This design comes from an exercise in tuning for a short achievable clock period and few clock cycles per item on the open sky130 flow, not from production work.
In this exercise RTL edits were held to simulation tests only and were not proved equivalent to the original.
Not every run is shown, and edits may drop behaviour that the tests do not exercise.

### flow/config.mk
export PLATFORM = sky130hd
export DESIGN_NAME = fp_arithmetic_sequence_generator
export DESIGN_NICKNAME = fp_arithmetic_sequence_generator
export VERILOG_FILES = /design/flow/design.v
export SDC_FILE = /design/flow/constraint.sdc
export NUM_CORES = 4
export LEC_CHECK = 0
export CAP_MARGIN = 20
export CORE_MARGIN = 2
export CORE_UTILIZATION = 40
export SLEW_MARGIN = 20
### flow/constraint.sdc
create_clock -name core_clock -period 12.0 [get_ports {clk}]
set_input_delay 2.4000 -clock core_clock [delete_from_list [all_inputs] [get_ports {clk}]]
set_output_delay 2.4000 -clock core_clock [all_outputs]
set_load 0.01 [all_outputs]
### flow/design.v
`timescale 1ns/1ps
module fp_arithmetic_sequence_generator (
    input wire clk,
    input wire rst_n,
    input wire activate,
    input wire [31:0] a1,
    input wire [31:0] d,
    input wire [31:0] n,
    input wire [31:0] saddr,
    output reg done,
    output reg [31:0] mem_addr,
    output reg [31:0] mem_wdata,
    output reg mem_write,
    input wire mem_ready
);
    function automatic [31:0] fadd(input [31:0] a, input [31:0] b);
        reg as, bs, rs;
        reg [7:0] ae, be, re;
        reg [23:0] am, bm;
        reg [24:0] rm;
        reg [4:0] lz;
        integer i;
        begin
            as = a[31]; ae = a[30:23]; am = {1'b1, a[22:0]};
            bs = b[31]; be = b[30:23]; bm = {1'b1, b[22:0]};
            if (ae > be) begin
                bm = bm >> (ae - be);
                re = ae;
            end else begin
                am = am >> (be - ae);
                re = be;
            end
            if (as == bs) begin
                rm = {1'b0, am} + {1'b0, bm}; rs = as;
            end else if (am >= bm) begin
                rm = {1'b0, am - bm}; rs = as;
            end else begin
                rm = {1'b0, bm - am}; rs = bs;
            end
            lz = 5'd0;
            for (i = 0; i < 24; i = i + 1)
                if (rm[i]) lz = 5'd23 - i[4:0];
            if (rm[24]) begin
                rm = rm >> 1; re = re + 8'd1;
            end else if (rm[23:0] != 24'd0) begin
                rm = rm << lz; re = re - {3'd0, lz};
            end else begin
                re = 8'd0;
            end
            fadd = {rs, re, rm[22:0]};
        end
    endfunction
    reg        busy;      
    reg        pend;      
    reg [31:0] rem;       
    reg [31:0] dreg;      
    wire        outst     = mem_write | pend;
    wire        rem_last  = mem_write ? (rem == 32'd1) : (rem == 32'd0);
    always @(posedge clk or negedge rst_n) begin
        if (!rst_n) begin
            busy      <= 1'b0;
            pend      <= 1'b0;
            mem_write <= 1'b0;
            done      <= 1'b0;
        end else if (!busy) begin
            pend      <= 1'b0;
            mem_write <= activate & (n != 32'd0);
            busy      <= activate & (n != 32'd0);
            done      <= activate & (n == 32'd0);
        end else begin
            if (outst & !mem_ready) begin
                pend      <= 1'b1;
                mem_write <= 1'b0;
                done      <= 1'b0;
            end else begin
                pend      <= 1'b0;
                mem_write <= !rem_last;
                done      <= rem_last;
                busy      <= !rem_last;
            end
        end
    end
    always @(posedge clk) begin
        if (!busy) begin
            mem_wdata <= a1;
            dreg      <= d;
            mem_addr  <= saddr;
            rem       <= n;
        end else if (mem_write) begin
            mem_wdata <= fadd(mem_wdata, dreg);
            mem_addr  <= mem_addr + 32'd4;
            rem       <= rem - 32'd1;
        end
    end
endmodule
### flow/run.sh
#!/bin/bash
# synth_recipe.tcl (not shown) runs the flow's synth.tcl, then flattens the netlist and writes it again
# the make line also repeats each setting of config.mk as NAME=value (left out here)
make -C /OpenROAD-flow-scripts/flow DESIGN_CONFIG=/design/flow/config.mk WORK_HOME=/design/flow/orfs CLKGATE_MAP_FILE= SYNTH_SCRIPT=/design/flow/synth_recipe.tcl finish
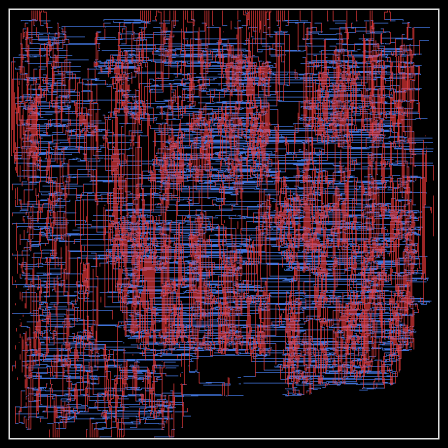
Run 1: signal wires by layer
Only two layers are drawn.
M1 -> blue  # wire length 26.1 mm
M2 -> red  # wire length 26.9 mm
routed vias: 16300
Total GRT Usage: 29.2%
WL/cell: 22.8 µm

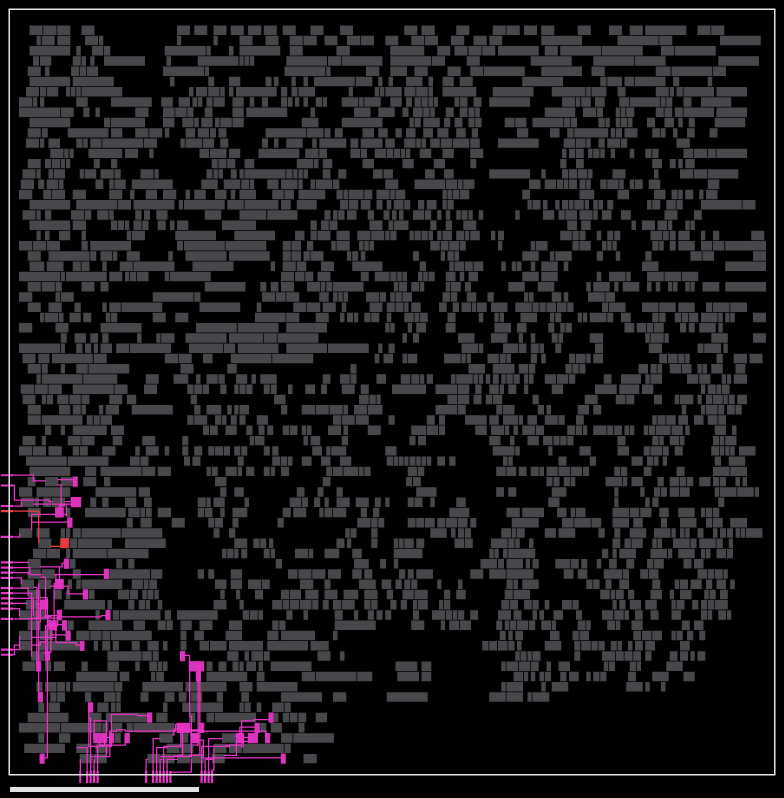
Run 1: I/O nets highlighted
Bar = 50 µm.
`mem_ready` -> red  # bits 1, direction input, edge left, end cells 1, wire 18.2 µm
`n` -> magenta  # bits 32, direction input, edge 16 bottom, 16 left, end cells 40, wire 864 µm
IO buf count: 197
io pins: 198

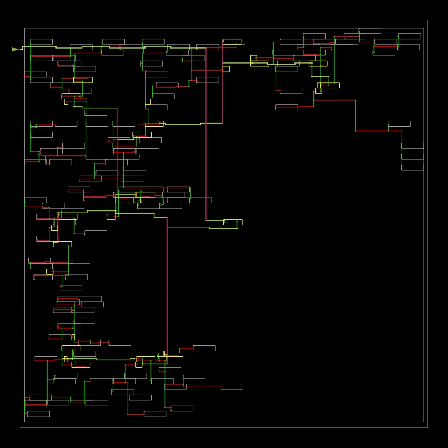
Run 1: clock routing
clkbuf count: 17
Clock Skew: 0.0220 ns
clock sinks: 132

==> flow_summary.yaml, run 1 <==
timing:
  finalCriticalPeriod_ns: 10.91
  worst_slew_pin_slew_ns: 1.16
  maxSlewHeadroom_pct: 22.0
  max_freq_mhz: 91.6
  drv_slew: 0
  setup_viol: 0
cells_and_area:
  multi_input_area_um2: 10900
  nets: 2366
drt:
  drc: 0
  wl_met1_um: 26100
  drt_wl_total_um: 60600
  dr_wl_met2_um: 26900
  topRoutingLayerUsed: "met5"
yosys:
  synth_area_um2: 15800
  synthCells: 1996
  synth_fp_nets: 2232
  ys_ff_latch: 132
setup_path:
  critPathLaunch: "mem_wdata[23]$_DFFE_PN_"
  timing.critical_path.required_ns: 12.21
  rrSetupSlack_ns: 1.09
  slowest_stage: "xnor2_1"
  worstPathMaxFanout: 25
  worstPathArrival_ns: 11.12
  cp-endpoint: "mem_wdata[29]$_DFFE_PN_"
global_routing:
  grt_pass1_wl_um: 93300
  grt_max_degree: 99
  antenna_found_initial: 3
  gr-total-overflow: 0
floorplan:
  dieWidth_um: 203
  start_util_pct: 40.6
  rows: 72
placement:
  placed_cells: 2629
  gp_congestion: 1.01
  hpwl_um: 47200
run:
  cap_violations: 0
clock_network:
  clockBufferDepth: 2
  cts_tree: "done"
  clk_latency_ns: 0.47
  cts_hold_buf: 0
  clock_tree.root_cell: "clkbuf_16"
  cts_buffers: 17
  ctsResizeCount: 0
  clk_pin_slew_ns: 0.06
status:
  status: "complete, no violations"
Testbench counts for the RTL of run 1, summed over its fixed seeds: cycles 11,194, items 10,866.
-- run 1: worst min path at each step --
stage	to	slack (ns)
2_1_floorplan	pend$_DFF_PN0_	0.61
3_3_place_gp	rem[8]$_DFFE_PN_	0.64
3_5_place_dp	rem[15]$_DFFE_PN_	0.66
4_1_cts	rem[8]$_DFFE_PN_	0.68
5_1_grt	rem[30]$_DFFE_PN_	0.71
6_report	rem[8]$_DFFE_PN_	0.67
-- run 1: area by class of cell --
type / instances / area share, %
flip-flops and latches: 132 / 21.1
diodes: 3 / 0.0400
multi-input cells: 1621 / 58.2
well taps: 518 / 3.46
clock inverters: 14 / 0.567
clock buffers: 17 / 2.27
repair buffers: 232 / 11.9
inverters: 126 / 2.52
-- run 1: worst max-delay path, delay by kind of cell, from the launching register on --
kind / cells / cell delay [ns]
compound gates: 18 / 4.35
xor+xnor: 2 / 1.10
fa+ha+maj: 5 / 1.53
buf+inv: 5 / 1.04
flops: 1 / 0.45
mux: 1 / 0.14
simple gates: 11 / 2.03
-- run 1: synthesized netlist by cell type, types with 25 or more instances --
cell type,instances,area (µm²)
nor4_1,29,181
a31oi_1,31,194
nand2b_1,25,156
a211oi_1,34,255
mux2i_1,67,671
nand3_1,57,285
ha_1,98,1230
edfxtp_1,128,3840
clkbuf_1,85,319
inv_1,123,462
xnor2_1,60,526
o21a_1,26,195
nor2_1,213,800
nor2b_1,32,200
a21oi_1,208,1040
nor3_1,55,275
o21ai_0,100,500
xor2_1,36,315
nand2_1,180,676
and3_1,25,156
-- run 1: cell families after synthesis --
family,share of synthesized area (%)
adder cells (fa/ha/maj),8.54
AO/OA/AOI/OAI,25.2
AND/OR/NAND/NOR,21.2
XOR/XNOR,5.74
flip-flops,25.0
multiplexers,8.18
buffers and inverters,6.15
-- run 1: flip-flops by register name (all words and copies together) (netlist names) --
register   flops
mem_write      1
busy           1
pend           1
mem_wdata     32
done           1
mem_addr      32
dreg          32
rem           32
-- run 1: layer usage --
metal	GRT usage, %	up-vias
met4	11.5	4
met3	7.51	100
met5	0	-
met2	45.1	766
met1	39.0	7805
li1	-	7610
-- run 1: metrics by stage --
| stage | util [%] | worst slack, ns |
|---|---|---|
| after floorplan | - | 2.91 |
| after global placement | 46.9 | 1.53 |
| after detailed placement | 46.9 | 1.48 |
| after CTS | 48.3 | 1.42 |
| after global routing | 48.3 | 0.470 |
| final | 48.3 | 1.09 |
--- run 2 (diff from run 1) ---
--- a/flow/config.mk
+++ b/flow/config.mk
@@ -5,7 +5,9 @@
 export SDC_FILE = /design/flow/constraint.sdc
 export NUM_CORES = 4
 export LEC_CHECK = 0
+export ABC_CLOCK_PERIOD_IN_PS = 2000
 export CAP_MARGIN = 20
 export CORE_MARGIN = 2
 export CORE_UTILIZATION = 40
+export SETUP_SLACK_MARGIN = 5
 export SLEW_MARGIN = 20
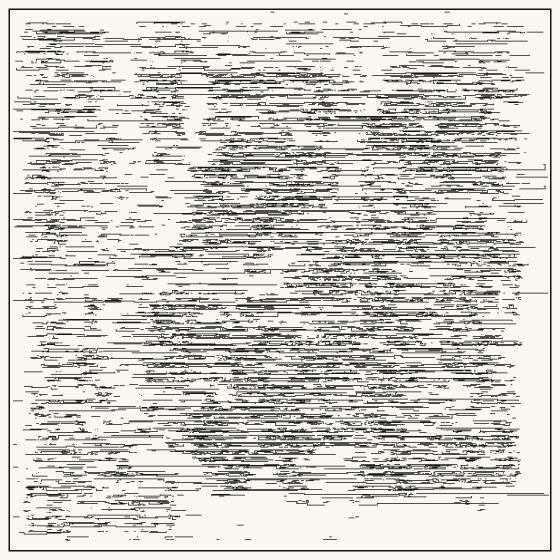
Run 2: M1 wires
nets with wire on the layer = 2314
longest straight run = 77.3 µm

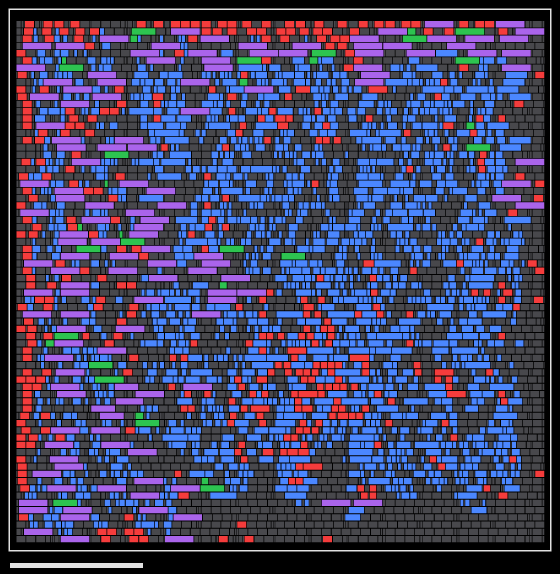
Run 2: placed cells, one color a class
Bar = 50 µm. Fill, decap, tap and diode cells in gray.
registers -> purple  # cells 132, share of their area 19%
remaining logic cells -> blue  # cells 1750, share of their area 62%
clock drivers and dummy loads -> green  # cells 32, share of their area 2.7%
remaining buffers and delay cells -> red  # cells 389, share of their area 17%
core area: 38800 µm²
fraction of area in registers: 18.1%
FP Rows: 72
Final Cell Area: 21800 µm²
fin util: 56.0%

==> run 2 against run 1 <==
Global-route usage is 1.9 points higher; final area is 16% higher; via count is 5.7% higher; area after synthesis stayed put; synthesized cell count stayed put; fmax is 27% higher; non-clock buffer count is 157 higher; highest routed layer is now met4.
==> flow_summary.yaml, run 2 <==
status:
  status: "complete, no violations"
yosys:
  synth_largest_area_cell: "edfxtp_1"
  synth_commonest_cells: "nor2_1, a21oi_1, nand2_1"
  synth_fp_nets: 2232
  synthCells: 1996
  ys_ff_latch: 132
  yosysMostFrequentCell: "nor2_1"
  synthTopCellsByArea: "edfxtp_1, ha_1, a21oi_1"
global_routing:
  antenna_found_initial: 0
  gr-total-overflow: 0
  grt_max_degree: 83
  use_met2_pct: 48.9
  track_usage_pct: 31.1
drt:
  topRoutingLayerUsed: "met4"
  dr_wl_met2_um: 29700
  drc: 0
  wl_met1_um: 26500
timing:
  max_freq_mhz: 117
  worst_slack_ns: 3.42
  maxSlewHeadroom_pct: 25.5
  finClkSkew_ns: 0.0110
clock_network:
  cts_buffers: 17
  clk_latency_ns: 0.47
  clk_pin_slew_ns: 0.06
  clock_tree.root_cell: "clkbuf_16"
  cts_hold_buf: 0
placement:
  gp_congestion: 0.983
  placed_cells: 2622
  hpwl_um: 47800
setup_path:
  cpLargestDelayFamily: "compound AO/OA/AOI/OAI gates"
  timing.critical_path.required_ns: 12.21
  path_buf_inv: 19
  slowest_stage: "edfxtp_1"
  worstPathMaxFanout: 6
  worstPathArrival_ns: 8.79
run:
  cap_violations: 0
cells_and_area:
  nets: 2526
floorplan:
  pin_count: 198
run 2: cell count changes in the layout (fill, tap and decap cells not counted), sizes merged:
| cell | before | now |
|---|---|---|
| buf | 35 | 192 |
| diode | 3 | 0 |
| o21ai | 111 | 114 |
| bufinv | 0 | 2 |
| clkinv | 8 | 6 |
| clkinvlp | 1 | 3 |
| inv | 131 | 130 |
run 2: area by class of cell:
cell class                      instances  area (µm²)  area share (%)
Multi-Input combinational cell       1624       12500            57.5
Sequential cell                       132        3950            18.1
Timing Repair Buffer                  389        3570            16.4
Tap cell                              518         648            2.98
Inverter                              126         500            2.30
Clock buffer                           17         425            1.96
Clock inverter                         15         153           0.702
run 2: worst paths after layout:
| kind | from | endpoint | slack (ns) | cells past startpoint |
|---|---|---|---|---|
| hold reg to reg | pend$_DFF_PN0_ | pend$_DFF_PN0_ | 0.66 | 3 |
| min in group asynchronous | rst_n | mem_write$_DFF_PN0_ | 2.16 | 1 |
| hold / removal | pend$_DFF_PN0_ | pend$_DFF_PN0_ | 0.66 | 3 |
| setup reg to reg | mem_wdata[23]$_DFFE_PN_ | mem_wdata[15]$_DFFE_PN_ | 3.42 | 50 |
| setup / recovery | mem_wdata[23]$_DFFE_PN_ | mem_wdata[15]$_DFFE_PN_ | 3.42 | 50 |
| max in group asynchronous | rst_n | busy$_DFF_PN0_ | 9.63 | 1 |
run 2: cell families (layout without fill, tap and decap cells):
logic type	Yosys count	in the layout	share of synthesized area [%]
AO/OA/AOI/OAI	613	616	25.2
flip-flops	132	132	25.0
multiplexers	104	104	8.18
buffers and inverters	243	547	6.15
adder cells (fa/ha/maj)	104	104	8.54
AND/OR/NAND/NOR	700	700	21.2
XOR/XNOR	100	100	5.74
run 2: what timing repair did:
| action | 4_1_cts | 5_1_grt |
|---|---|---|
| setup buffers | 126 | 37 |
| pin swaps | 91 | 51 |
| endpoints found under the setup margin | 31 | 31 |
| gates cloned | 2 | 2 |
| gates resized for setup | 202 | 85 |
run 2: worst reg2reg max path: cells and delay by family, from the launching register on:
family	cells	cell delay [ns]
AO/OA/AOI/OAI	16	3.00
buffers and inverters	19	2.34
adder cells (fa/ha/maj)	4	1.03
multiplexers	5	1.03
AND/OR/NAND/NOR	6	0.51
flip-flops	1	0.41
--- run 3 (changed files replaced; the others as in run 2) ---
removed: flow/run.sh
==> flow/design.v <==
`timescale 1ns/1ps
module fp_arithmetic_sequence_generator (
    input wire clk,
    input wire rst_n,
    input wire activate,
    input wire [31:0] a1,
    input wire [31:0] d,
    input wire [31:0] n,
    input wire [31:0] saddr,
    output reg done,
    output reg [31:0] mem_addr,
    output reg [31:0] mem_wdata,
    output reg mem_write,
    input wire mem_ready
);
    reg        busy;      
    reg        pend;      
    reg        tv;        
    reg        pv;        
    reg        nrm;       
    reg [31:0] rem;       
    reg        sd;        
    reg [7:0]  ed;
    reg [23:0] md;
    reg [23:0] X, Y, L;  
    reg [7:0]  R;         
    reg [7:0]  dR;        
    reg        isA;       
    reg        sX, sY;    
    reg        esub;      
    wire        st = mem_wdata[31];
    wire [7:0]  et = mem_wdata[30:23];
    wire [23:0] mt = {1'b1, mem_wdata[22:0]};
    wire [24:0] sum  = {1'b0, X} + {1'b0, Y};
    wire [24:0] dxy  = {1'b0, X} - {1'b0, Y};
    wire [23:0] dyx  = Y - X;
    wire        xgey = !dxy[24];
    wire [24:0] r    = !esub ? sum : (xgey ? dxy : {1'b0, dyx});
    wire        sgn  = (esub & !xgey) ? sY : sX;
    wire kp = r[24];                     
    wire k0 = !r[24] & r[23];            
    wire km = !r[24] & !r[23] & r[22];   
    wire kw = !r[24] & !r[23] & !r[22];  
    wire [22:0] fn = kp ? r[23:1] : k0 ? r[22:0] : {r[21:0], 1'b0};
    wire [7:0]  en = kp ? R + 8'd1 : k0 ? R : R - 8'd1;
    wire        wrap = (kp & (R == 8'hff)) | (km & (R == 8'h00));
    wire [23:0] mn = {1'b1, fn};
    wire dR0 = (dR == 8'd0);
    wire dR1 = (dR == 8'd1);
    wire nA = kp | (k0 & !dR0) | (km & !dR0 & !dR1);
    wire nC = km & dR0;
    wire nB = !nA & !nC;
    wire [7:0] dRn = kp ? dR + 8'd1 : k0 ? dR : dR - 8'd1;
    wire [23:0] YA = !isA ? {1'b0, md[23:1]} :
                     kp   ? {1'b0, Y[23:1]} :
                     k0   ? Y : {Y[22:0], L[23]};
    wire [23:0] LA = !isA ? {md[0], 23'd0} :
                     kp   ? {Y[0], L[23:1]} :
                     k0   ? L : {L[22:0], 1'b0};
    wire [8:0]  pdiff = {1'b0, et} - {1'b0, ed};
    wire        pA = !pdiff[8] & (pdiff != 9'd0);
    wire        pC = pdiff[8];
    wire [7:0]  pnd = -pdiff[7:0];           
    wire [5:0]  pshA = (pdiff[7:6] != 2'b00) ? 6'd63 : pdiff[5:0];
    wire [47:0] pW = {md, 24'd0} >> pshA;
    wire [23:0] pYC = (pnd[7:5] != 3'b000) ? 24'd0 : (mt >> pnd[4:0]);
    reg [4:0] lz;
    integer i;
    always @* begin
        lz = 5'd0;
        for (i = 0; i < 24; i = i + 1)
            if (X[i]) lz = 5'd23 - i[4:0];
    end
    wire [23:0] nsh = X << lz;
    wire        nzero = (X == 24'd0);
    wire outst    = mem_write | pend;
    wire pend_n   = outst & !mem_ready;
    wire rem_last = mem_write ? (rem == 32'd1) : (rem == 32'd0);
    wire tfree    = !tv | mem_write;
    wire fast     = !nrm & pv & tfree;
    wire fast_ok  = fast & !kw;
    wire tv_n     = nrm | fast_ok | (tv & !mem_write);
    always @(posedge clk or negedge rst_n) begin
        if (!rst_n) begin
            busy      <= 1'b0;
            pend      <= 1'b0;
            mem_write <= 1'b0;
            done      <= 1'b0;
            tv        <= 1'b0;
            pv        <= 1'b0;
            nrm       <= 1'b0;
        end else if (!busy) begin
            pend      <= 1'b0;
            mem_write <= activate & (n != 32'd0);
            busy      <= activate & (n != 32'd0);
            done      <= activate & (n == 32'd0);
            tv        <= 1'b1;
            pv        <= 1'b0;
            nrm       <= 1'b0;
        end else begin
            pend      <= pend_n;
            mem_write <= tv_n & !pend_n & !rem_last;
            done      <= !pend_n & rem_last;
            busy      <= !(!pend_n & rem_last);
            tv        <= tv_n;
            nrm       <= fast & kw;
            if (nrm)          pv <= 1'b0;
            else if (!pv)     pv <= 1'b1;
            else if (fast_ok) pv <= !wrap;
        end
    end
    always @(posedge clk) begin
        if (!busy) begin
            mem_addr <= saddr;
            rem      <= n;
        end else if (mem_write) begin
            mem_addr <= mem_addr + 32'd4;
            rem      <= rem - 32'd1;
        end
    end
    always @(posedge clk) begin
        if (!busy) begin
            mem_wdata <= a1;
            sd <= d[31];
            ed <= d[30:23];
            md <= {1'b1, d[22:0]};
        end else if (nrm) begin
            mem_wdata <= nzero ? {mem_wdata[31], 31'd0}
                               : {mem_wdata[31], R - {3'd0, lz}, nsh[22:0]};
        end else if (!pv) begin
            isA  <= pA;
            esub <= st ^ sd;
            if (pA) begin
                X <= mt; Y <= pW[47:24]; L <= pW[23:0];
                R <= et; dR <= pdiff[7:0]; sX <= st; sY <= sd;
            end else if (!pC) begin
                X <= mt; Y <= md; L <= 24'd0;
                R <= et; dR <= 8'd0; sX <= st; sY <= sd;
            end else begin
                X <= md; Y <= pYC; L <= 24'd0;
                R <= ed; dR <= 8'd0; sX <= sd; sY <= st;
            end
        end else if (fast) begin
            if (kw) begin
                X <= r[23:0];
                mem_wdata[31] <= sgn;
            end else begin
                mem_wdata <= {sgn, en, fn};
                isA  <= nA;
                esub <= sgn ^ sd;
                if (nA) begin
                    X <= mn; Y <= YA; L <= LA;
                    R <= en; dR <= dRn; sX <= sgn; sY <= sd;
                end else if (nB) begin
                    X <= mn; Y <= md; L <= 24'd0;
                    R <= en; dR <= 8'd0; sX <= sgn; sY <= sd;
                end else begin
                    X <= md; Y <= {1'b0, mn[23:1]}; L <= 24'd0;
                    R <= ed; dR <= 8'd0; sX <= sd; sY <= sgn;
                end
            end
        end
    end
endmodule
==> flow/flow/run.sh <==
#!/bin/bash
# Standard ORFS layout, with timing repair aimed well below the clock period.
set -euo pipefail
bash standard.sh finish SETUP_SLACK_MARGIN=9 > standard_flow.log 2>&1
==> flow/standard.sh <==
#!/bin/bash
# synth_recipe.tcl (not shown) runs the flow's synth.tcl, then flattens the netlist and writes it again
# the make line also repeats each setting of config.mk as NAME=value (left out here)
make -C /OpenROAD-flow-scripts/flow DESIGN_CONFIG=/design/flow/config.mk WORK_HOME=/design/flow/orfs CLKGATE_MAP_FILE= SYNTH_SCRIPT=/design/flow/synth_recipe.tcl "${@:-finish}"
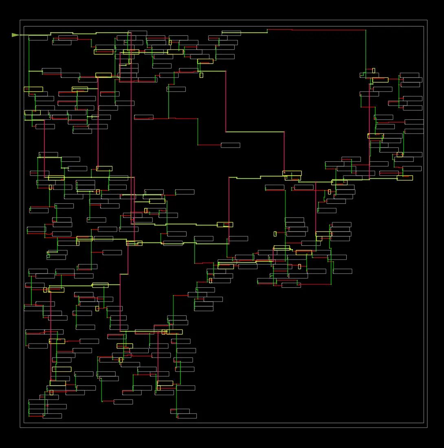
Run 3: clock routing
Clock Skew: 0.0609 ns
Clock Latency Late Sink: 0.62 ns
num sequential: 227
clkbuf count: 32

==> run 3 against run 2 <==
Non-clock buffer count is 205 higher; count of clock-buffer cells in the layout is 15 higher; via count rose by 49%; highest routed layer is now met5; routed wire length grew 64%; critical path depth down 32; die area is 38% higher; fmax grew 92%; still clean on timing, DRC and antenna; area after synthesis up 38%; critical path type unchanged; final area up 46%.
==> flow_summary.yaml, run 3 <==
placement:
  gp_congestion: 1.00
  hpwl_um: 69600
setup_path:
  timing.critical_path.required_ns: 12.22
  worstPathMaxFanout: 8
  worstPathArrival_ns: 4.68
cells_and_area:
  num-multi-input-gates: 2191
  stdcell_area_um2: 31800
  top_area_cell_class: "multi-input gates"
  clkCellAreaFrac_pct: 2.88
  regArea_um2: 6790
  final-nonclk-buf-share_pct: 18.2
  inv_count: 113
  buffers_excl_clock: 594
  multi_input_area_um2: 17000
  nets: 3388
global_routing:
  antenna_found_initial: 2
  grt_max_degree: 85
status:
  status: "complete, no violations"
floorplan:
  coreArea_um2: 53900
  rows: 85
  pin_count: 198
  taps: 696
yosys:
  synthTopCellsByArea: "edfxtp_1, a21oi_1, ha_1"
  synthCells: 2725
  synthAdderAreaFrac_pct: 5.96
  synth_mux_area_share_pct: 6.20
  synth_largest_area_cell: "edfxtp_1"
  synth-xor-area-share_pct: 4.37
  synth_fp_nets: 2958
  ys_ff_latch: 227
  yosysMostFrequentCell: "nand2_1"
  synth_commonest_cells: "nand2_1, nor2_1, a21oi_1"
clock_network:
  clk_pin_slew_ns: 0.07
  clock_tree.root_cell: "clkbuf_16"
  cts_buffers: 28
timing:
  maxSlewHeadroom_pct: 15.4
Testbench counts for the RTL of run 3, summed over its fixed seeds: cycles 11,554, items 10,866.
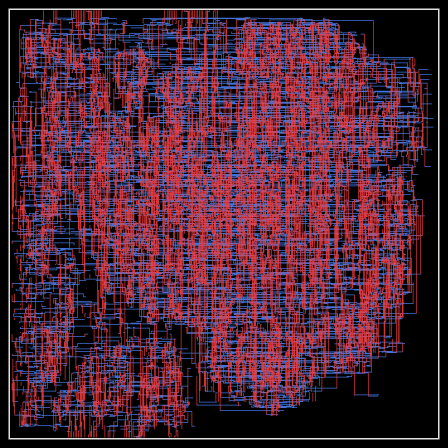
Run 3: signal wires by layer
Only two layers are drawn.
M1 -> blue  # wire length 41.4 mm
M2 -> red  # wire length 45.8 mm

[run 3: cell types whose count changed after synthesis, sizes merged, moves of 16 or more]
cell	change
inv	-18
o21ai	+54
a22o	-16
nand2	+139
edfxtp	+92
mux2i	+39
a21oi	+89
o211ai	+46
nor2	+86
clkbuf	+46
buf	+45
[run 3: path summary, 6_finish.rpt]
path / startpoint / endpoint / slack (ns) / cells after the start
max: X[0]$_DFFE_PP_ / Y[17]$_DFFE_PP_ / 7.54 / 18
min: pend$_DFF_PN0_ / pend$_DFF_PN0_ / 0.60 / 2
max reg2reg: X[0]$_DFFE_PP_ / Y[17]$_DFFE_PP_ / 7.54 / 18
min reg2reg: pend$_DFF_PN0_ / pend$_DFF_PN0_ / 0.60 / 2
max in group asynchronous: rst_n / busy$_DFF_PN0_ / 9.51 / 1
min in group asynchronous: rst_n / nrm$_DFF_PN0_ / 2.11 / 1
[run 3: through the flow]
stage,std cells,hold slack [ns],util (%)
after detailed placement,3453,0.595,45.7
after floorplan,2725,0.553,-
after CTS,3786,0.606,55.6
final,3873,0.598,58.9
after global routing,3873,0.645,58.9
after global placement,3453,0.580,45.7
[run 3: critical path, cell delays in order, from the launching register on]
cell	delay, ns
edfxtp_1	0.50
ha_2	0.25
inv_2	0.04
fa_2	0.35
o21bai_1	0.18
nand2_1	0.13
a2111o_1	0.48
a211oi_4	0.24
buf_6	0.17
nor4_4	0.05
or2_4	0.26
o211ai_4	0.17
buf_12	0.16
or4_4	0.15
buf_12	0.15
nor2_8	0.06
buf_6	0.14
a221oi_2	0.27
nand4_1	0.32
[run 3: timing repair]
action | 4_1_cts | 5_1_grt
endpoints found under the setup margin | 299 | 303
gates resized for setup | 774 | 280
buffers inserted | 252 | 85
hold buffers | 0 | 0
gates cloned | 29 | 2
pin swaps | 153 | 125
[run 3: per-layer routing]
| layer | wire length (µm) | GRT usage [%] |
|---|---|---|
| met1 | 41400 | 46.9 |
| met2 | 45800 | 53.6 |
| met5 | 71 | 0 |
| met3 | 13800 | 11.3 |
| met4 | 6700 | 17.6 |
--- run 4 (diff from run 3) ---
==> flow/run.sh (new file) <==
#!/bin/bash
# synth_recipe.tcl (not shown) runs the flow's synth.tcl, then flattens the netlist and writes it again
# the make line also repeats each setting of config.mk as NAME=value (left out here)
make -C /OpenROAD-flow-scripts/flow DESIGN_CONFIG=/design/flow/config.mk WORK_HOME=/design/flow/orfs CLKGATE_MAP_FILE= SYNTH_SCRIPT=/design/flow/synth_recipe.tcl finish
removed: flow/flow/run.sh
removed: flow/standard.sh
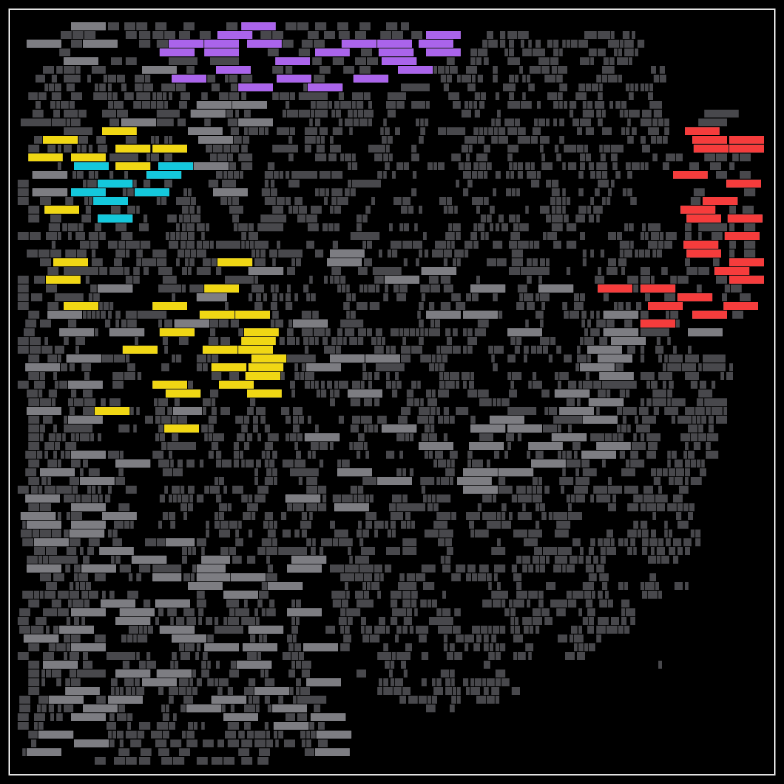
Run 4: sequential cells colored by netlist name
`R` -> cyan  # flops 8, where upper left
`md` -> purple  # flops 23
`mem_wdata` -> yellow  # flops 32
`L` -> red  # flops 24
not colored = 140
sequential cell area: 6790 µm²
fin util: 46.7%
fraction of area in registers: 27.0%

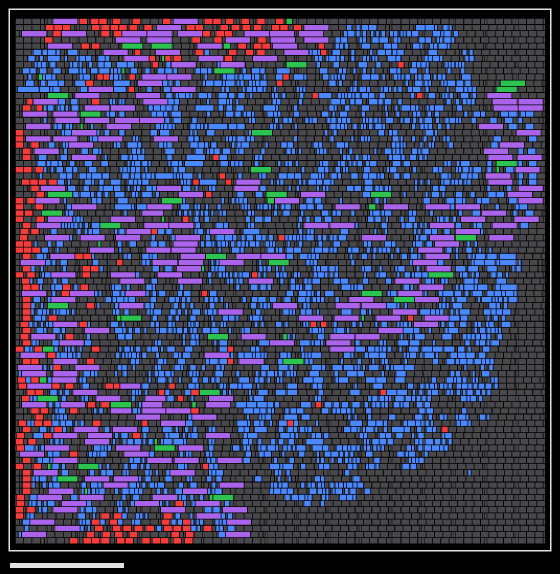
Run 4: placed cells, one color a class
Bar = 50 µm. Fill, decap, tap and diode cells in gray.
registers -> purple  # cells 227, share of their area 28%
remaining buffers and delay cells -> red  # cells 240, share of their area 9.4%
remaining logic cells -> blue  # cells 2290, share of their area 59%
clock drivers and dummy loads -> green  # cells 56, share of their area 4.1%
FP Rows: 85
core area: 53900 µm²
Final Cell Area: 25200 µm²

==> run 4 against run 3 <==
Still clean; sequential cell count stayed put; final area is 21% lower; clock skew is 0.049 ns lower; count of clock-buffer cells in the layout is 10 higher; first-iteration DRC count is 13% lower; routed wire length is 15% lower; fmax is 27% lower; sequential share of layout area is 5.6 points higher; utilization is 12 points lower; worst setup slack worse by 1.7 ns; critical endpoint is now L[10]$_DFFE_PP_; largest cell class unchanged; highest routed layer is now met4.
==> flow_summary.yaml, run 4 <==
status:
  status: "complete, no violations"
yosys:
  synthTopCellsByArea: "edfxtp_1, a21oi_1, ha_1"
  yosysMostFrequentCell: "nand2_1"
  ys_ff_latch: 227
  synth_largest_area_cell: "edfxtp_1"
  synthCells: 2725
  async_flop_share_pct: 3.08
  yosysSeqAreaShare_pct: 31.1
  synth_fp_nets: 2958
  synth_commonest_cells: "nand2_1, nor2_1, a21oi_1"
  yosys_warnings: 1
clock_network:
  clock-sinks: 227
  ctsResizeCount: 0
  cts_buffers: 30
  cts_setup_buffers: 0
  clock_tree.root_cell: "clkbuf_16"
  cts_hold_buf: 0
  clk_pin_slew_ns: 0.06
  cts_tree: "done"
  clk_latency_ns: 0.58
setup_path:
  crit_path_end_kind: "flop"
  worstPathArrival_ns: 6.32
  timing.critical_path.required_ns: 12.21
  worstPathMaxFanout: 48
global_routing:
  met3_usage_pct: 6.85
  grt_pass1_wl_um: 134000
  use_met1_pct: 42.9
  antenna_found_initial: 2
  busiest_layer: "met2"
  use_met2_pct: 48.0
  grt_max_degree: 83
floorplan:
  dieWidth_um: 238
  pin_count: 198
drt:
  wl_met1_um: 37800
  dr_wl_met2_um: 40100
  first_pass_iters: 9
  drt_wl_total_um: 91100
  postRouteAntennaNets: 0
  wl_met3_um: 10200
  topRoutingLayerUsed: "met4"
run:
  cap_violations: 0
placement:
  gp_congestion: 0.987
  placed_cells: 3453
  dp_slack_ns: 6.11
  hpwl_um: 68200
cells_and_area:
  fin_cells: 3509
  nets: 3022
  syn_to_final_growth_pct: 15.3
  nFillCells: 5305
timing:
  maxSlewHeadroom_pct: 23.6
  whs_ns: 0.592
  finClkSkew_ns: 0.0119
  fin_tns_setup_ns: 0
## run 4: changes by cell type in the layout (fill, tap and decap cells not counted), moves of 30 or more
cell | previous run | this run
buf_12 | 31 | 0
o21ai_0 | 91 | 157
o21ai_2 | 31 | 0
o21ai_1 | 38 | 8
a21oi_2 | 37 | 2
buf_6 | 113 | 0
clkdlybuf4s50_1 | 99 | 197
buf_4 | 249 | 43
a21oi_1 | 238 | 295
buf_2 | 44 | 0
## run 4: logic make-up after synthesis
kind of cell | count (synthesis) | synth area share [%]
compound gates | 902 | 26.9
xor+xnor | 109 | 4.37
fa+ha+maj | 101 | 5.96
buf+inv | 320 | 6.06
flops | 227 | 31.1
mux | 128 | 6.20
simple gates | 938 | 19.4
## run 4: worst max-delay path, stage by stage, from the launching register on
cell and delay [ns]:
edfxtp_1 0.61, inv_1 0.11, ha_1 0.25, fa_1 0.40, nand2b_1 0.16, a21oi_1 0.30
o2111ai_1 0.42, a41o_1 0.41, o311ai_1 0.34, a21oi_1 0.15, nor2_2 0.15, buf_4 0.36
nor2_4 0.10, and3_1 0.42, inv_1 0.46, nand2_1 0.25, a31oi_4 0.19, buf_4 0.56
## run 4: cell type report
cell class / count / area [µm²] / area share [%]
Sequential cell: 227 / 6790 / 27.0
Clock buffer: 42 / 827 / 3.29
Clock inverter: 14 / 160 / 0.636
Tap cell: 696 / 871 / 3.46
Timing Repair Buffer: 240 / 2290 / 9.12
Inverter: 112 / 420 / 1.67
Multi-Input combinational cell: 2178 / 13800 / 54.9
## run 4: path summary, 6_finish.rpt
kind                            slack (ns)  cells after the start            from               to
worst max register to register        5.89                     17  X[0]$_DFFE_PP_  L[10]$_DFFE_PP_
worst min-delay path                  0.59                      2  pend$_DFF_PN0_   pend$_DFF_PN0_
worst max-delay path                  5.89                     17  X[0]$_DFFE_PP_  L[10]$_DFFE_PP_
max in group asynchronous             9.45                      1           rst_n   busy$_DFF_PN0_
min in group asynchronous             2.16                      1           rst_n    nrm$_DFF_PN0_
worst min register to register        0.59                      2  pend$_DFF_PN0_   pend$_DFF_PN0_
Run 4, full-chip view from the flow's report step:
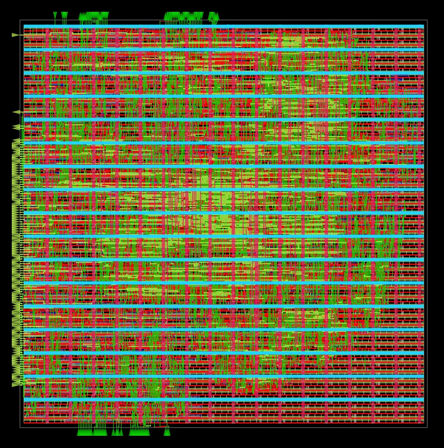

==> run 5: a larger rewrite; changed files in full <==
removed: flow/run.sh
==> flow/design.v <==
`timescale 1ns/1ps
module fp_arithmetic_sequence_generator (
    input wire clk,
    input wire rst_n,
    input wire activate,
    input wire [31:0] a1,
    input wire [31:0] d,
    input wire [31:0] n,
    input wire [31:0] saddr,
    output reg done,
    output reg [31:0] mem_addr,
    output reg [31:0] mem_wdata,
    output reg mem_write,
    input wire mem_ready
);
    reg        busy;      
    reg        pend;      
    reg        tv;        
    reg        pv;        
    reg        nrm;       
    reg [31:0] rem;       
    reg        sd;        
    reg [7:0]  ed;
    reg [23:0] md;
    reg [23:0] X, Y;      
    reg [47:0] W;         
    reg [7:0]  R;         
    reg [7:0]  dR;        
    reg        isB;       
    reg        sX, sY;    
    reg        esub;      
    reg [8:0]  PD;        
    reg [23:0] rN;        
    reg [7:0]  eN;
    reg        sN;
    wire        st = mem_wdata[31];
    wire [7:0]  et = mem_wdata[30:23];
    wire [23:0] mt = {1'b1, mem_wdata[22:0]};
    wire [24:0] sum = {1'b0, X} + {1'b0, Y};
    wire [24:0] dxy = {1'b0, X} - {1'b0, Y};
    wire [23:0] dyx = Y - X;
    wire        bor = dxy[24];                        
    wire [23:0] rb  = bor ? dyx : dxy[23:0];          
    wire kp = !esub & sum[24];
    wire k0 = !esub ? !sum[24] : (!isB & dxy[23]);
    wire km = esub & (isB ? rb[22] : (!dxy[23] & dxy[22]));
    wire kw = esub & (isB ? !rb[22] : (!dxy[23] & !dxy[22]));
    wire [22:0] f_p  = sum[23:1];
    wire [22:0] f_0  = esub ? dxy[22:0] : sum[22:0];
    wire [22:0] f_m  = isB ? {rb[21:0], 1'b0} : {dxy[21:0], 1'b0};
    wire [22:0] fn   = kp ? f_p : k0 ? f_0 : f_m;
    wire [23:0] mn   = {1'b1, fn};
    wire        sgn  = (esub & isB & bor) ? sY : sX;
    wire dR0  = (dR == 8'd0);
    wire dR1  = (dR == 8'd1);
    wire wrap = (kp & (R == 8'hff)) | (km & (R == 8'h00));
    wire [7:0]  Rp1 = R + 8'd1;
    wire [7:0]  Rm1 = R - 8'd1;
    wire [7:0]  en  = kp ? Rp1 : k0 ? R : Rm1;        
    wire        nC  = km & dR0;                       
    wire        nB  = (k0 & dR0) | (km & dR1);
    wire [7:0]  Rn  = nC ? R : en;
    wire [7:0]  dRn = nC ? 8'd0 : PDf[7:0];
    wire [47:0] Wn  = kp ? {1'b0, W[47:1]} : (k0 | dR0) ? W : {W[46:0], 1'b0};
    wire [8:0]  dRp9 = {1'b0, dR} + 9'd1;
    wire [8:0]  dRm9 = ~(~{1'b0, dR} + 9'd1);
    wire [8:0]  PDf  = kp ? dRp9 : k0 ? {1'b0, dR} : dRm9;
    wire [8:0]  PDwp = 9'd0 - {1'b0, ed};             
    wire [8:0]  PDwm = {1'b0, ~ed};                   
    wire [8:0]  PDN  = {1'b0, eN} - {1'b0, ed};
    wire [8:0]  pdiff = PD;
    wire        pC = pdiff[8];
    wire        pB = (pdiff == 9'd0);
    wire [7:0]  pnd = -pdiff[7:0];                    
    wire [5:0]  pshA = pC ? 6'd0 : (pdiff[7:6] != 2'b00) ? 6'd63 : pdiff[5:0];
    wire [47:0] pW = {md, 24'd0} >> pshA;
    wire [23:0] pYC = (pnd[7:5] != 3'b000) ? 24'd0 : (mt >> pnd[4:0]);
    reg [4:0] lz;
    integer i;
    always @* begin
        lz = 5'd0;
        for (i = 0; i < 24; i = i + 1)
            if (rN[i]) lz = 5'd23 - i[4:0];
    end
    wire [23:0] nsh = rN << lz;
    wire        nzero = (rN == 24'd0);
    wire [8:0]  eNlz  = {1'b0, eN} - {4'd0, lz};      
    wire outst    = mem_write | pend;
    wire pend_n   = outst & !mem_ready;
    wire rem_last = mem_write ? (rem == 32'd1) : (rem == 32'd0);
    wire tfree    = !tv | mem_write;
    wire fast     = !nrm & pv & tfree;
    wire fast_ok  = fast & !kw;
    wire tv_n     = nrm | fast_ok | (tv & !mem_write);
    always @(posedge clk or negedge rst_n) begin
        if (!rst_n) begin
            busy      <= 1'b0;
            pend      <= 1'b0;
            mem_write <= 1'b0;
            done      <= 1'b0;
            tv        <= 1'b0;
            pv        <= 1'b0;
            nrm       <= 1'b0;
        end else if (!busy) begin
            pend      <= 1'b0;
            mem_write <= activate & (n != 32'd0);
            busy      <= activate & (n != 32'd0);
            done      <= activate & (n == 32'd0);
            tv        <= 1'b1;
            pv        <= 1'b0;
            nrm       <= 1'b0;
        end else begin
            pend      <= pend_n;
            mem_write <= tv_n & !pend_n & !rem_last;
            done      <= !pend_n & rem_last;
            busy      <= !(!pend_n & rem_last);
            tv        <= tv_n;
            nrm       <= fast & kw;
            pv        <= fast ? (!kw & !wrap) : !nrm;
        end
    end
    always @(posedge clk) begin
        if (!busy) begin
            mem_addr <= saddr;
            rem      <= n;
        end else if (mem_write) begin
            mem_addr <= mem_addr + 32'd4;
            rem      <= rem - 32'd1;
        end
    end
    always @(posedge clk) begin
        if (!busy) begin
            PD <= {1'b0, a1[30:23]} - {1'b0, d[30:23]};
            mem_wdata <= a1;
            sd <= d[31];
            ed <= d[30:23];
            md <= {1'b1, d[22:0]};
        end else if (nrm) begin
            mem_wdata <= nzero ? {sN, 31'd0} : {sN, eNlz[7:0], nsh[22:0]};
            PD <= nzero ? 9'd0 - {1'b0, ed} : (PDN - {4'd0, lz}) ^ {eNlz[8], 8'd0};
        end else if (fast_ok) begin
            mem_wdata <= {sgn, en, fn};
            PD <= !wrap ? PDf : kp ? PDwp : PDwm;
        end
    end
    always @(posedge clk) begin
        rN <= rb;
        eN <= R;
        sN <= sgn;
        if (fast) begin
            X    <= nC ? md : mn;
            Y    <= nC ? {1'b0, mn[23:1]} : Wn[47:24];
            W    <= Wn;
            R    <= Rn;
            dR   <= dRn;
            isB  <= nB;
            sX   <= nC ? sd : sgn;
            sY   <= nC ? sgn : sd;
            esub <= sgn ^ sd;
        end else begin
            X    <= pC ? md : mt;
            Y    <= pC ? pYC : pW[47:24];
            W    <= pW;
            R    <= pC ? ed : et;
            dR   <= pC ? 8'd0 : pdiff[7:0];
            isB  <= pB;
            sX   <= pC ? sd : st;
            sY   <= pC ? st : sd;
            esub <= st ^ sd;
        end
    end
endmodule
==> flow/flow/run.sh <==
#!/bin/bash
# Standard ORFS layout, with timing repair aimed well below the clock period.
set -euo pipefail
bash standard.sh finish SETUP_SLACK_MARGIN=9 > standard_flow.log 2>&1
==> flow/standard.sh <==
#!/bin/bash
# synth_recipe.tcl (not shown) runs the flow's synth.tcl, then flattens the netlist and writes it again
# the make line also repeats each setting of config.mk as NAME=value (left out here)
make -C /OpenROAD-flow-scripts/flow DESIGN_CONFIG=/design/flow/config.mk WORK_HOME=/design/flow/orfs CLKGATE_MAP_FILE= SYNTH_SCRIPT=/design/flow/synth_recipe.tcl "${@:-finish}"
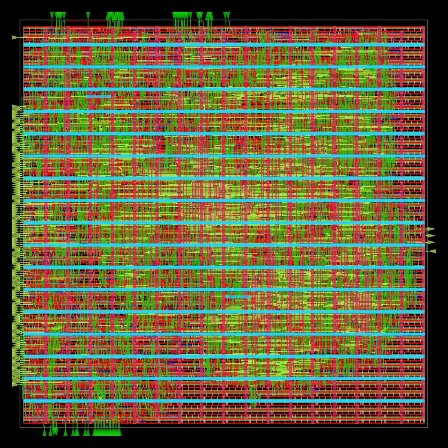
Run 5: full-chip view from the flow's report step
fin util: 61.9%
die footprint: 62000 µm²
non-filler instance count after layout: 4235
Final Cell Area: 36700 µm²

==> run 5 against run 4 <==
Still clean on timing, DRC and antenna; clock skew grew 0.026 ns; cell count grew 21%; non-clock buffer count grew 440; routed wire length grew 29%; count of clock-buffer cells in the layout grew 7; critical path depth shrank 16; synthesized cell count grew 5.2%; hold slack lost 0.14 ns; fmax grew 60%; largest cell class unchanged.
==> flow_summary.yaml, run 5 <==
floorplan:
  coreArea_um2: 59200
  dieWidth_um: 249
  rows: 89
cells_and_area:
  regArea_um2: 7670
  nFillCells: 4855
  regMostFlops: "W"
  multi_input_area_um2: 19300
  syn_to_final_growth_pct: 52.6
yosys:
  synth_largest_area_cell: "edfxtp_1"
  yosys_warnings: 1
  synthCells: 2866
  synth_fp_nets: 3115
  synth_commonest_cells: "nor2_1, a21oi_1, nand2_1"
  async_flop_share_pct: 2.40
  ys_ff_latch: 292
  synthTopCellsByArea: "edfxtp_1, dfxtp_1, mux2i_1"
timing:
  maxSlewHeadroom_pct: 17.4
  fin_tns_setup_ns: 0
  finClkSkew_ns: 0.0382
setup_path:
  path_cells: "buf_2"
  path_buf_inv: 1
  worstPathMaxFanout: 5
  slowest_stage: "edfxtp_1"
  worstPathArrival_ns: 1.42
  timing.critical_path.required_ns: 9.60
  crit_path_end_kind: "output pin"
  max_stage_delay_ns: 0.62
clock_network:
  cts_buffers: 38
  clock_tree.root_cell: "clkbuf_16"
  clk_pin_slew_ns: 0.06
  clock-sinks: 292
  cts_tree: "done"
placement:
  hpwl_um: 77100
  gp_congestion: 0.979
global_routing:
  met3_usage_pct: 8.69
  grt_max_degree: 74
  grt_pass1_wl_um: 167000
  use_met1_pct: 47.0
  use_met2_pct: 53.3
  busiest_layer: "met2"
  antenna_found_initial: 5
status:
  status: "complete, no violations"
drt:
  postRouteAntennaNets: 0
  drt_wl_total_um: 117000
  first_pass_iters: 7
run:
  cap_violations: 0
Testbench counts for the RTL of run 5, summed over its fixed seeds: cycles 11,554, items 10,866.
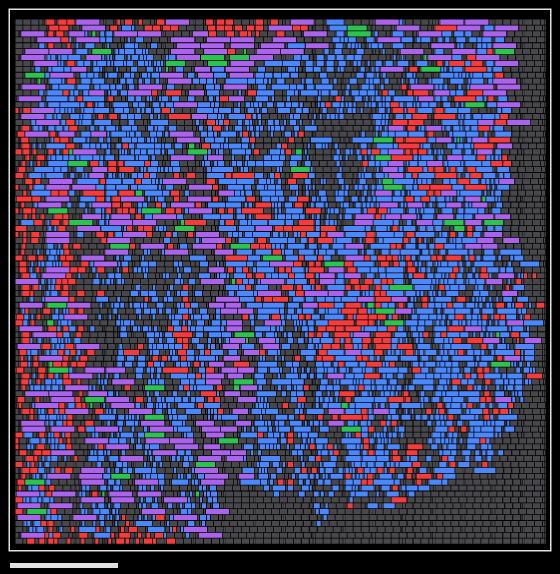
Run 5: placed cells, one color a class
Bar = 50 µm. Fill, decap, tap and diode cells in gray.
remaining logic cells -> blue  # cells 2416, share of their area 56%
remaining buffers and delay cells -> red  # cells 680, share of their area 19%
registers -> purple  # cells 292, share of their area 22%
clock drivers and dummy loads -> green  # cells 70, share of their area 3.6%

==> run 5: cell types whose count changed after synthesis, sizes merged, moves of 24 or more <==
cell / delta
a21oi: -31
clkbuf: -43
dfxtp: +116
edfxtp: -51
inv: +24
mux2i: +38
nand2: -63
o211ai: -35
xnor2: +48
==> run 5: path summary, 6_finish.rpt <==
check,startpoint,end,slack [ns],depth (start not counted)
max,mem_wdata[12]$_DFFE_PP_,mem_wdata[12],8.18,1
min,R[3]$_DFFE_PP_,eN[3]$_DFF_P_,0.45,0
max reg2reg,X[0]$_DFF_P_,mem_wdata[1]$_DFFE_PP_,8.25,14
min reg2reg,R[3]$_DFFE_PP_,eN[3]$_DFF_P_,0.45,0
max in group asynchronous,rst_n,busy$_DFF_PN0_,9.56,1
min in group asynchronous,rst_n,pend$_DFF_PN0_,2.11,1
==> run 5: metrics by stage <==
step                      utilization [%]  hold WS, ns  cell area [µm²]  setup WS (ns)
after floorplan                         -        0.404            24900           7.91
after global placement               45.9        0.437            27200           7.01
after detailed placement             46.0        0.436            27200           7.00
after CTS                            57.8        0.460            34200           8.22
after global routing                 61.9        0.491            36600           8.16
final                                61.9        0.449            36700           8.18
==> run 5: what timing repair did <==
action	in CTS	in global routing
cloned	32	3
setup endpoints to repair	326	310
resized for setup	1032	335
buffers inserted	297	129
hold buffers	0	0
pin swaps	218	195
==> run 5: cell families (layout without fill, tap and decap cells) <==
kind of cell | Yosys count | count (layout) | synth area share, %
and+or+nand+nor | 913 | 920 | 17.6
AOI/OAI and AO/OA | 899 | 900 | 24.8
buffers and inverters | 303 | 887 | 5.11
DFF | 292 | 292 | 31.5
muxes | 175 | 175 | 8.44
xor gates and xnor gates | 167 | 167 | 6.09
adders and majority gates | 117 | 117 | 6.41
other | 0 | 4 | 0
==> run 5: per-layer routing <==
metal  wire length, µm  part of all wire [%]
met1             46500                    40
met2             50500                    43
met3             13200                    11
met4              7100                   6.1
met5                27                 0.023
==> run 5: final cells by class <==
type	instances	share of cell area [%]
multi-input combinational	2279	52.8
clock buffer	49	2.88
clock inverter	21	0.662
inverter	136	1.60
antenna	4	0.0273
sequential	292	20.9
tap	773	2.64
timing repair buffer	680	18.5
timing repair inverter	1	0.0205
--- run 6 (diff from run 5) ---
--- a/flow/config.mk
+++ b/flow/config.mk
@@ -8,6 +8,6 @@
 export ABC_CLOCK_PERIOD_IN_PS = 2000
 export CAP_MARGIN = 20
 export CORE_MARGIN = 2
-export CORE_UTILIZATION = 40
+export CORE_UTILIZATION = 60
 export SETUP_SLACK_MARGIN = 5
 export SLEW_MARGIN = 20
==> run 6 against run 5 <==
The flow now stops in 5_1_grt; synthesized cell count unchanged; area after synthesis unchanged.
==> flow_summary.yaml, run 6 <==
placement:
  io_buffers: 197
  placed_cells: 3449
  dpl-instance-area_um2: 26900
  gp_congestion: 1.05
  hpwl_um: 72300
status:
  stop_stage: "5_1_grt"
  status: "aborted with a tool error"
  error_line: "[ERROR GRT-0232] Routing congestion too high. Check the congestion heatmap in the GUI."
floorplan:
  pin_count: 198
  dieWidth_um: 204
  rows: 73
  start_util_pct: 60.6
  die_h_um: 204
clock_network:
  clock-sinks: 292
  cts_buffers: 34
  cts_hold_buf: 0
  h-tree-depth: 2
  clock_tree.root_cell: "clkbuf_16"
  clockBufferDepth: 3
global_routing:
  grt_max_degree: 74
  gr-total-overflow: 102
yosys:
  synth_commonest_cells: "nor2_1, a21oi_1, nand2_1"
  async_flop_share_pct: 2.40
  ys_ff_latch: 292
  synth_largest_area_cell: "edfxtp_1"
  yosys_warnings: 1
  synthTopCellsByArea: "edfxtp_1, dfxtp_1, mux2i_1"
  synth_area_um2: 24000
  synthCells: 2866
  synth_fp_nets: 3115
  synth_edf_count: 169
timing:
  worst-ep-kind: "register data pin"
  crit_endpoint: "PD[7]$_DFFE_PP_/D"
run 6: cell counts after synthesis:
Identical to the previous run, type by type.
run 6: cells by family after synthesis:
logic type,share of synthesized area (%)
buffers and inverters,5.11
muxes,8.44
xor gates and xnor gates,6.09
DFF,31.5
AOI/OAI and AO/OA,24.8
adders and majority gates,6.41
and+or+nand+nor,17.6
run 6: what timing repair did:
item	4_1_cts
setup buffers	262
cloned	35
endpoints found under the setup margin	325
pin swaps	173
resized for setup	939
run 6: metrics by stage:
step           hold slack [ns]  setup slack (ns)
4_1_cts                  0.478              8.16
3_5_place_dp             0.436              6.93
3_3_place_gp             0.439              7.05
2_1_floorplan            0.404              7.91
run 6: how the worst min path moves through the flow:
| stage | startpoint | endpoint | slack [ns] |
|---|---|---|---|
| CTS | R[7]$_DFFE_PP_ | eN[7]$_DFF_P_ | 0.48 |
| detailed placement | R[6]$_DFFE_PP_ | eN[6]$_DFF_P_ | 0.44 |
| global placement | R[6]$_DFFE_PP_ | eN[6]$_DFF_P_ | 0.44 |
| floorplan | R[7]$_DFFE_PP_ | eN[7]$_DFF_P_ | 0.40 |
run 6: metal layers:
metal,global-route usage [%],GRT overflow
met5,39.8,0
met2,92.1,60
met1,75.7,0
met3,61.5,1
met4,70.9,41
--- run 7 (changed files replaced; the others as in run 6) ---
==> flow/design.v <==
`timescale 1ns/1ps
module fp_arithmetic_sequence_generator (
    input wire clk,
    input wire rst_n,
    input wire activate,
    input wire [31:0] a1,
    input wire [31:0] d,
    input wire [31:0] n,
    input wire [31:0] saddr,
    output reg done,
    output reg [31:0] mem_addr,
    output reg [31:0] mem_wdata,
    output reg mem_write,
    input wire mem_ready
);
    reg        busy;      
    reg        pend;      
    reg        tv;        
    reg        pv;        
    reg        nrm;       
    reg [31:0] rem;       
    reg        sd;        
    reg [7:0]  ed;
    reg [23:0] md;
    reg [23:0] X, Y;      
    reg [47:0] W;         
    reg [7:0]  R;         
    reg [7:0]  dR;        
    reg        isB;       
    reg        isA;       
    reg        sX, sY;    
    reg        esub;      
    reg [23:0] rN;        
    reg [7:0]  eN;
    reg        sN;
    reg [31:0] T;         
    reg [31:0] A;         
    reg        wrn;       
    wire       wr = !wrn;
    wire        st = T[31];
    wire [7:0]  et = T[30:23];
    wire [23:0] mt = {1'b1, T[22:0]};
    wire [24:0] sum = {1'b0, X} + {1'b0, Y};
    wire [24:0] dxy = {1'b0, X} - {1'b0, Y};
    wire [23:0] dyx = Y - X;
    wire        bor = dxy[24];                        
    wire [23:0] rb  = bor ? dyx : dxy[23:0];          
    wire kp = !esub & sum[24];
    wire k0 = !esub ? !sum[24] : (!isB & dxy[23]);
    wire km = esub & (isB ? rb[22] : (!dxy[23] & dxy[22]));
    wire kw = esub & (isB ? !rb[22] : (!dxy[23] & !dxy[22]));
    wire [22:0] f_p  = sum[23:1];
    wire [22:0] f_0  = esub ? dxy[22:0] : sum[22:0];
    wire [22:0] f_m  = isB ? {rb[21:0], 1'b0} : {dxy[21:0], 1'b0};
    wire [22:0] fn   = kp ? f_p : k0 ? f_0 : f_m;
    wire [23:0] mn   = {1'b1, fn};
    wire        sgn  = (esub & isB & bor) ? sY : sX;
    wire dR0  = (dR == 8'd0);
    wire dR1  = (dR == 8'd1);
    wire wrap = (kp & (R == 8'hff)) | (km & (R == 8'h00));
    wire [7:0]  Rp1 = R + 8'd1;
    wire [7:0]  Rm1 = R - 8'd1;
    wire [7:0]  en  = kp ? Rp1 : k0 ? R : Rm1;        
    wire        nC  = km & dR0;                       
    wire        nB  = (k0 & dR0) | (km & dR1);
    wire [7:0]  Rn  = nC ? R : en;
    wire [7:0]  dRp = dR + 8'd1;
    wire [7:0]  dRm = ~(~dR + 8'd1);
    wire [7:0]  dRn = kp ? dRp : k0 ? dR : dR0 ? 8'd0 : dRm;
    wire [47:0] Wn  = !isA ? (kp ? {1'b0, md, 23'd0} : {md, 24'd0}) :
                      kp ? {1'b0, W[47:1]} : k0 ? W : {W[46:0], 1'b0};
    wire [8:0]  pdiff = {1'b0, et} - {1'b0, ed};
    wire [8:0]  pndiff = {1'b0, ed} - {1'b0, et};
    wire        pC = pdiff[8];
    wire        pB = (pdiff == 9'd0);
    wire [7:0]  pnd = pndiff[7:0];                    
    wire [47:0] pW = ({md, 24'd0} >> pdiff[4:0]) & {48{pdiff[7:5] == 3'b000}};
    wire [23:0] pYC = (mt >> pnd[4:0]) & {24{pnd[7:5] == 3'b000}};
    reg [4:0] lz;
    integer i;
    always @* begin
        lz = 5'd0;
        for (i = 0; i < 24; i = i + 1)
            if (rN[i]) lz = 5'd23 - i[4:0];
    end
    wire [23:0] nsh = rN << lz;
    wire        nzero = (rN == 24'd0);
    wire [8:0]  eNlz  = {1'b0, eN} - {4'd0, lz};      
    wire outst    = wr | pend;
    wire pend_n   = outst & !mem_ready;
    wire rem_last = wr ? (rem == 32'd1) : (rem == 32'd0);
    wire tfree    = !tv | wr;
    wire fast     = !nrm & pv & tfree;
    wire fast_ok  = fast & !kw;
    wire tv_n     = nrm | fast_ok | (tv & !wr);
    wire wr_n     = busy ? (tv_n & !pend_n & !rem_last) : (activate & (n != 32'd0));
    always @(posedge clk or negedge rst_n) begin
        if (!rst_n) begin
            busy      <= 1'b0;
            pend      <= 1'b0;
            mem_write <= 1'b0;
            wrn       <= 1'b1;
            done      <= 1'b0;
            tv        <= 1'b0;
            pv        <= 1'b0;
            nrm       <= 1'b0;
        end else if (!busy) begin
            pend      <= 1'b0;
            mem_write <= wr_n;
            wrn       <= !wr_n;
            busy      <= activate & (n != 32'd0);
            done      <= activate & (n == 32'd0);
            tv        <= 1'b1;
            pv        <= 1'b0;
            nrm       <= 1'b0;
        end else begin
            pend      <= pend_n;
            mem_write <= wr_n;
            wrn       <= !wr_n;
            done      <= !pend_n & rem_last;
            busy      <= !(!pend_n & rem_last);
            tv        <= tv_n;
            nrm       <= fast & kw;
            pv        <= fast ? (!kw & !wrap) : !nrm;
        end
    end
    wire        A_en = !busy | wr;
    wire [31:0] A_n  = !busy ? saddr : A + 32'd4;
    wire        T_en = !busy | nrm | fast_ok;
    wire [31:0] T_n  = !busy ? a1 :
                       nrm   ? (nzero ? {sN, 31'd0} : {sN, eNlz[7:0], nsh[22:0]}) :
                               {sgn, en, fn};
    always @(posedge clk) begin
        if (A_en) A <= A_n;
        if (T_en) T <= T_n;
    end
    always @(posedge clk or negedge rst_n) begin
        if (!rst_n) begin
            mem_addr  <= 32'd0;
            mem_wdata <= 32'd0;
        end else begin
            if (A_en) mem_addr  <= A_n;
            if (T_en) mem_wdata <= T_n;
        end
    end
    always @(posedge clk) begin
        if (!busy)
            rem <= n;
        else if (wr)
            rem <= rem - 32'd1;
    end
    always @(posedge clk) begin
        if (!busy) begin
            sd <= d[31];
            ed <= d[30:23];
            md <= {1'b1, d[22:0]};
        end
    end
    always @(posedge clk) begin
        rN <= rb;
        eN <= R;
        sN <= sgn;
        if (fast) begin
            X    <= nC ? md : mn;
            Y    <= nC ? {1'b0, mn[23:1]} : Wn[47:24];
            W    <= Wn;
            R    <= Rn;
            dR   <= dRn;
            isB  <= nB;
            isA  <= !nB & !nC;
            sX   <= nC ? sd : sgn;
            sY   <= nC ? sgn : sd;
            esub <= sgn ^ sd;
        end else begin
            X    <= pC ? md : mt;
            Y    <= pC ? pYC : pW[47:24];
            W    <= pW;
            R    <= pC ? ed : et;
            dR   <= pC ? 8'd0 : pdiff[7:0];
            isB  <= pB;
            isA  <= !pB & !pC;
            sX   <= pC ? sd : st;
            sY   <= pC ? st : sd;
            esub <= st ^ sd;
        end
    end
endmodule
==> flow/config.mk <==
export PLATFORM = sky130hd
export DESIGN_NAME = fp_arithmetic_sequence_generator
export DESIGN_NICKNAME = fp_arithmetic_sequence_generator
export VERILOG_FILES = /design/flow/design.v
export SDC_FILE = /design/flow/constraint.sdc
export NUM_CORES = 4
export LEC_CHECK = 0
export ABC_CLOCK_PERIOD_IN_PS = 2000
export CAP_MARGIN = 20
export CORE_MARGIN = 2
export CORE_UTILIZATION = 40
export SETUP_SLACK_MARGIN = 5
export SLEW_MARGIN = 20
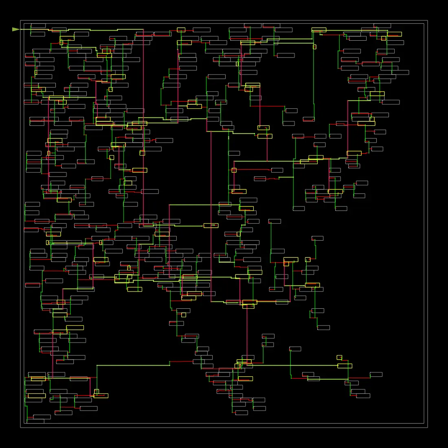
Run 7: clock routing
Clock Latency Late Sink: 0.63 ns
clock sinks: 349
clkbuf count: 60
num sequential: 349
Clock Skew: 0.0448 ns

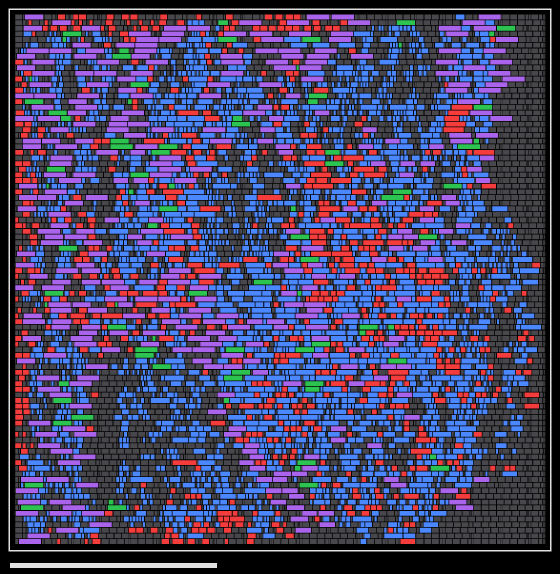
Run 7: placed cells, one color a class
Bar = 100 µm. Fill, decap, tap and diode cells in gray.
clock drivers and dummy loads -> green  # cells 82, share of their area 4.0%
remaining logic cells -> blue  # cells 2588, share of their area 54%
remaining buffers and delay cells -> red  # cells 742, share of their area 19%
registers -> purple  # cells 349, share of their area 23%

==> run 7 against run 6 <==
Now clean on timing, DRC and antenna; synthesized cell count up 8.4%; area after synthesis rose by 9.5%.
==> flow_summary.yaml, run 7 <==
status:
  status: "complete, no violations"
yosys:
  ys_ff_latch: 349
  synth_largest_area_cell: "edfxtp_1"
  synth_compound_area_share_pct: 22.4
  yosysTopAreaCellShare_pct: 19.2
  yosys.area_share.simple_pct: 18.8
  synthAdderAreaFrac_pct: 5.17
  synth-xor-area-share_pct: 4.76
  synth_commonest_cells: "nand2_1, nor2_1, a21oi_1"
  synthCells: 3108
  synth_edf_count: 168
  async_flop_share_pct: 20.6
  yosys_warnings: 1
  synth_mux_area_share_pct: 9.44
  synth_area_um2: 26300
  synthTopCellsByArea: "edfxtp_1, dfxtp_1, dfrtp_1"
  synth_fp_nets: 3345
  synth_top_family_by_area: "compound AO/OA/AOI/OAI gates"
clock_network:
  cts_buffers: 44
  cts_hold_buf: 0
  h-tree-depth: 2
  clockBufferDepth: 3
  clock_tree.root_cell: "clkbuf_16"
floorplan:
  die_h_um: 260
  dieArea_um2: 67800
  pin_count: 198
  start_util_pct: 40.2
  dieWidth_um: 260
  rows: 94
  coreArea_um2: 65400
placement:
  io_buffers: 197
  placed_cells: 4022
  dpl-instance-area_um2: 29400
  hpwl_um: 86100
  gp_congestion: 0.987
timing:
  min_period_over_period_pct: 33.7
  maxSlewHeadroom_pct: 12.9
global_routing:
  grt_max_degree: 87
  gr-total-overflow: 0
setup_path:
  worstPathMaxFanout: 4
  cp-endpoint: "Y[9]$_DFF_P_"
Testbench counts for the RTL of run 7, summed over its fixed seeds: cycles 11,554, items 10,866.
-- run 7: metrics by stage --
stage / hold WS [ns] / worst slack (ns) / utilization (%)
floorplan: 0.346 / 8.52 / -
global placement: 0.456 / 6.42 / 45.0
detailed placement: 0.464 / 6.58 / 45.0
CTS: 0.485 / 8.37 / 59.4
global route: 0.517 / 7.87 / 62.8
finish: 0.482 / 7.95 / 62.8
-- run 7: worst min path at each step --
stage	from	slack [ns]	depth (start not counted)	to
after floorplan	R[3]$_DFFE_PP_	0.35	0	eN[3]$_DFF_P_
after CTS	mem_addr[20]$_DFFE_PN0P_	0.48	2	mem_addr[20]$_DFFE_PN0P_
final	mem_addr[20]$_DFFE_PN0P_	0.48	2	mem_addr[20]$_DFFE_PN0P_
after global placement	mem_addr[16]$_DFFE_PN0P_	0.46	2	mem_addr[16]$_DFFE_PN0P_
after global routing	mem_addr[20]$_DFFE_PN0P_	0.52	2	mem_addr[20]$_DFFE_PN0P_
after detailed placement	mem_addr[19]$_DFFE_PN0P_	0.46	2	mem_addr[19]$_DFFE_PN0P_
-- run 7: timing repair --
item / in CTS / in global routing
setup endpoints to repair: 438 / 370
pin swaps: 291 / 194
gates resized for setup: 1298 / 260
gates cloned: 42 / 0
endpoints found under the hold margin: 0 / 0
setup buffers: 360 / 119
-- run 7: final cells by class --
type | instances | area [µm²] | share of cell area [%]
multi-input cells | 2441 | 20800 | 50.8
flip-flops and latches | 349 | 9140 | 22.3
repair buffers | 742 | 7690 | 18.7
clock buffers | 60 | 1280 | 3.12
well taps | 864 | 1080 | 2.63
inverters | 142 | 607 | 1.48
clock inverters | 22 | 322 | 0.783
repair inverters | 5 | 76.3 | 0.186
diodes | 2 | 5.00 | 0.0122
-- run 7: layer usage --
layer / global-route usage, % / vias up / routed length (µm)
met2: 59.6 / 2025 / 59800
met5: 0 / - / 73
met3: 10.6 / 680 / 16100
met4: 24.2 / 12 / 11400
li1: - / 12700 / -
met1: 47.5 / 14500 / 49900
--- run 8 (diff from run 7) ---
--- a/flow/design.v
+++ b/flow/design.v
@@ -34,6 +34,7 @@
     reg [7:0]  eN;
     reg        sN;
     reg [31:0] T;         
+    reg        tsync;     
     reg [31:0] A;         
     reg        wrn;       
     wire       wr = !wrn;
@@ -104,6 +105,7 @@
             tv        <= 1'b0;
             pv        <= 1'b0;
             nrm       <= 1'b0;
+            tsync     <= 1'b0;
         end else if (!busy) begin
             pend      <= 1'b0;
             mem_write <= wr_n;
@@ -113,6 +115,7 @@
             tv        <= 1'b1;
             pv        <= 1'b0;
             nrm       <= 1'b0;
+            tsync     <= 1'b1;
         end else begin
             pend      <= pend_n;
             mem_write <= wr_n;
@@ -121,27 +124,25 @@
             busy      <= !(!pend_n & rem_last);
             tv        <= tv_n;
             nrm       <= fast & kw;
-            pv        <= fast ? (!kw & !wrap) : !nrm;
+            pv        <= fast ? (!kw & !wrap) : (!nrm & tsync);
+            tsync     <= !fast;
         end
     end
     wire        A_en = !busy | wr;
     wire [31:0] A_n  = !busy ? saddr : A + 32'd4;
-    wire        T_en = !busy | nrm | fast_ok;
-    wire [31:0] T_n  = !busy ? a1 :
-                       nrm   ? (nzero ? {sN, 31'd0} : {sN, eNlz[7:0], nsh[22:0]}) :
-                               {sgn, en, fn};
+    wire        T_en = !busy | nrm | fast;
+    wire [31:0] T_nrm = nzero ? {sN, 31'd0} : {sN, eNlz[7:0], nsh[22:0]};
+    wire [31:0] T_n  = !busy ? a1 : nrm ? T_nrm : {sgn, en, fn};
     always @(posedge clk) begin
         if (A_en) A <= A_n;
-        if (T_en) T <= T_n;
+        if (T_en) mem_wdata <= T_n;
+        T <= !busy ? a1 : nrm ? T_nrm : mem_wdata;
     end
     always @(posedge clk or negedge rst_n) begin
-        if (!rst_n) begin
-            mem_addr  <= 32'd0;
-            mem_wdata <= 32'd0;
-        end else begin
-            if (A_en) mem_addr  <= A_n;
-            if (T_en) mem_wdata <= T_n;
-        end
+        if (!rst_n)
+            mem_addr <= 32'd0;
+        else if (A_en)
+            mem_addr <= A_n;
     end
     always @(posedge clk) begin
         if (!busy)
--- a/flow/config.mk
+++ b/flow/config.mk
@@ -6,8 +6,8 @@
 export NUM_CORES = 4
 export LEC_CHECK = 0
 export ABC_CLOCK_PERIOD_IN_PS = 2000
-export CAP_MARGIN = 20
+export CAP_MARGIN = 50
 export CORE_MARGIN = 2
 export CORE_UTILIZATION = 40
 export SETUP_SLACK_MARGIN = 5
-export SLEW_MARGIN = 20
+export SLEW_MARGIN = 50
==> run 8 against run 7 <==
Still clean on timing, DRC and antenna; utilization shrank 2.6 points; cell count shrank 1.9%; clock skew grew 0.0088 ns; register-to-register slack lost 0.22 ns; global-route usage shrank 4.4 points; critical endpoint is now X[12]$_DFF_P_; highest routed layer unchanged.
==> flow_summary.yaml, run 8 <==
yosys:
  synthTopCellsByArea: "edfxtp_1, dfxtp_1, nand2_1"
  synthCells: 3106
  synth_largest_area_cell: "edfxtp_1"
  yosys_warnings: 1
  synth_edf_count: 168
  synth_commonest_cells: "nand2_1, nor2_1, a21oi_1"
clock_network:
  clock_tree.root_cell: "clkbuf_16"
  clockBufferDepth: 3
  cts_hold_buf: 0
  cts_buffers: 43
setup_path:
  worstPathMaxFanout: 5
placement:
  placed_cells: 3997
  dp_slack_ns: 7.37
floorplan:
  pin_count: 198
  rows: 93
  dieArea_um2: 66900
  start_util_pct: 40.4
  coreArea_um2: 64200
status:
  status: "complete, no violations"
global_routing:
  met3_usage_pct: 8.89
  use_met2_pct: 51.6
  busiest_layer: "met2"
  use_met1_pct: 42.7
timing:
  min_period_over_period_pct: 35.6
  finClkSkew_ns: 0.0536
  worst_slack_ns: 7.73
  whs_ns: 0.438
Testbench counts for the RTL of run 8, summed over its fixed seeds: cycles 11,554, items 10,866.
## run 8: logic make-up (layout without fill, tap and decap cells)
family / Yosys count / count (layout) / synth area share (%)
AO/OA/AOI/OAI: 905 / 905 / 23.5
XOR/XNOR: 145 / 145 / 4.92
adder cells (fa/ha/maj): 105 / 105 / 5.24
buffers and inverters: 364 / 928 / 5.78
flip-flops: 350 / 350 / 34.3
multiplexers: 175 / 175 / 7.82
other: 0 / 4 / 0
AND/OR/NAND/NOR: 1062 / 1070 / 18.4
## run 8: cell type report
class | instances | area (µm²)
multi-input combinational | 2400 | 19600
timing repair buffer | 681 | 6820
timing repair inverter | 2 | 22.5
clock buffer | 60 | 1220
fill | 5230 | 25600
sequential | 350 | 8980
antenna | 4 | 10.0
inverter | 165 | 709
tap | 855 | 1070
clock inverter | 20 | 201
## run 8: timing repair
item,CTS,global route
pin swaps,229,190
setup endpoints to repair,313,294
buffers inserted,293,127
gates cloned,29,7
resized for setup,942,371
## run 8: final timing paths
| check | from | endpoint | slack (ns) | cells past startpoint |
|---|---|---|---|---|
| worst max-delay path | Y[0]$_DFF_P_ | X[12]$_DFF_P_ | 7.73 | 15 |
| worst min-delay path | R[6]$_DFFE_PP_ | eN[6]$_DFF_P_ | 0.44 | 0 |
| worst max register to register | Y[0]$_DFF_P_ | X[12]$_DFF_P_ | 7.73 | 15 |
| worst min register to register | R[6]$_DFFE_PP_ | eN[6]$_DFF_P_ | 0.44 | 0 |
| max in group asynchronous | rst_n | busy$_DFF_PN0_ | 9.61 | 2 |
| min in group asynchronous | rst_n | mem_addr[28]$_DFFE_PN0P_ | 1.91 | 2 |
## run 8: per-layer routing
metal | vias up | wire length (µm)
met5 | - | 74
met4 | 6 | 11000
met3 | 730 | 15100
met2 | 2221 | 53900
met1 | 14000 | 45700
li1 | 12400 | -
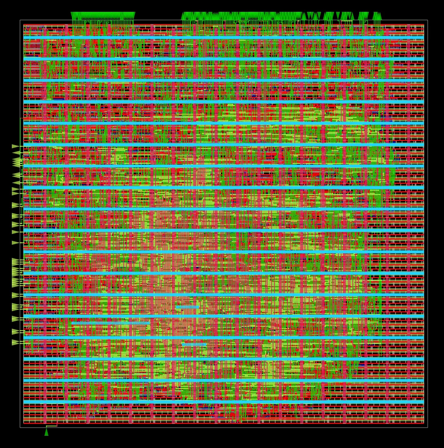
Run 8: full-chip view from the flow's report step
total length of routed wires: 126000 µm
die width: 259 µm
die height: 259 µm

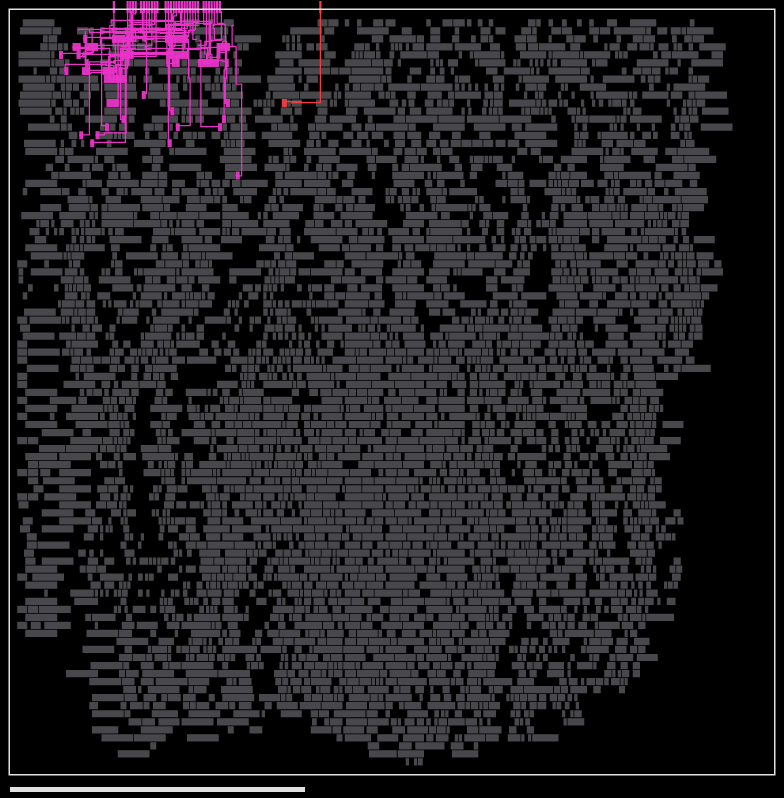
Run 8: I/O nets highlighted
Bar = 100 µm.
`mem_ready` -> red  # bits 1, direction input, edge top, end cells 1, wire 48.2 µm
`n` -> magenta  # bits 32, direction input, edge top, end cells 40, wire 1580 µm

--- run 9 (diff from run 8) ---
--- a/flow/config.mk
+++ b/flow/config.mk
@@ -6,8 +6,8 @@
 export NUM_CORES = 4
 export LEC_CHECK = 0
 export ABC_CLOCK_PERIOD_IN_PS = 2000
-export CAP_MARGIN = 50
+export CAP_MARGIN = 20
 export CORE_MARGIN = 2
 export CORE_UTILIZATION = 40
 export SETUP_SLACK_MARGIN = 5
-export SLEW_MARGIN = 50
+export SLEW_MARGIN = 20
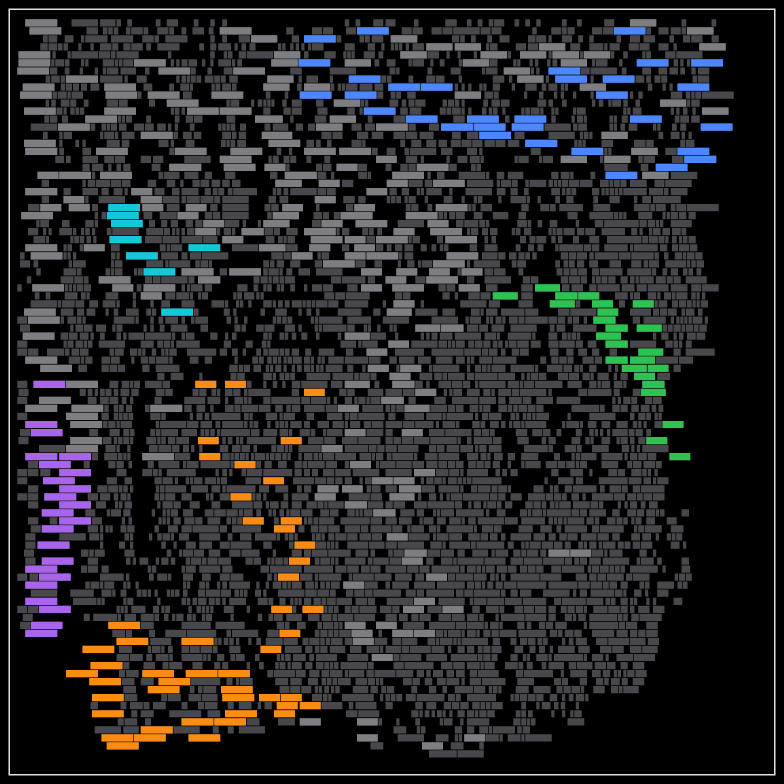
Run 9: sequential cells colored by netlist name
`R` -> cyan  # flops 8
`A` -> blue  # flops 32
`W` -> orange  # flops 48
`md` -> purple  # flops 23
`rN` -> green  # flops 24, where middle right

==> run 9 against run 8 <==
Still clean on timing, DRC and antenna; sequential share of layout area increased by 0.33 points; area after synthesis unchanged; routed wire length fell by 4.6%; via count is 2.4% lower; worst setup slack improved by 0.44 ns; synthesized cell count unchanged; hold slack better by 0.013 ns; highest routed layer unchanged; first-iteration DRC count decreased by 3.1%.
==> flow_summary.yaml, run 9 <==
status:
  status: "complete, no violations"
cells_and_area:
  seq_share_pct: 23.5
  inv_count: 169
  antenna-diode-count: 1
  regMostFlops: "W"
  final-nonclk-buf-share_pct: 16.8
  drive_above_1_share_pct: 33.9
  nFillCells: 5353
  multi_input_area_share_pct: 50.8
  regArea_um2: 8970
  num-multi-input-gates: 2401
  clkbuf_count: 60
  top_area_cell_class: "multi-input gates"
  design.seq.count: 350
  nets: 3847
  multi_input_area_um2: 19400
  clkCellAreaFrac_pct: 4.07
  buffers_excl_clock: 645
  largest_reg_flops: 48
drt:
  vias_per_cell: 6.37
  drt_wl_total_um: 120000
timing:
  worst_slew_pin_slew_ns: 1.24
  max_freq_mhz: 261
  min_period_over_period_pct: 31.9
  finalHoldViolCount: 0
  finClkSkew_ns: 0.0435
placement:
  io_buffers: 197
  placed_cells: 3996
setup_path:
  slowest_stage: "a211oi_4"
  path_class: "reg -> reg"
  worstPathMaxFanout: 8
  max_stage_delay_ns: 0.41
yosys:
  yosys_warnings: 1
  avgSynthCellArea_um2: 8.35
  yosysSeqAreaShare_pct: 34.3
  synth_edf_count: 168
  synthCells: 3106
  synth_commonest_cells: "nand2_1, nor2_1, a21oi_1"
  synthTopCellsByArea: "edfxtp_1, dfxtp_1, nand2_1"
  synth_largest_area_cell: "edfxtp_1"
  synth.distinct_cells: 109
floorplan:
  rows: 93
  start_util_pct: 40.4
  pin_count: 198
  taps: 855
  coreArea_um2: 64200
  dieArea_um2: 66900
  dieWidth_um: 259
  die_h_um: 259
clock_network:
  cts_tree: "done"
  clockBufferDepth: 3
  clock-sinks: 350
  clock_tree.root_cell: "clkbuf_16"
  cts_buffers: 43
global_routing:
  grt_pass1_wl_um: 171000
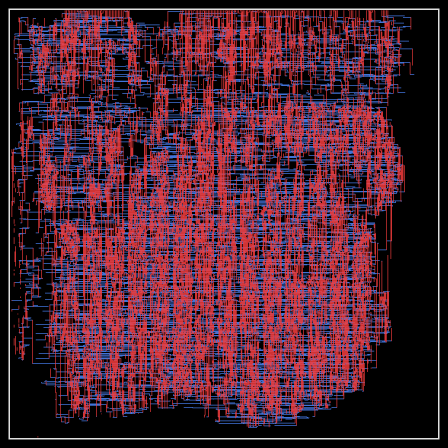
Run 9: signal wires by layer
Only two layers are drawn.
M2 -> red  # wire length 51.9 mm
M1 -> blue  # wire length 45.3 mm
Total GRT Usage: 33.5%
WL/cell: 26.7 µm

## run 9: worst paths after layout
path | startpoint | to | slack [ns] | cells past startpoint
min in group asynchronous | rst_n | mem_addr[28]$_DFFE_PN0P_ | 1.88 | 2
hold / removal | R[6]$_DFFE_PP_ | eN[6]$_DFF_P_ | 0.45 | 0
setup reg to reg | Y[0]$_DFF_P_ | Y[14]$_DFF_P_ | 8.17 | 18
hold reg to reg | R[6]$_DFFE_PP_ | eN[6]$_DFF_P_ | 0.45 | 0
setup / recovery | Y[0]$_DFF_P_ | Y[14]$_DFF_P_ | 8.17 | 18
max in group asynchronous | rst_n | busy$_DFF_PN0_ | 9.63 | 2
## run 9: metrics by stage
step                      worst slack (ns)  cell area, µm²  hold slack, ns
final                                 8.17           38100           0.451
after floorplan                       8.75           26500           0.391
after global placement                7.42           28800           0.427
after detailed placement              7.33           28900           0.428
after CTS                             8.24           36000           0.441
after global routing                  8.11           38100           0.452
## run 9: what timing repair did
action	CTS	global route
buffers inserted	281	107
endpoints found under the setup margin	398	300
cloned	27	9
resized for setup	1035	269
pin swaps	225	154
hold buffers	0	0
## run 9: kinds of logic (layout without fill, tap and decap cells)
kind of cell | after synthesis | count (layout) | share of synthesized area (%)
AND/OR/NAND/NOR | 1062 | 1071 | 18.4
flip-flops | 350 | 350 | 34.3
other | 0 | 1 | 0
buffers and inverters | 364 | 894 | 5.78
adder cells (fa/ha/maj) | 105 | 105 | 5.24
AO/OA/AOI/OAI | 905 | 905 | 23.5
XOR/XNOR | 145 | 145 | 4.92
multiplexers | 175 | 175 | 7.82
## run 9: layer usage
| layer | global-route usage (%) | routed length [µm] |
|---|---|---|
| met5 | 0 | 52 |
| met2 | 51.4 | 51900 |
| met4 | 20.2 | 9610 |
| met1 | 43.0 | 45300 |
| met3 | 7.63 | 13100 |
Run 9, full-chip view from the flow's report step:
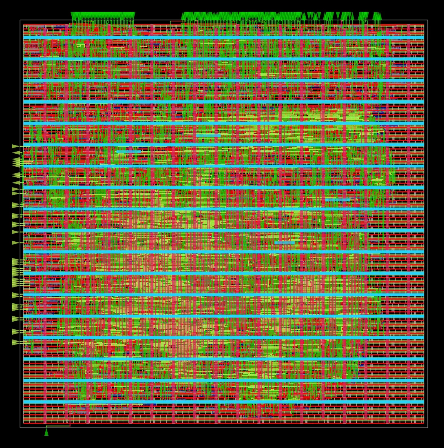

--- run 10 (diff from run 9) ---
--- a/flow/design.v
+++ b/flow/design.v
@@ -33,6 +33,7 @@
     reg [23:0] rN;        
     reg [7:0]  eN;
     reg        sN;
+    reg [31:0] H;         
     reg [31:0] T;         
     reg        tsync;     
     reg [31:0] A;         
@@ -48,14 +49,14 @@
     wire [23:0] rb  = bor ? dyx : dxy[23:0];          
     wire kp = !esub & sum[24];
     wire k0 = !esub ? !sum[24] : (!isB & dxy[23]);
-    wire km = esub & (isB ? rb[22] : (!dxy[23] & dxy[22]));
-    wire kw = esub & (isB ? !rb[22] : (!dxy[23] & !dxy[22]));
+    wire km = esub & !isB & !dxy[23] & dxy[22];
+    wire kw = esub & (isB | (!dxy[23] & !dxy[22]));
     wire [22:0] f_p  = sum[23:1];
     wire [22:0] f_0  = esub ? dxy[22:0] : sum[22:0];
-    wire [22:0] f_m  = isB ? {rb[21:0], 1'b0} : {dxy[21:0], 1'b0};
+    wire [22:0] f_m  = {dxy[21:0], 1'b0};
     wire [22:0] fn   = kp ? f_p : k0 ? f_0 : f_m;
     wire [23:0] mn   = {1'b1, fn};
-    wire        sgn  = (esub & isB & bor) ? sY : sX;
+    wire        sgn  = sX;
     wire dR0  = (dR == 8'd0);
     wire dR1  = (dR == 8'd1);
     wire wrap = (kp & (R == 8'hff)) | (km & (R == 8'h00));
@@ -135,14 +136,17 @@
     wire [31:0] T_n  = !busy ? a1 : nrm ? T_nrm : {sgn, en, fn};
     always @(posedge clk) begin
         if (A_en) A <= A_n;
-        if (T_en) mem_wdata <= T_n;
-        T <= !busy ? a1 : nrm ? T_nrm : mem_wdata;
+        if (T_en) H <= T_n;
+        T <= !busy ? a1 : nrm ? T_nrm : H;
     end
     always @(posedge clk or negedge rst_n) begin
-        if (!rst_n)
-            mem_addr <= 32'd0;
-        else if (A_en)
-            mem_addr <= A_n;
+        if (!rst_n) begin
+            mem_addr  <= 32'd0;
+            mem_wdata <= 32'd0;
+        end else begin
+            if (A_en) mem_addr  <= A_n;
+            if (T_en) mem_wdata <= T_n;
+        end
     end
     always @(posedge clk) begin
         if (!busy)
@@ -151,16 +155,14 @@
             rem <= rem - 32'd1;
     end
     always @(posedge clk) begin
-        if (!busy) begin
-            sd <= d[31];
-            ed <= d[30:23];
-            md <= {1'b1, d[22:0]};
-        end
+        sd <= d[31];
+        ed <= d[30:23];
+        md <= {1'b1, d[22:0]};
     end
     always @(posedge clk) begin
-        rN <= rb;
+        rN <= isB ? rb : dxy[23:0];
         eN <= R;
-        sN <= sgn;
+        sN <= (isB & bor) ? sY : sX;
         if (fast) begin
             X    <= nC ? md : mn;
             Y    <= nC ? {1'b0, mn[23:1]} : Wn[47:24];
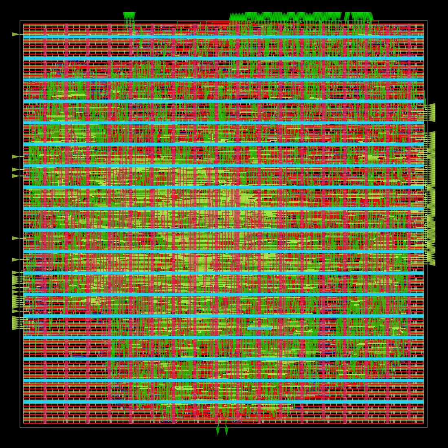
Run 10: full-chip view from the flow's report step
die height: 258 µm
die footprint: 66600 µm²

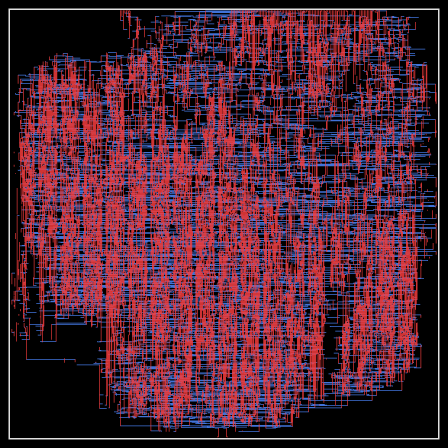
Run 10: signal wires by layer
Only two layers are drawn.
M1 -> blue  # wire length 46.2 mm
M2 -> red  # wire length 52.6 mm

==> run 10 against run 9 <==
Still clean on timing, DRC and antenna; global-route usage decreased by 0.17 points; clock skew fell by 0.017 ns; worst setup slack improved by 0.10 ns; area after synthesis decreased by 0.48%; sequential share of layout area up 0.55 points.
==> flow_summary.yaml, run 10 <==
run:
  cap_violations: 0
clock_network:
  clock-sinks: 382
  cts_buffers: 44
  clockBufferDepth: 3
  cts_tree: "done"
  clock_tree.root_cell: "clkbuf_16"
  cts_hold_buf: 0
worst_hold_path:
  worst_hold_path.endpoint: "eN[7]$_DFF_P_"
  min_path_cells: 0
  min-delay-start: "R[7]$_DFFE_PP_"
setup_path:
  slowest_stage: "o21ai_1"
  cp.depth: 14
  cp-endpoint: "mem_wdata[19]$_DFFE_PN0P_"
  max_stage_delay_ns: 0.51
  critPathLaunch: "X[0]$_DFF_P_"
  rrSetupSlack_ns: 8.27
  r2r-end: "mem_wdata[19]$_DFFE_PN0P_"
  worst_r2r_path_depth: 14
  r2r-start: "X[0]$_DFF_P_"
  cp-start-kind: "flop"
  worstPathMaxFanout: 21
floorplan:
  rows: 93
  start_util_pct: 40.3
  dieWidth_um: 258
  pin_count: 198
yosys:
  yosys_warnings: 1
  synthTopCellsByArea: "edfxtp_1, dfxtp_1, dfrtp_1"
  synth.distinct_cells: 105
  avgSynthCellArea_um2: 8.56
  synth_edf_count: 137
  synth_ff_type: "dfxtp_1"
  synth_commonest_cells: "nand2_1, nor2_1, a21oi_1"
  yosysSeqAreaShare_pct: 36.4
  synth_largest_area_cell: "edfxtp_1"
  synthCells: 3015
timing:
  finClkSkew_ns: 0.0265
  min_period_over_period_pct: 31.1
  finalHoldViolCount: 0
  drv_slew: 0
  max_freq_mhz: 268
cells_and_area:
  regMostFlops: "W"
  drive_above_1_share_pct: 37.2
  multi_input_area_um2: 19600
  nets: 3769
  regArea_um2: 9470
  largest_reg_flops: 48
  nFillCells: 5157
global_routing:
  track_usage_pct: 33.3
  grt_pass1_wl_um: 169000
drt:
  wire_per_inst_um: 26.9
  postRouteAntennaNets: 0
  drt_wl_total_um: 119000
  vias_per_cell: 6.31
placement:
  io_buffers: 197
status:
  status: "complete, no violations"
Testbench counts for the RTL of run 10, summed over its fixed seeds: cycles 11,560, items 10,866.
-- run 10: layer usage --
| metal | share of wire, % | routed length (µm) | vias up | GRT usage, % |
|---|---|---|---|---|
| li1 | - | - | 12100 | - |
| met1 | 39 | 46200 | 13500 | 43.7 |
| met2 | 44 | 52600 | 1889 | 51.5 |
| met3 | 11 | 12800 | 487 | 7.92 |
| met4 | 6.1 | 7310 | 2 | 16.3 |
| met5 | 0.011 | 13 | - | 0 |
-- run 10: through the flow --
stage	hold slack (ns)	instance area (µm²)	instances	worst slack [ns]
6_report	0.397	39300	4430	8.27
5_1_grt	0.411	39300	4423	8.25
4_1_cts	0.399	36900	4288	8.38
3_5_place_dp	0.369	29100	3921	6.87
3_3_place_gp	0.365	29100	3921	6.95
2_1_floorplan	0.348	26700	3015	8.60
-- run 10: logic make-up (layout without fill, tap and decap cells) --
family / after synthesis / count (layout) / synth area share (%)
simple gates: 978 / 984 / 17.0
compound gates: 915 / 915 / 23.9
flops: 382 / 382 / 36.4
buf+inv: 317 / 864 / 4.97
mux: 172 / 172 / 7.57
xor+xnor: 146 / 146 / 4.95
fa+ha+maj: 105 / 105 / 5.26
other cells: 0 / 7 / 0
-- run 10: layout make-up --
type | count | share of cell area [%]
timing repair buffer | 641 | 17.7
timing repair inverter | 7 | 0.200
clock inverter | 24 | 0.799
multi-input combinational | 2322 | 49.8
sequential | 382 | 24.1
inverter | 134 | 1.48
antenna | 7 | 0.0445
clock buffer | 58 | 3.14
tap | 855 | 2.72
-- run 10: worst reg2reg max path: stages (launching register included) --
cell,delay (ns)
dfxtp_4,0.38
ha_4,0.14
inv_2,0.04
fa_2,0.42
nor2_4,0.12
o311a_4,0.20
o221ai_4,0.15
or3_4,0.41
a21oi_4,0.23
o21ai_4,0.14
buf_12,0.20
buf_16,0.18
o21ai_1,0.51
o21bai_4,0.21
mux2_4,0.29
-- run 10: timing repair --
action                                   CTS  global route
endpoints found under the setup margin   462           355
endpoints found under the hold margin      0             0
cloned                                    37             4
setup buffers                            248           131
pin swaps                                222           201
resized for setup                       1073           331
--- run 11 (diff from run 10) ---
--- a/flow/design.v
+++ b/flow/design.v
@@ -137,15 +137,14 @@
     always @(posedge clk) begin
         if (A_en) A <= A_n;
         if (T_en) H <= T_n;
+        mem_wdata <= T_en ? T_n : H;
         T <= !busy ? a1 : nrm ? T_nrm : H;
     end
     always @(posedge clk or negedge rst_n) begin
         if (!rst_n) begin
             mem_addr  <= 32'd0;
-            mem_wdata <= 32'd0;
         end else begin
             if (A_en) mem_addr  <= A_n;
-            if (T_en) mem_wdata <= T_n;
         end
     end
     always @(posedge clk) begin
==> run 11 against run 10 <==
Critical endpoint is now Y[5]$_DFF_P_; via count rose by 1.5%; routed wire length is 3.8% higher.
==> flow_summary.yaml, run 11 <==
floorplan:
  dieArea_um2: 65800
  start_util_pct: 40.4
  die_h_um: 256
  rows: 92
  pin_count: 198
setup_path:
  worstPathMaxFanout: 5
  critPathLaunch: "X[0]$_DFF_P_"
  slowest_stage: "mux4_2"
  cp-start-kind: "flop"
  max_stage_delay_ns: 0.47
drt:
  drt_wl_total_um: 123000
  postRouteAntennaNets: 0
  wire_per_inst_um: 28.0
  vias_per_cell: 6.43
global_routing:
  track_usage_pct: 34.7
  grt_pass1_wl_um: 174000
clock_network:
  cts_tree: "done"
  clock_tree.root_cell: "clkbuf_16"
  cts_hold_buf: 0
  clockBufferDepth: 3
yosys:
  synth.distinct_cells: 99
  synthCells: 2991
  synth_commonest_cells: "nand2_1, nor2_1, a21oi_1"
  synth_edf_count: 137
  synthTopCellsByArea: "edfxtp_1, dfxtp_1, nand2_1"
  yosysSeqAreaShare_pct: 33.7
  synth_ff_type: "dfxtp_1"
  synth_largest_area_cell: "edfxtp_1"
status:
  status: "complete, no violations"
worst_hold_path:
  min-delay-start: "sY$_DFF_P_"
timing:
  finClkSkew_ns: 0.0323
  finalHoldViolCount: 0
  drv_slew: 0
cells_and_area:
  largest_reg_flops: 48
  nets: 3763
Testbench counts for the RTL of run 11, summed over its fixed seeds: cycles 11,560, items 10,866.
run 11: cell count changes after synthesis, moves of 19 or more:
cell / change
a21oi_1: -35
inv_1: +20
dfrtp_1: -32
a31oi_1: +22
a221o_1: +19
nor2_1: -54
a211oi_1: +21
o211ai_1: +47
o21ai_0: -33
run 11: metal layers:
layer  share of wire [%]  wire length, µm  global-route usage [%]
met1                  38            47100                    44.4
met2                  43            53600                    52.9
met3                  11            13200                    7.88
met4                 7.8             9590                    22.4
met5               0.033               41                       0
run 11: worst paths after layout:
path | endpoint | slack [ns]
hold / removal | sN$_DFF_P_ | 0.47
setup / recovery | Y[5]$_DFF_P_ | 8.18
hold reg to reg | sN$_DFF_P_ | 0.47
min in group asynchronous | mem_addr[11]$_DFFE_PN0P_ | 1.81
setup reg to reg | Y[5]$_DFF_P_ | 8.18
max in group asynchronous | busy$_DFF_PN0_ | 9.75
run 11: what timing repair did:
action / in CTS / in global routing
pin swaps: 233 / 175
resized for setup: 984 / 329
cloned: 28 / 5
setup buffers: 274 / 133
setup endpoints to repair: 386 / 305
run 11: cell type report:
type,count,area [µm²]
Timing Repair inverter,7,85.1
Fill cell,5272,25200
Inverter,154,651
Timing Repair Buffer,660,6510
Clock inverter,17,283
Tap cell,846,1060
Antenna cell,7,17.5
Multi-Input combinational cell,2310,19400
Clock buffer,63,1230
Sequential cell,350,8680
run 11: worst reg2reg max path, delay by kind of cell (launching register included):
family	cells	cell delay [ns]
AOI/OAI and AO/OA	4	1.21
buffers and inverters	4	0.56
and+or+nand+nor	3	0.56
adders and majority gates	2	0.50
muxes	1	0.47
DFF	1	0.37
run 11: kinds of logic (layout without fill, tap and decap cells):
group	Yosys count	count (layout)	share of synthesized area (%)
buffers and inverters	339	901	5.26
AOI/OAI and AO/OA	883	883	23.6
xor gates and xnor gates	139	139	4.77
muxes	204	204	9.59
adders and majority gates	105	105	5.33
DFF	350	350	33.7
other	0	7	0
and+or+nand+nor	971	979	17.7
run 11: stage by stage:
step / hold WS (ns) / setup slack, ns / utilization, % / std cells
after floorplan: 0.346 / 8.59 / - / 2991
after detailed placement: 0.434 / 7.35 / 45.4 / 3887
after global routing: 0.496 / 8.09 / 60.0 / 4412
after CTS: 0.454 / 8.32 / 56.1 / 4269
after global placement: 0.428 / 7.35 / 45.4 / 3887
final: 0.467 / 8.18 / 60.0 / 4414
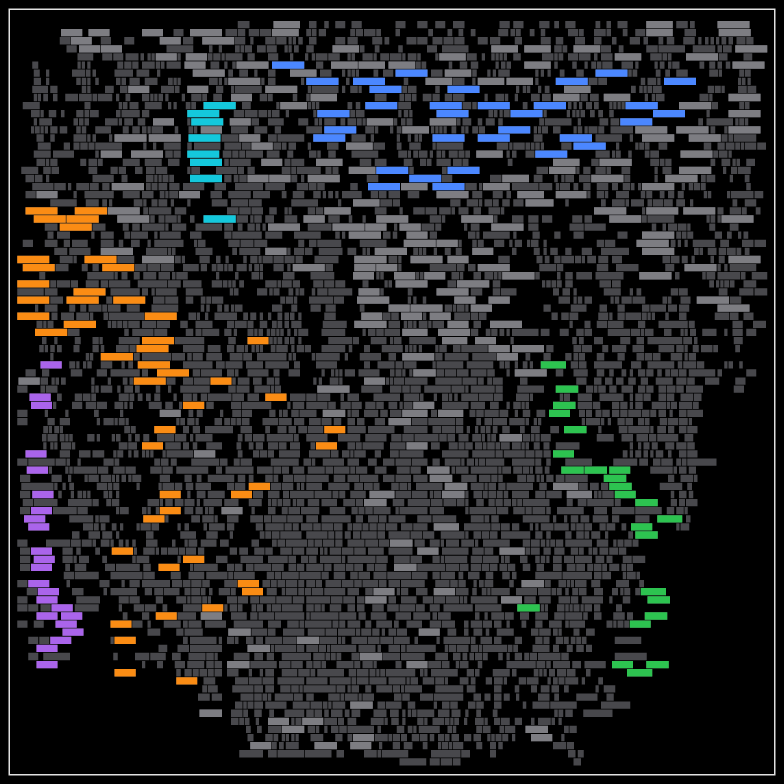
Run 11: sequential cells colored by netlist name
`A` -> blue  # flops 32
`rN` -> green  # flops 24
`W` -> orange  # flops 48
`md` -> purple  # flops 23
`R` -> cyan  # flops 8, where upper left
not colored = 215

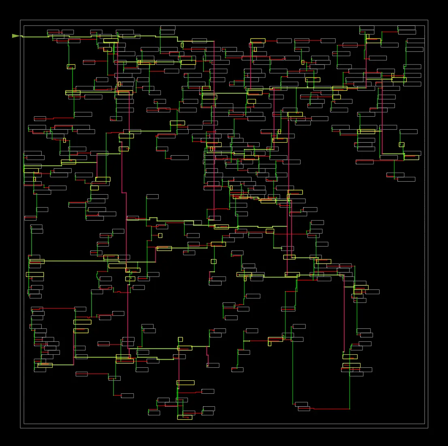
Run 11: clock routing
clock sinks: 350
Num CTS Buffers: 43
Clock Latency Late Sink: 0.61 ns
clkbuf count: 63

Run 11, full-chip view from the flow's report step:
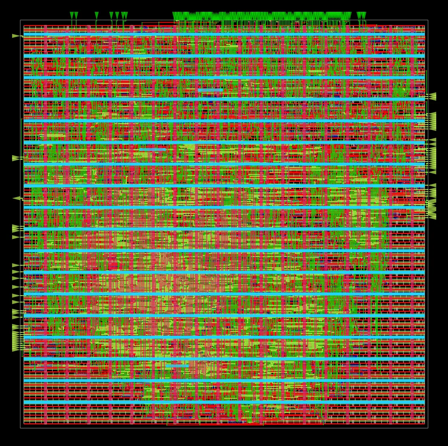

--- run 12 (diff from run 11) ---
--- a/flow/design.v
+++ b/flow/design.v
@@ -33,7 +33,6 @@
     reg [23:0] rN;        
     reg [7:0]  eN;
     reg        sN;
-    reg [31:0] H;         
     reg [31:0] T;         
     reg        tsync;     
     reg [31:0] A;         
@@ -42,19 +41,13 @@
     wire        st = T[31];
     wire [7:0]  et = T[30:23];
     wire [23:0] mt = {1'b1, T[22:0]};
-    wire [24:0] sum = {1'b0, X} + {1'b0, Y};
-    wire [24:0] dxy = {1'b0, X} - {1'b0, Y};
-    wire [23:0] dyx = Y - X;
-    wire        bor = dxy[24];                        
-    wire [23:0] rb  = bor ? dyx : dxy[23:0];          
-    wire kp = !esub & sum[24];
-    wire k0 = !esub ? !sum[24] : (!isB & dxy[23]);
-    wire km = esub & !isB & !dxy[23] & dxy[22];
-    wire kw = esub & (isB | (!dxy[23] & !dxy[22]));
-    wire [22:0] f_p  = sum[23:1];
-    wire [22:0] f_0  = esub ? dxy[22:0] : sum[22:0];
-    wire [22:0] f_m  = {dxy[21:0], 1'b0};
-    wire [22:0] fn   = kp ? f_p : k0 ? f_0 : f_m;
+    wire [24:0] r   = {1'b0, X} + {1'b0, Y ^ {24{esub}}} + {24'd0, esub};
+    wire        bor = !r[24];                         
+    wire kp = !esub & r[24];
+    wire k0 = esub ? r[23] : !r[24];
+    wire km = esub & !r[23] & r[22];
+    wire kw = esub & !r[23] & !r[22];
+    wire [22:0] fn   = kp ? r[23:1] : k0 ? r[22:0] : {r[21:0], 1'b0};
     wire [23:0] mn   = {1'b1, fn};
     wire        sgn  = sX;
     wire dR0  = (dR == 8'd0);
@@ -92,7 +85,9 @@
     wire pend_n   = outst & !mem_ready;
     wire rem_last = wr ? (rem == 32'd1) : (rem == 32'd0);
     wire tfree    = !tv | wr;
-    wire fast     = !nrm & pv & tfree;
+    wire bsub     = isB & esub;
+    wire fast     = !nrm & pv & tfree & !bsub;
+    wire swap     = !nrm & pv & bsub;
     wire fast_ok  = fast & !kw;
     wire tv_n     = nrm | fast_ok | (tv & !wr);
     wire wr_n     = busy ? (tv_n & !pend_n & !rem_last) : (activate & (n != 32'd0));
@@ -125,7 +120,7 @@
             busy      <= !(!pend_n & rem_last);
             tv        <= tv_n;
             nrm       <= fast & kw;
-            pv        <= fast ? (!kw & !wrap) : (!nrm & tsync);
+            pv        <= fast ? (!kw & !wrap) : swap | (!nrm & tsync);
             tsync     <= !fast;
         end
     end
@@ -136,16 +131,14 @@
     wire [31:0] T_n  = !busy ? a1 : nrm ? T_nrm : {sgn, en, fn};
     always @(posedge clk) begin
         if (A_en) A <= A_n;
-        if (T_en) H <= T_n;
-        mem_wdata <= T_en ? T_n : H;
-        T <= !busy ? a1 : nrm ? T_nrm : H;
+        if (T_en) mem_wdata <= T_n;
+        T <= !busy ? a1 : nrm ? T_nrm : mem_wdata;
     end
     always @(posedge clk or negedge rst_n) begin
-        if (!rst_n) begin
-            mem_addr  <= 32'd0;
-        end else begin
-            if (A_en) mem_addr  <= A_n;
-        end
+        if (!rst_n)
+            mem_addr <= 32'd0;
+        else if (A_en)
+            mem_addr <= A_n;
     end
     always @(posedge clk) begin
         if (!busy)
@@ -159,9 +152,9 @@
         md <= {1'b1, d[22:0]};
     end
     always @(posedge clk) begin
-        rN <= isB ? rb : dxy[23:0];
+        rN <= r[23:0];
         eN <= R;
-        sN <= (isB & bor) ? sY : sX;
+        sN <= sgn;
         if (fast) begin
             X    <= nC ? md : mn;
             Y    <= nC ? {1'b0, mn[23:1]} : Wn[47:24];
@@ -173,6 +166,17 @@
             sX   <= nC ? sd : sgn;
             sY   <= nC ? sgn : sd;
             esub <= sgn ^ sd;
+        end else if (swap) begin
+            X    <= bor ? Y : X;
+            Y    <= bor ? X : Y;
+            sX   <= bor ? sY : sX;
+            sY   <= bor ? sX : sY;
+            isB  <= 1'b0;
+            isA  <= 1'b0;
+            esub <= 1'b1;
+            R    <= ed;
+            dR   <= 8'd0;
+            W    <= pW;
         end else begin
             X    <= pC ? md : mt;
             Y    <= pC ? pYC : pW[47:24];
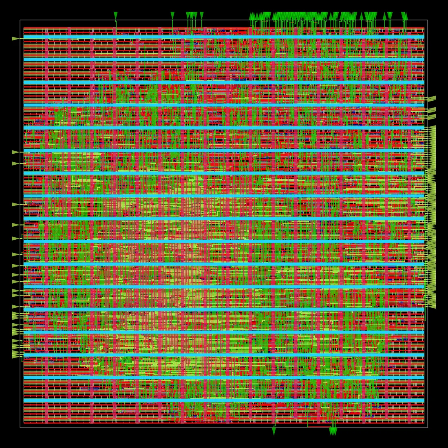
Run 12: full-chip view from the flow's report step
non-filler instance count after layout: 3830
FP Rows: 87
die footprint: 59600 µm²
fin util: 58.1%
total length of routed wires: 101000 µm

==> run 12 against run 11 <==
Still clean; clock skew fell by 0.0067 ns; sequential share of layout area grew 4.8 points; largest cell class unchanged; highest routed layer is now met4.
==> flow_summary.yaml, run 12 <==
cells_and_area:
  largest_reg_flops: 48
  nets: 3227
  nFillCells: 4815
clock_network:
  cts_buffers: 42
  clockBufferDepth: 3
  cts_tree: "done"
  clock_tree.root_cell: "clkbuf_16"
setup_path:
  worstPathMaxFanout: 7
floorplan:
  die_h_um: 244
  start_util_pct: 40.6
  pin_count: 198
yosys:
  synth.distinct_cells: 97
  synth_edf_count: 186
  synthTopCellsByArea: "edfxtp_1, dfxtp_1, nand2_1"
  synth_commonest_cells: "nand2_1, nor2_1, edfxtp_1"
  synth_largest_area_cell: "edfxtp_1"
timing:
  finalHoldViolCount: 0
  drv_slew: 0
  whs_ns: 0.467
status:
  status: "complete, no violations"
global_routing:
  track_usage_pct: 32.3
drt:
  postRouteAntennaNets: 0
Testbench counts for the RTL of run 12, summed over its fixed seeds: cycles 11,571, items 10,866.
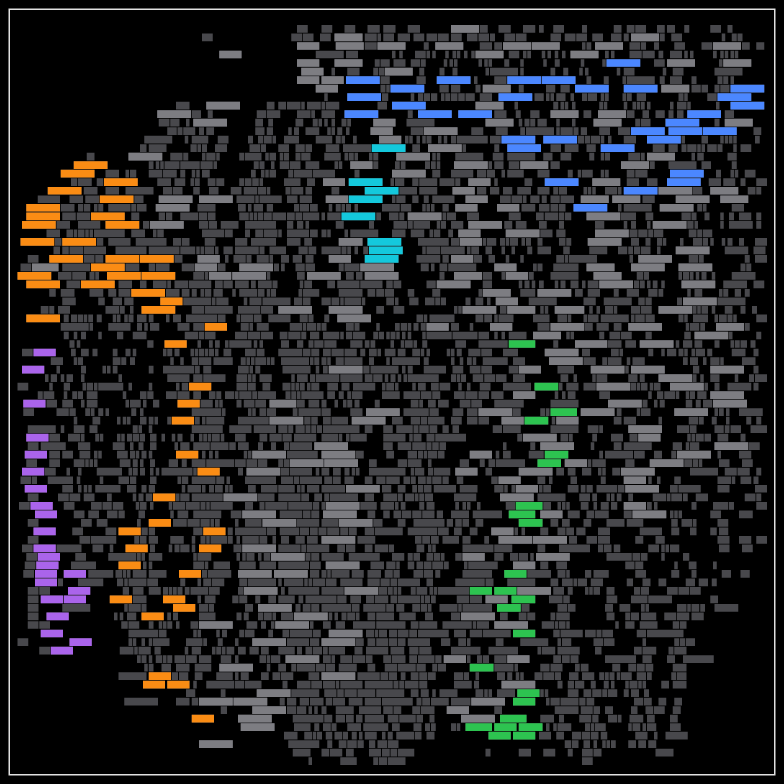
Run 12: sequential cells colored by netlist name
`W` -> orange  # flops 48
`R` -> cyan  # flops 8, where top center
`A` -> blue  # flops 32
`md` -> purple  # flops 23
`rN` -> green  # flops 24
fraction of area in registers: 27.7%
sequential cell area: 9140 µm²

## run 12: cell count changes after synthesis, moves of 18 or more
cell | previous run | this run
inv_1 | 144 | 71
a21oi_1 | 211 | 174
a31oi_1 | 45 | 18
mux2i_1 | 116 | 88
xnor2_1 | 95 | 60
edfxtp_1 | 137 | 186
nor3_1 | 61 | 37
xor2_1 | 44 | 62
nand2_1 | 339 | 362
ha_1 | 99 | 53
dfxtp_1 | 172 | 124
o21ai_0 | 132 | 170
## run 12: final cells by class
type                            count  area [µm²]  area share (%)
Multi-Input combinational cell   2055       15700            47.6
Sequential cell                   351        9140            27.7
Timing Repair Buffer              514        5460            16.5
Clock buffer                       56        1260            3.82
Tap cell                          756         946            2.87
Inverter                           74         317           0.960
Clock inverter                     22         148           0.448
Antenna cell                        2        5.00          0.0152
## run 12: path summary, 6_finish.rpt
path	startpoint	to	slack (ns)	depth (start not counted)
min in group asynchronous	rst_n	done$_DFF_PN0_	1.92	2
hold / removal	mem_addr[19]$_DFFE_PN0P_	mem_addr[19]$_DFFE_PN0P_	0.47	2
hold reg to reg	mem_addr[19]$_DFFE_PN0P_	mem_addr[19]$_DFFE_PN0P_	0.47	2
setup reg to reg	esub$_DFF_P_	X[17]$_DFFE_PP_	7.97	16
setup / recovery	esub$_DFF_P_	X[17]$_DFFE_PP_	7.97	16
max in group asynchronous	rst_n	busy$_DFF_PN0_	9.60	2
## run 12: routing by layer
layer  track usage (%)  part of all wire (%)
met1              42.1                    38
met2              50.4                    45
met3              6.56                    11
met4              17.1                   6.5
met5                 0                     0
## run 12: through the flow
stage	setup WS, ns	cells
CTS	8.17	3744
finish	7.97	3830
floorplan	8.44	2628
global placement	6.76	3450
global route	7.91	3828
detailed placement	6.61	3450
## run 12: kinds of logic (layout without fill, tap and decap cells)
group / Yosys count / after routing / synth area share, %
buf+inv: 240 / 666 / 4.22
simple gates: 913 / 931 / 17.7
other cells: 0 / 2 / 0
compound gates: 802 / 802 / 23.4
flops: 351 / 351 / 39.5
xor+xnor: 123 / 123 / 4.71
mux: 142 / 142 / 7.21
fa+ha+maj: 57 / 57 / 3.22
## run 12: repair_timing
action / 4_1_cts / 5_1_grt
hold endpoints to repair: 0 / 0
gates cloned: 42 / 1
pin swaps: 159 / 121
setup buffers: 174 / 83
resized for setup: 766 / 237
endpoints found under the setup margin: 448 / 349
--- run 13 (diff from run 12) ---
--- a/flow/design.v
+++ b/flow/design.v
@@ -18,6 +18,7 @@
     reg        tv;        
     reg        pv;        
     reg        nrm;       
+    reg        neg;       
     reg [31:0] rem;       
     reg        sd;        
     reg [7:0]  ed;
@@ -33,6 +34,7 @@
     reg [23:0] rN;        
     reg [7:0]  eN;
     reg        sN;
+    reg [31:0] H;         
     reg [31:0] T;         
     reg        tsync;     
     reg [31:0] A;         
@@ -41,13 +43,16 @@
     wire        st = T[31];
     wire [7:0]  et = T[30:23];
     wire [23:0] mt = {1'b1, T[22:0]};
-    wire [24:0] r   = {1'b0, X} + {1'b0, Y ^ {24{esub}}} + {24'd0, esub};
+    wire [24:0] r   = {1'b0, X} + {1'b0, Y} + {24'd0, esub};
     wire        bor = !r[24];                         
     wire kp = !esub & r[24];
-    wire k0 = esub ? r[23] : !r[24];
-    wire km = esub & !r[23] & r[22];
-    wire kw = esub & !r[23] & !r[22];
-    wire [22:0] fn   = kp ? r[23:1] : k0 ? r[22:0] : {r[21:0], 1'b0};
+    wire k0 = !esub ? !r[24] : (!isB & r[23]);
+    wire km = esub & !isB & !r[23] & r[22];
+    wire kw = esub & (isB | (!r[23] & !r[22]));
+    wire [22:0] f_p  = r[23:1];
+    wire [22:0] f_0  = r[22:0];
+    wire [22:0] f_m  = {r[21:0], 1'b0};
+    wire [22:0] fn   = kp ? f_p : k0 ? f_0 : f_m;
     wire [23:0] mn   = {1'b1, fn};
     wire        sgn  = sX;
     wire dR0  = (dR == 8'd0);
@@ -85,11 +90,10 @@
     wire pend_n   = outst & !mem_ready;
     wire rem_last = wr ? (rem == 32'd1) : (rem == 32'd0);
     wire tfree    = !tv | wr;
-    wire bsub     = isB & esub;
-    wire fast     = !nrm & pv & tfree & !bsub;
-    wire swap     = !nrm & pv & bsub;
+    wire fast     = !nrm & !neg & pv & tfree;
     wire fast_ok  = fast & !kw;
     wire tv_n     = nrm | fast_ok | (tv & !wr);
+    wire to_neg   = fast & isB & esub & bor;
     wire wr_n     = busy ? (tv_n & !pend_n & !rem_last) : (activate & (n != 32'd0));
     always @(posedge clk or negedge rst_n) begin
         if (!rst_n) begin
@@ -101,6 +105,7 @@
             tv        <= 1'b0;
             pv        <= 1'b0;
             nrm       <= 1'b0;
+            neg       <= 1'b0;
             tsync     <= 1'b0;
         end else if (!busy) begin
             pend      <= 1'b0;
@@ -111,6 +116,7 @@
             tv        <= 1'b1;
             pv        <= 1'b0;
             nrm       <= 1'b0;
+            neg       <= 1'b0;
             tsync     <= 1'b1;
         end else begin
             pend      <= pend_n;
@@ -119,8 +125,9 @@
             done      <= !pend_n & rem_last;
             busy      <= !(!pend_n & rem_last);
             tv        <= tv_n;
-            nrm       <= fast & kw;
-            pv        <= fast ? (!kw & !wrap) : swap | (!nrm & tsync);
+            nrm       <= (fast & kw & !to_neg) | neg;
+            neg       <= to_neg;
+            pv        <= fast ? (!kw & !wrap) : (!nrm & !neg & tsync);
             tsync     <= !fast;
         end
     end
@@ -131,14 +138,16 @@
     wire [31:0] T_n  = !busy ? a1 : nrm ? T_nrm : {sgn, en, fn};
     always @(posedge clk) begin
         if (A_en) A <= A_n;
-        if (T_en) mem_wdata <= T_n;
-        T <= !busy ? a1 : nrm ? T_nrm : mem_wdata;
+        if (T_en) H <= T_n;
+        mem_wdata <= T_en ? T_n : H;
+        T <= !busy ? a1 : nrm ? T_nrm : H;
     end
     always @(posedge clk or negedge rst_n) begin
-        if (!rst_n)
-            mem_addr <= 32'd0;
-        else if (A_en)
-            mem_addr <= A_n;
+        if (!rst_n) begin
+            mem_addr  <= 32'd0;
+        end else begin
+            if (A_en) mem_addr  <= A_n;
+        end
     end
     always @(posedge clk) begin
         if (!busy)
@@ -152,12 +161,12 @@
         md <= {1'b1, d[22:0]};
     end
     always @(posedge clk) begin
-        rN <= r[23:0];
-        eN <= R;
-        sN <= sgn;
+        rN <= neg ? ~rN + 24'd1 : r[23:0];
+        eN <= neg ? eN : R;
+        sN <= neg ? sN : (isB & bor) ? sY : sX;
         if (fast) begin
             X    <= nC ? md : mn;
-            Y    <= nC ? {1'b0, mn[23:1]} : Wn[47:24];
+            Y    <= (nC ? {1'b0, mn[23:1]} : Wn[47:24]) ^ {24{sgn ^ sd}};
             W    <= Wn;
             R    <= Rn;
             dR   <= dRn;
@@ -166,20 +175,9 @@
             sX   <= nC ? sd : sgn;
             sY   <= nC ? sgn : sd;
             esub <= sgn ^ sd;
-        end else if (swap) begin
-            X    <= bor ? Y : X;
-            Y    <= bor ? X : Y;
-            sX   <= bor ? sY : sX;
-            sY   <= bor ? sX : sY;
-            isB  <= 1'b0;
-            isA  <= 1'b0;
-            esub <= 1'b1;
-            R    <= ed;
-            dR   <= 8'd0;
-            W    <= pW;
         end else begin
             X    <= pC ? md : mt;
-            Y    <= pC ? pYC : pW[47:24];
+            Y    <= (pC ? pYC : pW[47:24]) ^ {24{st ^ sd}};
             W    <= pW;
             R    <= pC ? ed : et;
             dR   <= pC ? 8'd0 : pdiff[7:0];
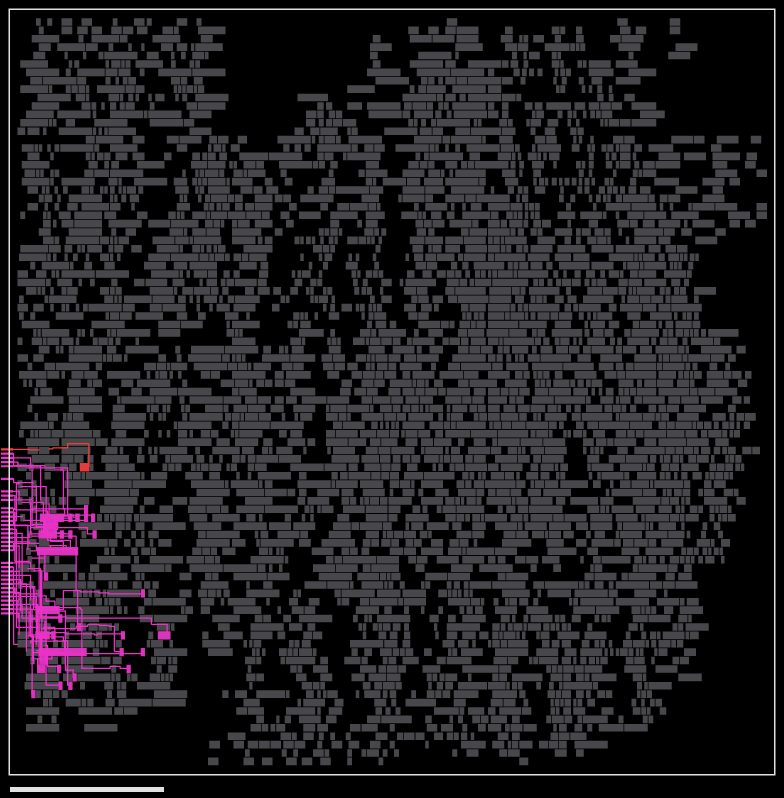
Run 13: I/O nets highlighted
Bar = 50 µm.
`n` -> magenta  # bits 32, direction input, edge left, end cells 40, wire 1400 µm
`mem_ready` -> red  # bits 1, direction input, edge left, end cells 1, wire 31.2 µm

==> run 13 against run 12 <==
Register-to-register slack gained 0.14 ns; die area increased by 2.7%; highest routed layer is now met5; via count grew 3.9%; synthesized cell count is 5.1% higher; critical path depth is 2 higher; fmax grew 3.6%; critical path type unchanged; routed wire length grew 4.2%; utilization shrank 0.42 points.
==> flow_summary.yaml, run 13 <==
floorplan:
  pin_count: 198
  start_util_pct: 40.3
  rows: 89
  die_h_um: 247
  dieArea_um2: 61200
clock_network:
  ctsResizeCount: 845
  clockBufferDepth: 3
  cts_tree: "done"
  clock_tree.root_cell: "clkbuf_16"
  cts_setup_buffers: 180
  h-tree-depth: 2
yosys:
  synthAdderAreaFrac_pct: 3.33
  synth.distinct_cells: 92
  synth-xor-area-share_pct: 5.03
  synth_commonest_cells: "nand2_1, nor2_1, a21oi_1"
  synth_largest_area_cell: "edfxtp_1"
  synth_area_um2: 23700
  yosys.area_share.simple_pct: 18.5
  synth_top_family_by_area: "compound AO/OA/AOI/OAI gates"
  synthTopCellsByArea: "edfxtp_1, dfxtp_1, mux2i_1"
  synth_edf_count: 147
  synth_compound_area_share_pct: 21.5
  synth_fp_nets: 2955
  synth_mux_area_share_pct: 10.3
  ys_ff_latch: 351
  yosysTopAreaCellShare_pct: 18.6
  synthCells: 2763
status:
  status: "complete, no violations"
timing:
  drv_slew: 0
  max_freq_mhz: 257
  finalHoldViolCount: 0
  setup_viol: 0
drt:
  vias_per_cell: 6.42
  drt_wl_total_um: 105000
  first_pass_iters: 7
  postRouteAntennaNets: 0
global_routing:
  grt_max_degree: 77
  track_usage_pct: 33.2
setup_path:
  worstPathMaxFanout: 4
  max_stage_delay_ns: 0.49
  slowest_stage: "mux2i_2"
cells_and_area:
  largest_reg_flops: 48
  nets: 3319
placement:
  io_buffers: 197
Testbench counts for the RTL of run 13, summed over its fixed seeds: cycles 11,567, items 10,866.
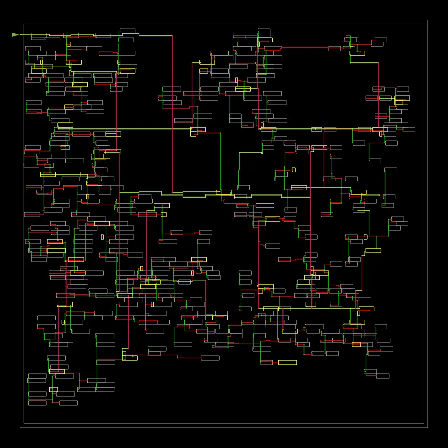
Run 13: clock routing
Num CTS Buffers: 42
clkbuf count: 62
clock sinks: 351
Clock Latency Late Sink: 0.59 ns

[run 13: cell count changes after synthesis, moves of 38 or more]
cell / delta
dfxtp_1: +38
edfxtp_1: -39
mux2i_1: +39
nor3_1: +45
nand2_1: -67
[run 13: critical path, delay by kind of cell, from the launching register on]
family                   cells  cell delay (ns)
buffers and inverters        6             0.85
AO/OA/AOI/OAI                4             0.56
multiplexers                 2             0.80
flip-flops                   1             0.35
AND/OR/NAND/NOR              4             0.58
adder cells (fa/ha/maj)      2             0.56
[run 13: path summary, 6_finish.rpt]
check / slack, ns / to / startpoint / cells after the start
max reg2reg: 8.11 / Y[17]$_DFF_P_ / X[0]$_DFF_P_ / 18
max: 8.11 / Y[17]$_DFF_P_ / X[0]$_DFF_P_ / 18
max in group asynchronous: 9.71 / busy$_DFF_PN0_ / rst_n / 1
min reg2reg: 0.47 / mem_addr[8]$_DFFE_PN0P_ / mem_addr[8]$_DFFE_PN0P_ / 2
min in group asynchronous: 1.83 / mem_addr[30]$_DFFE_PN0P_ / rst_n / 1
min: 0.47 / mem_addr[8]$_DFFE_PN0P_ / mem_addr[8]$_DFFE_PN0P_ / 2
[run 13: cell type report]
type                            instances  area, µm²
Inverter                               74        344
Timing Repair Buffer                  507       5190
Antenna cell                            2       5.00
Timing Repair inverter                  1       20.0
Tap cell                              773        967
Clock inverter                         16        186
Multi-Input combinational cell       2150      17300
Clock buffer                           62       1240
Sequential cell                       351       8730
Fill cell                            5040      24900
[run 13: metal layers]
layer	vias to the layer above	track usage [%]	part of all wire, %
met2	1664	49.3	43
met1	12200	43.2	39
li1	10900	-	-
met3	455	9.64	12
met5	-	0	0.0085
met4	2	18.7	6.6
[run 13: through the flow]
stage / hold slack [ns] / setup slack, ns / util (%) / cells / instance area [µm²]
finish: 0.474 / 8.11 / 57.7 / 3936 / 33900
global route: 0.499 / 8.07 / 57.7 / 3934 / 33900
CTS: 0.473 / 8.29 / 55.0 / 3857 / 32300
detailed placement: 0.460 / 6.97 / 45.2 / 3574 / 26600
global placement: 0.461 / 7.15 / 45.2 / 3574 / 26600
floorplan: 0.472 / 8.74 / - / 2763 / 24200

==> notes/layouts.md <==
Pictures saved along the way, in no particular order.

I/O nets highlighted.
panel A
Bar = 100 µm.
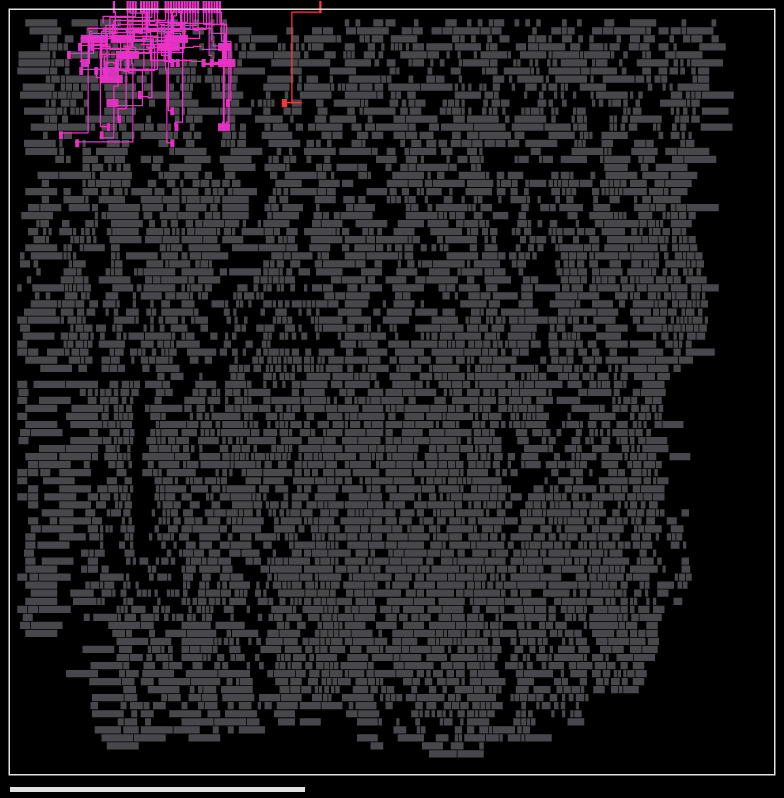
panel B
Bar = 100 µm.
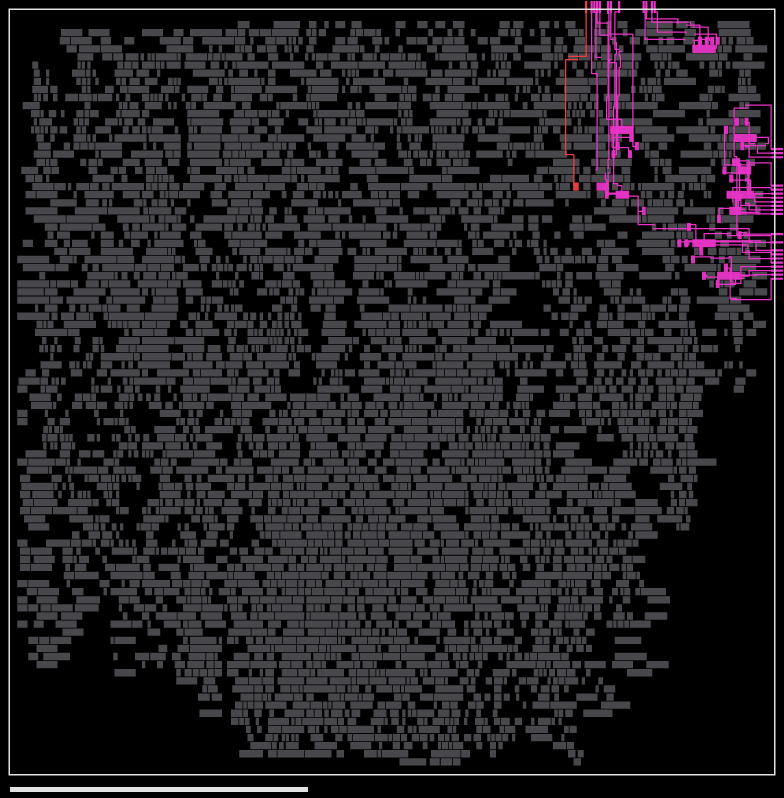
panel C
Bar = 100 µm.
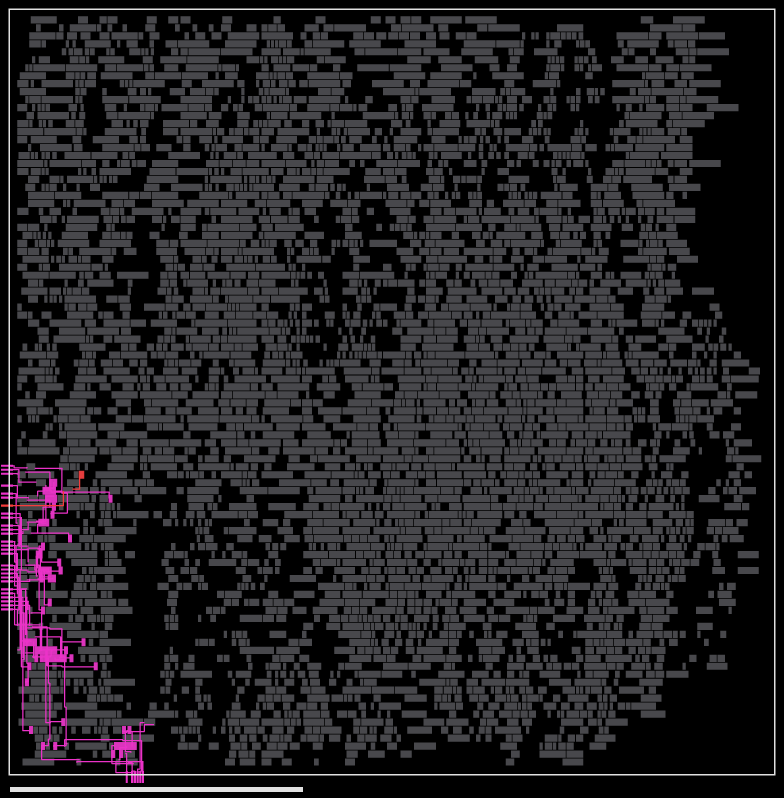
panel D
Bar = 50 µm.
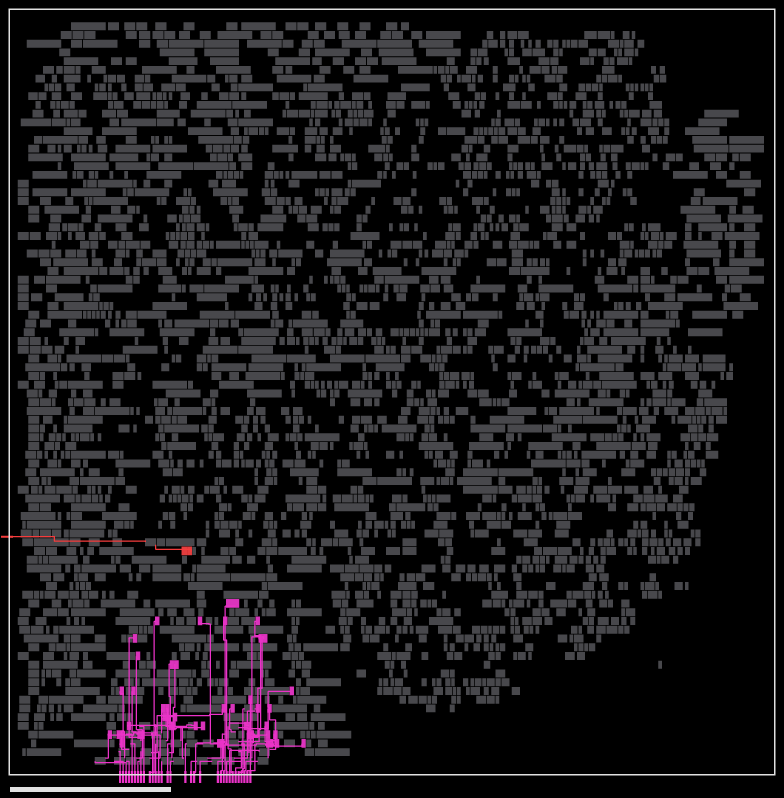
panel E
Bar = 50 µm.
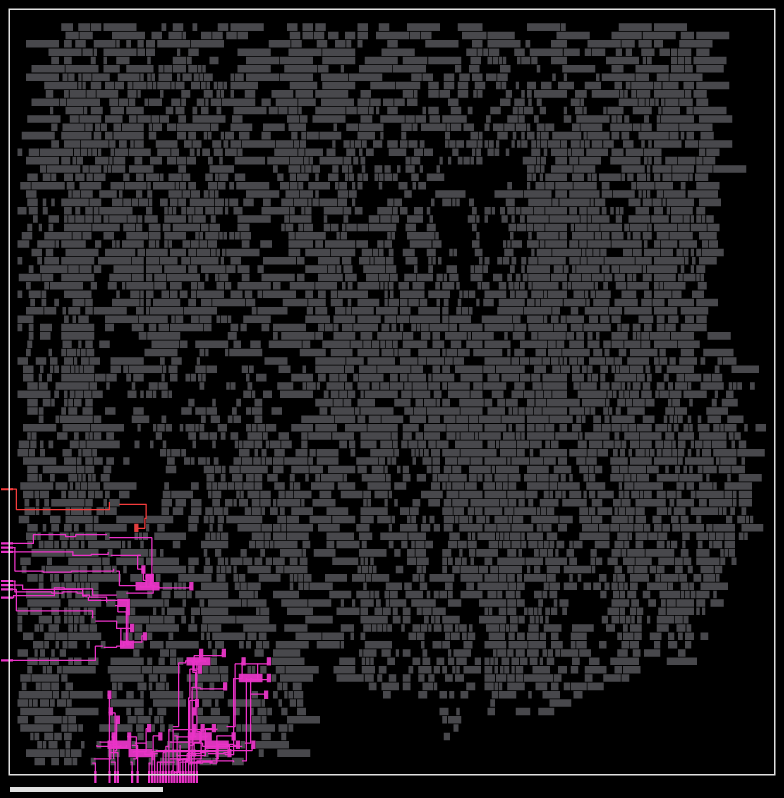
panel A -> run 9
panel C -> run 7
panel E -> run 5
panel D -> run 4
panel B -> run 11

## static timing again, ports no longer ideal
The results above use ideal ports. As a check the final layouts listed here were re-extracted and re-timed, cells and wires unchanged.
Step 1: set_driving_cell puts a clkbuf_16 on clk and a buf_2 on each other input, an assumption about the parent block.
Step 2 also shifts input and output timing later by t, the mid clock arrival at the registers, as if the neighbouring blocks saw the same clock.
a / b / c = ideal ports / drivers / drivers and shift; a / b = the first two.
run	shift t [ns]	slack for setup (ns)	pins driven straight from the clock port
run 1	0.514	1.086 / 1.086 / 1.086	1
run 2	0.514	3.421 / 3.421 / 3.421	1
run 3	0.658	7.542 / 7.542 / 7.542	1
run 4	0.637	5.891 / 5.891 / 5.891	1
run 5	0.651	8.176 / 8.113 / 7.563	1
run 7	0.670	7.952 / 7.952 / 7.952	1
run 8	0.650	7.729 / 7.729 / 7.729	1
run 9	0.658	8.167 / 8.167 / 8.167	1
run 10	0.666	8.268 / 8.268 / 8.154	1
run 11	0.657	8.183 / 8.183 / 8.134	1
run 12	0.627	7.974 / 7.974 / 7.974	1
run 13	0.635	8.112 / 8.112 / 8.112	1
After both steps setup and hold are still met in every run listed. The setup slack of run 5, which loses most, moves by -0.063 ns with the drivers and by -0.613 ns with both steps.
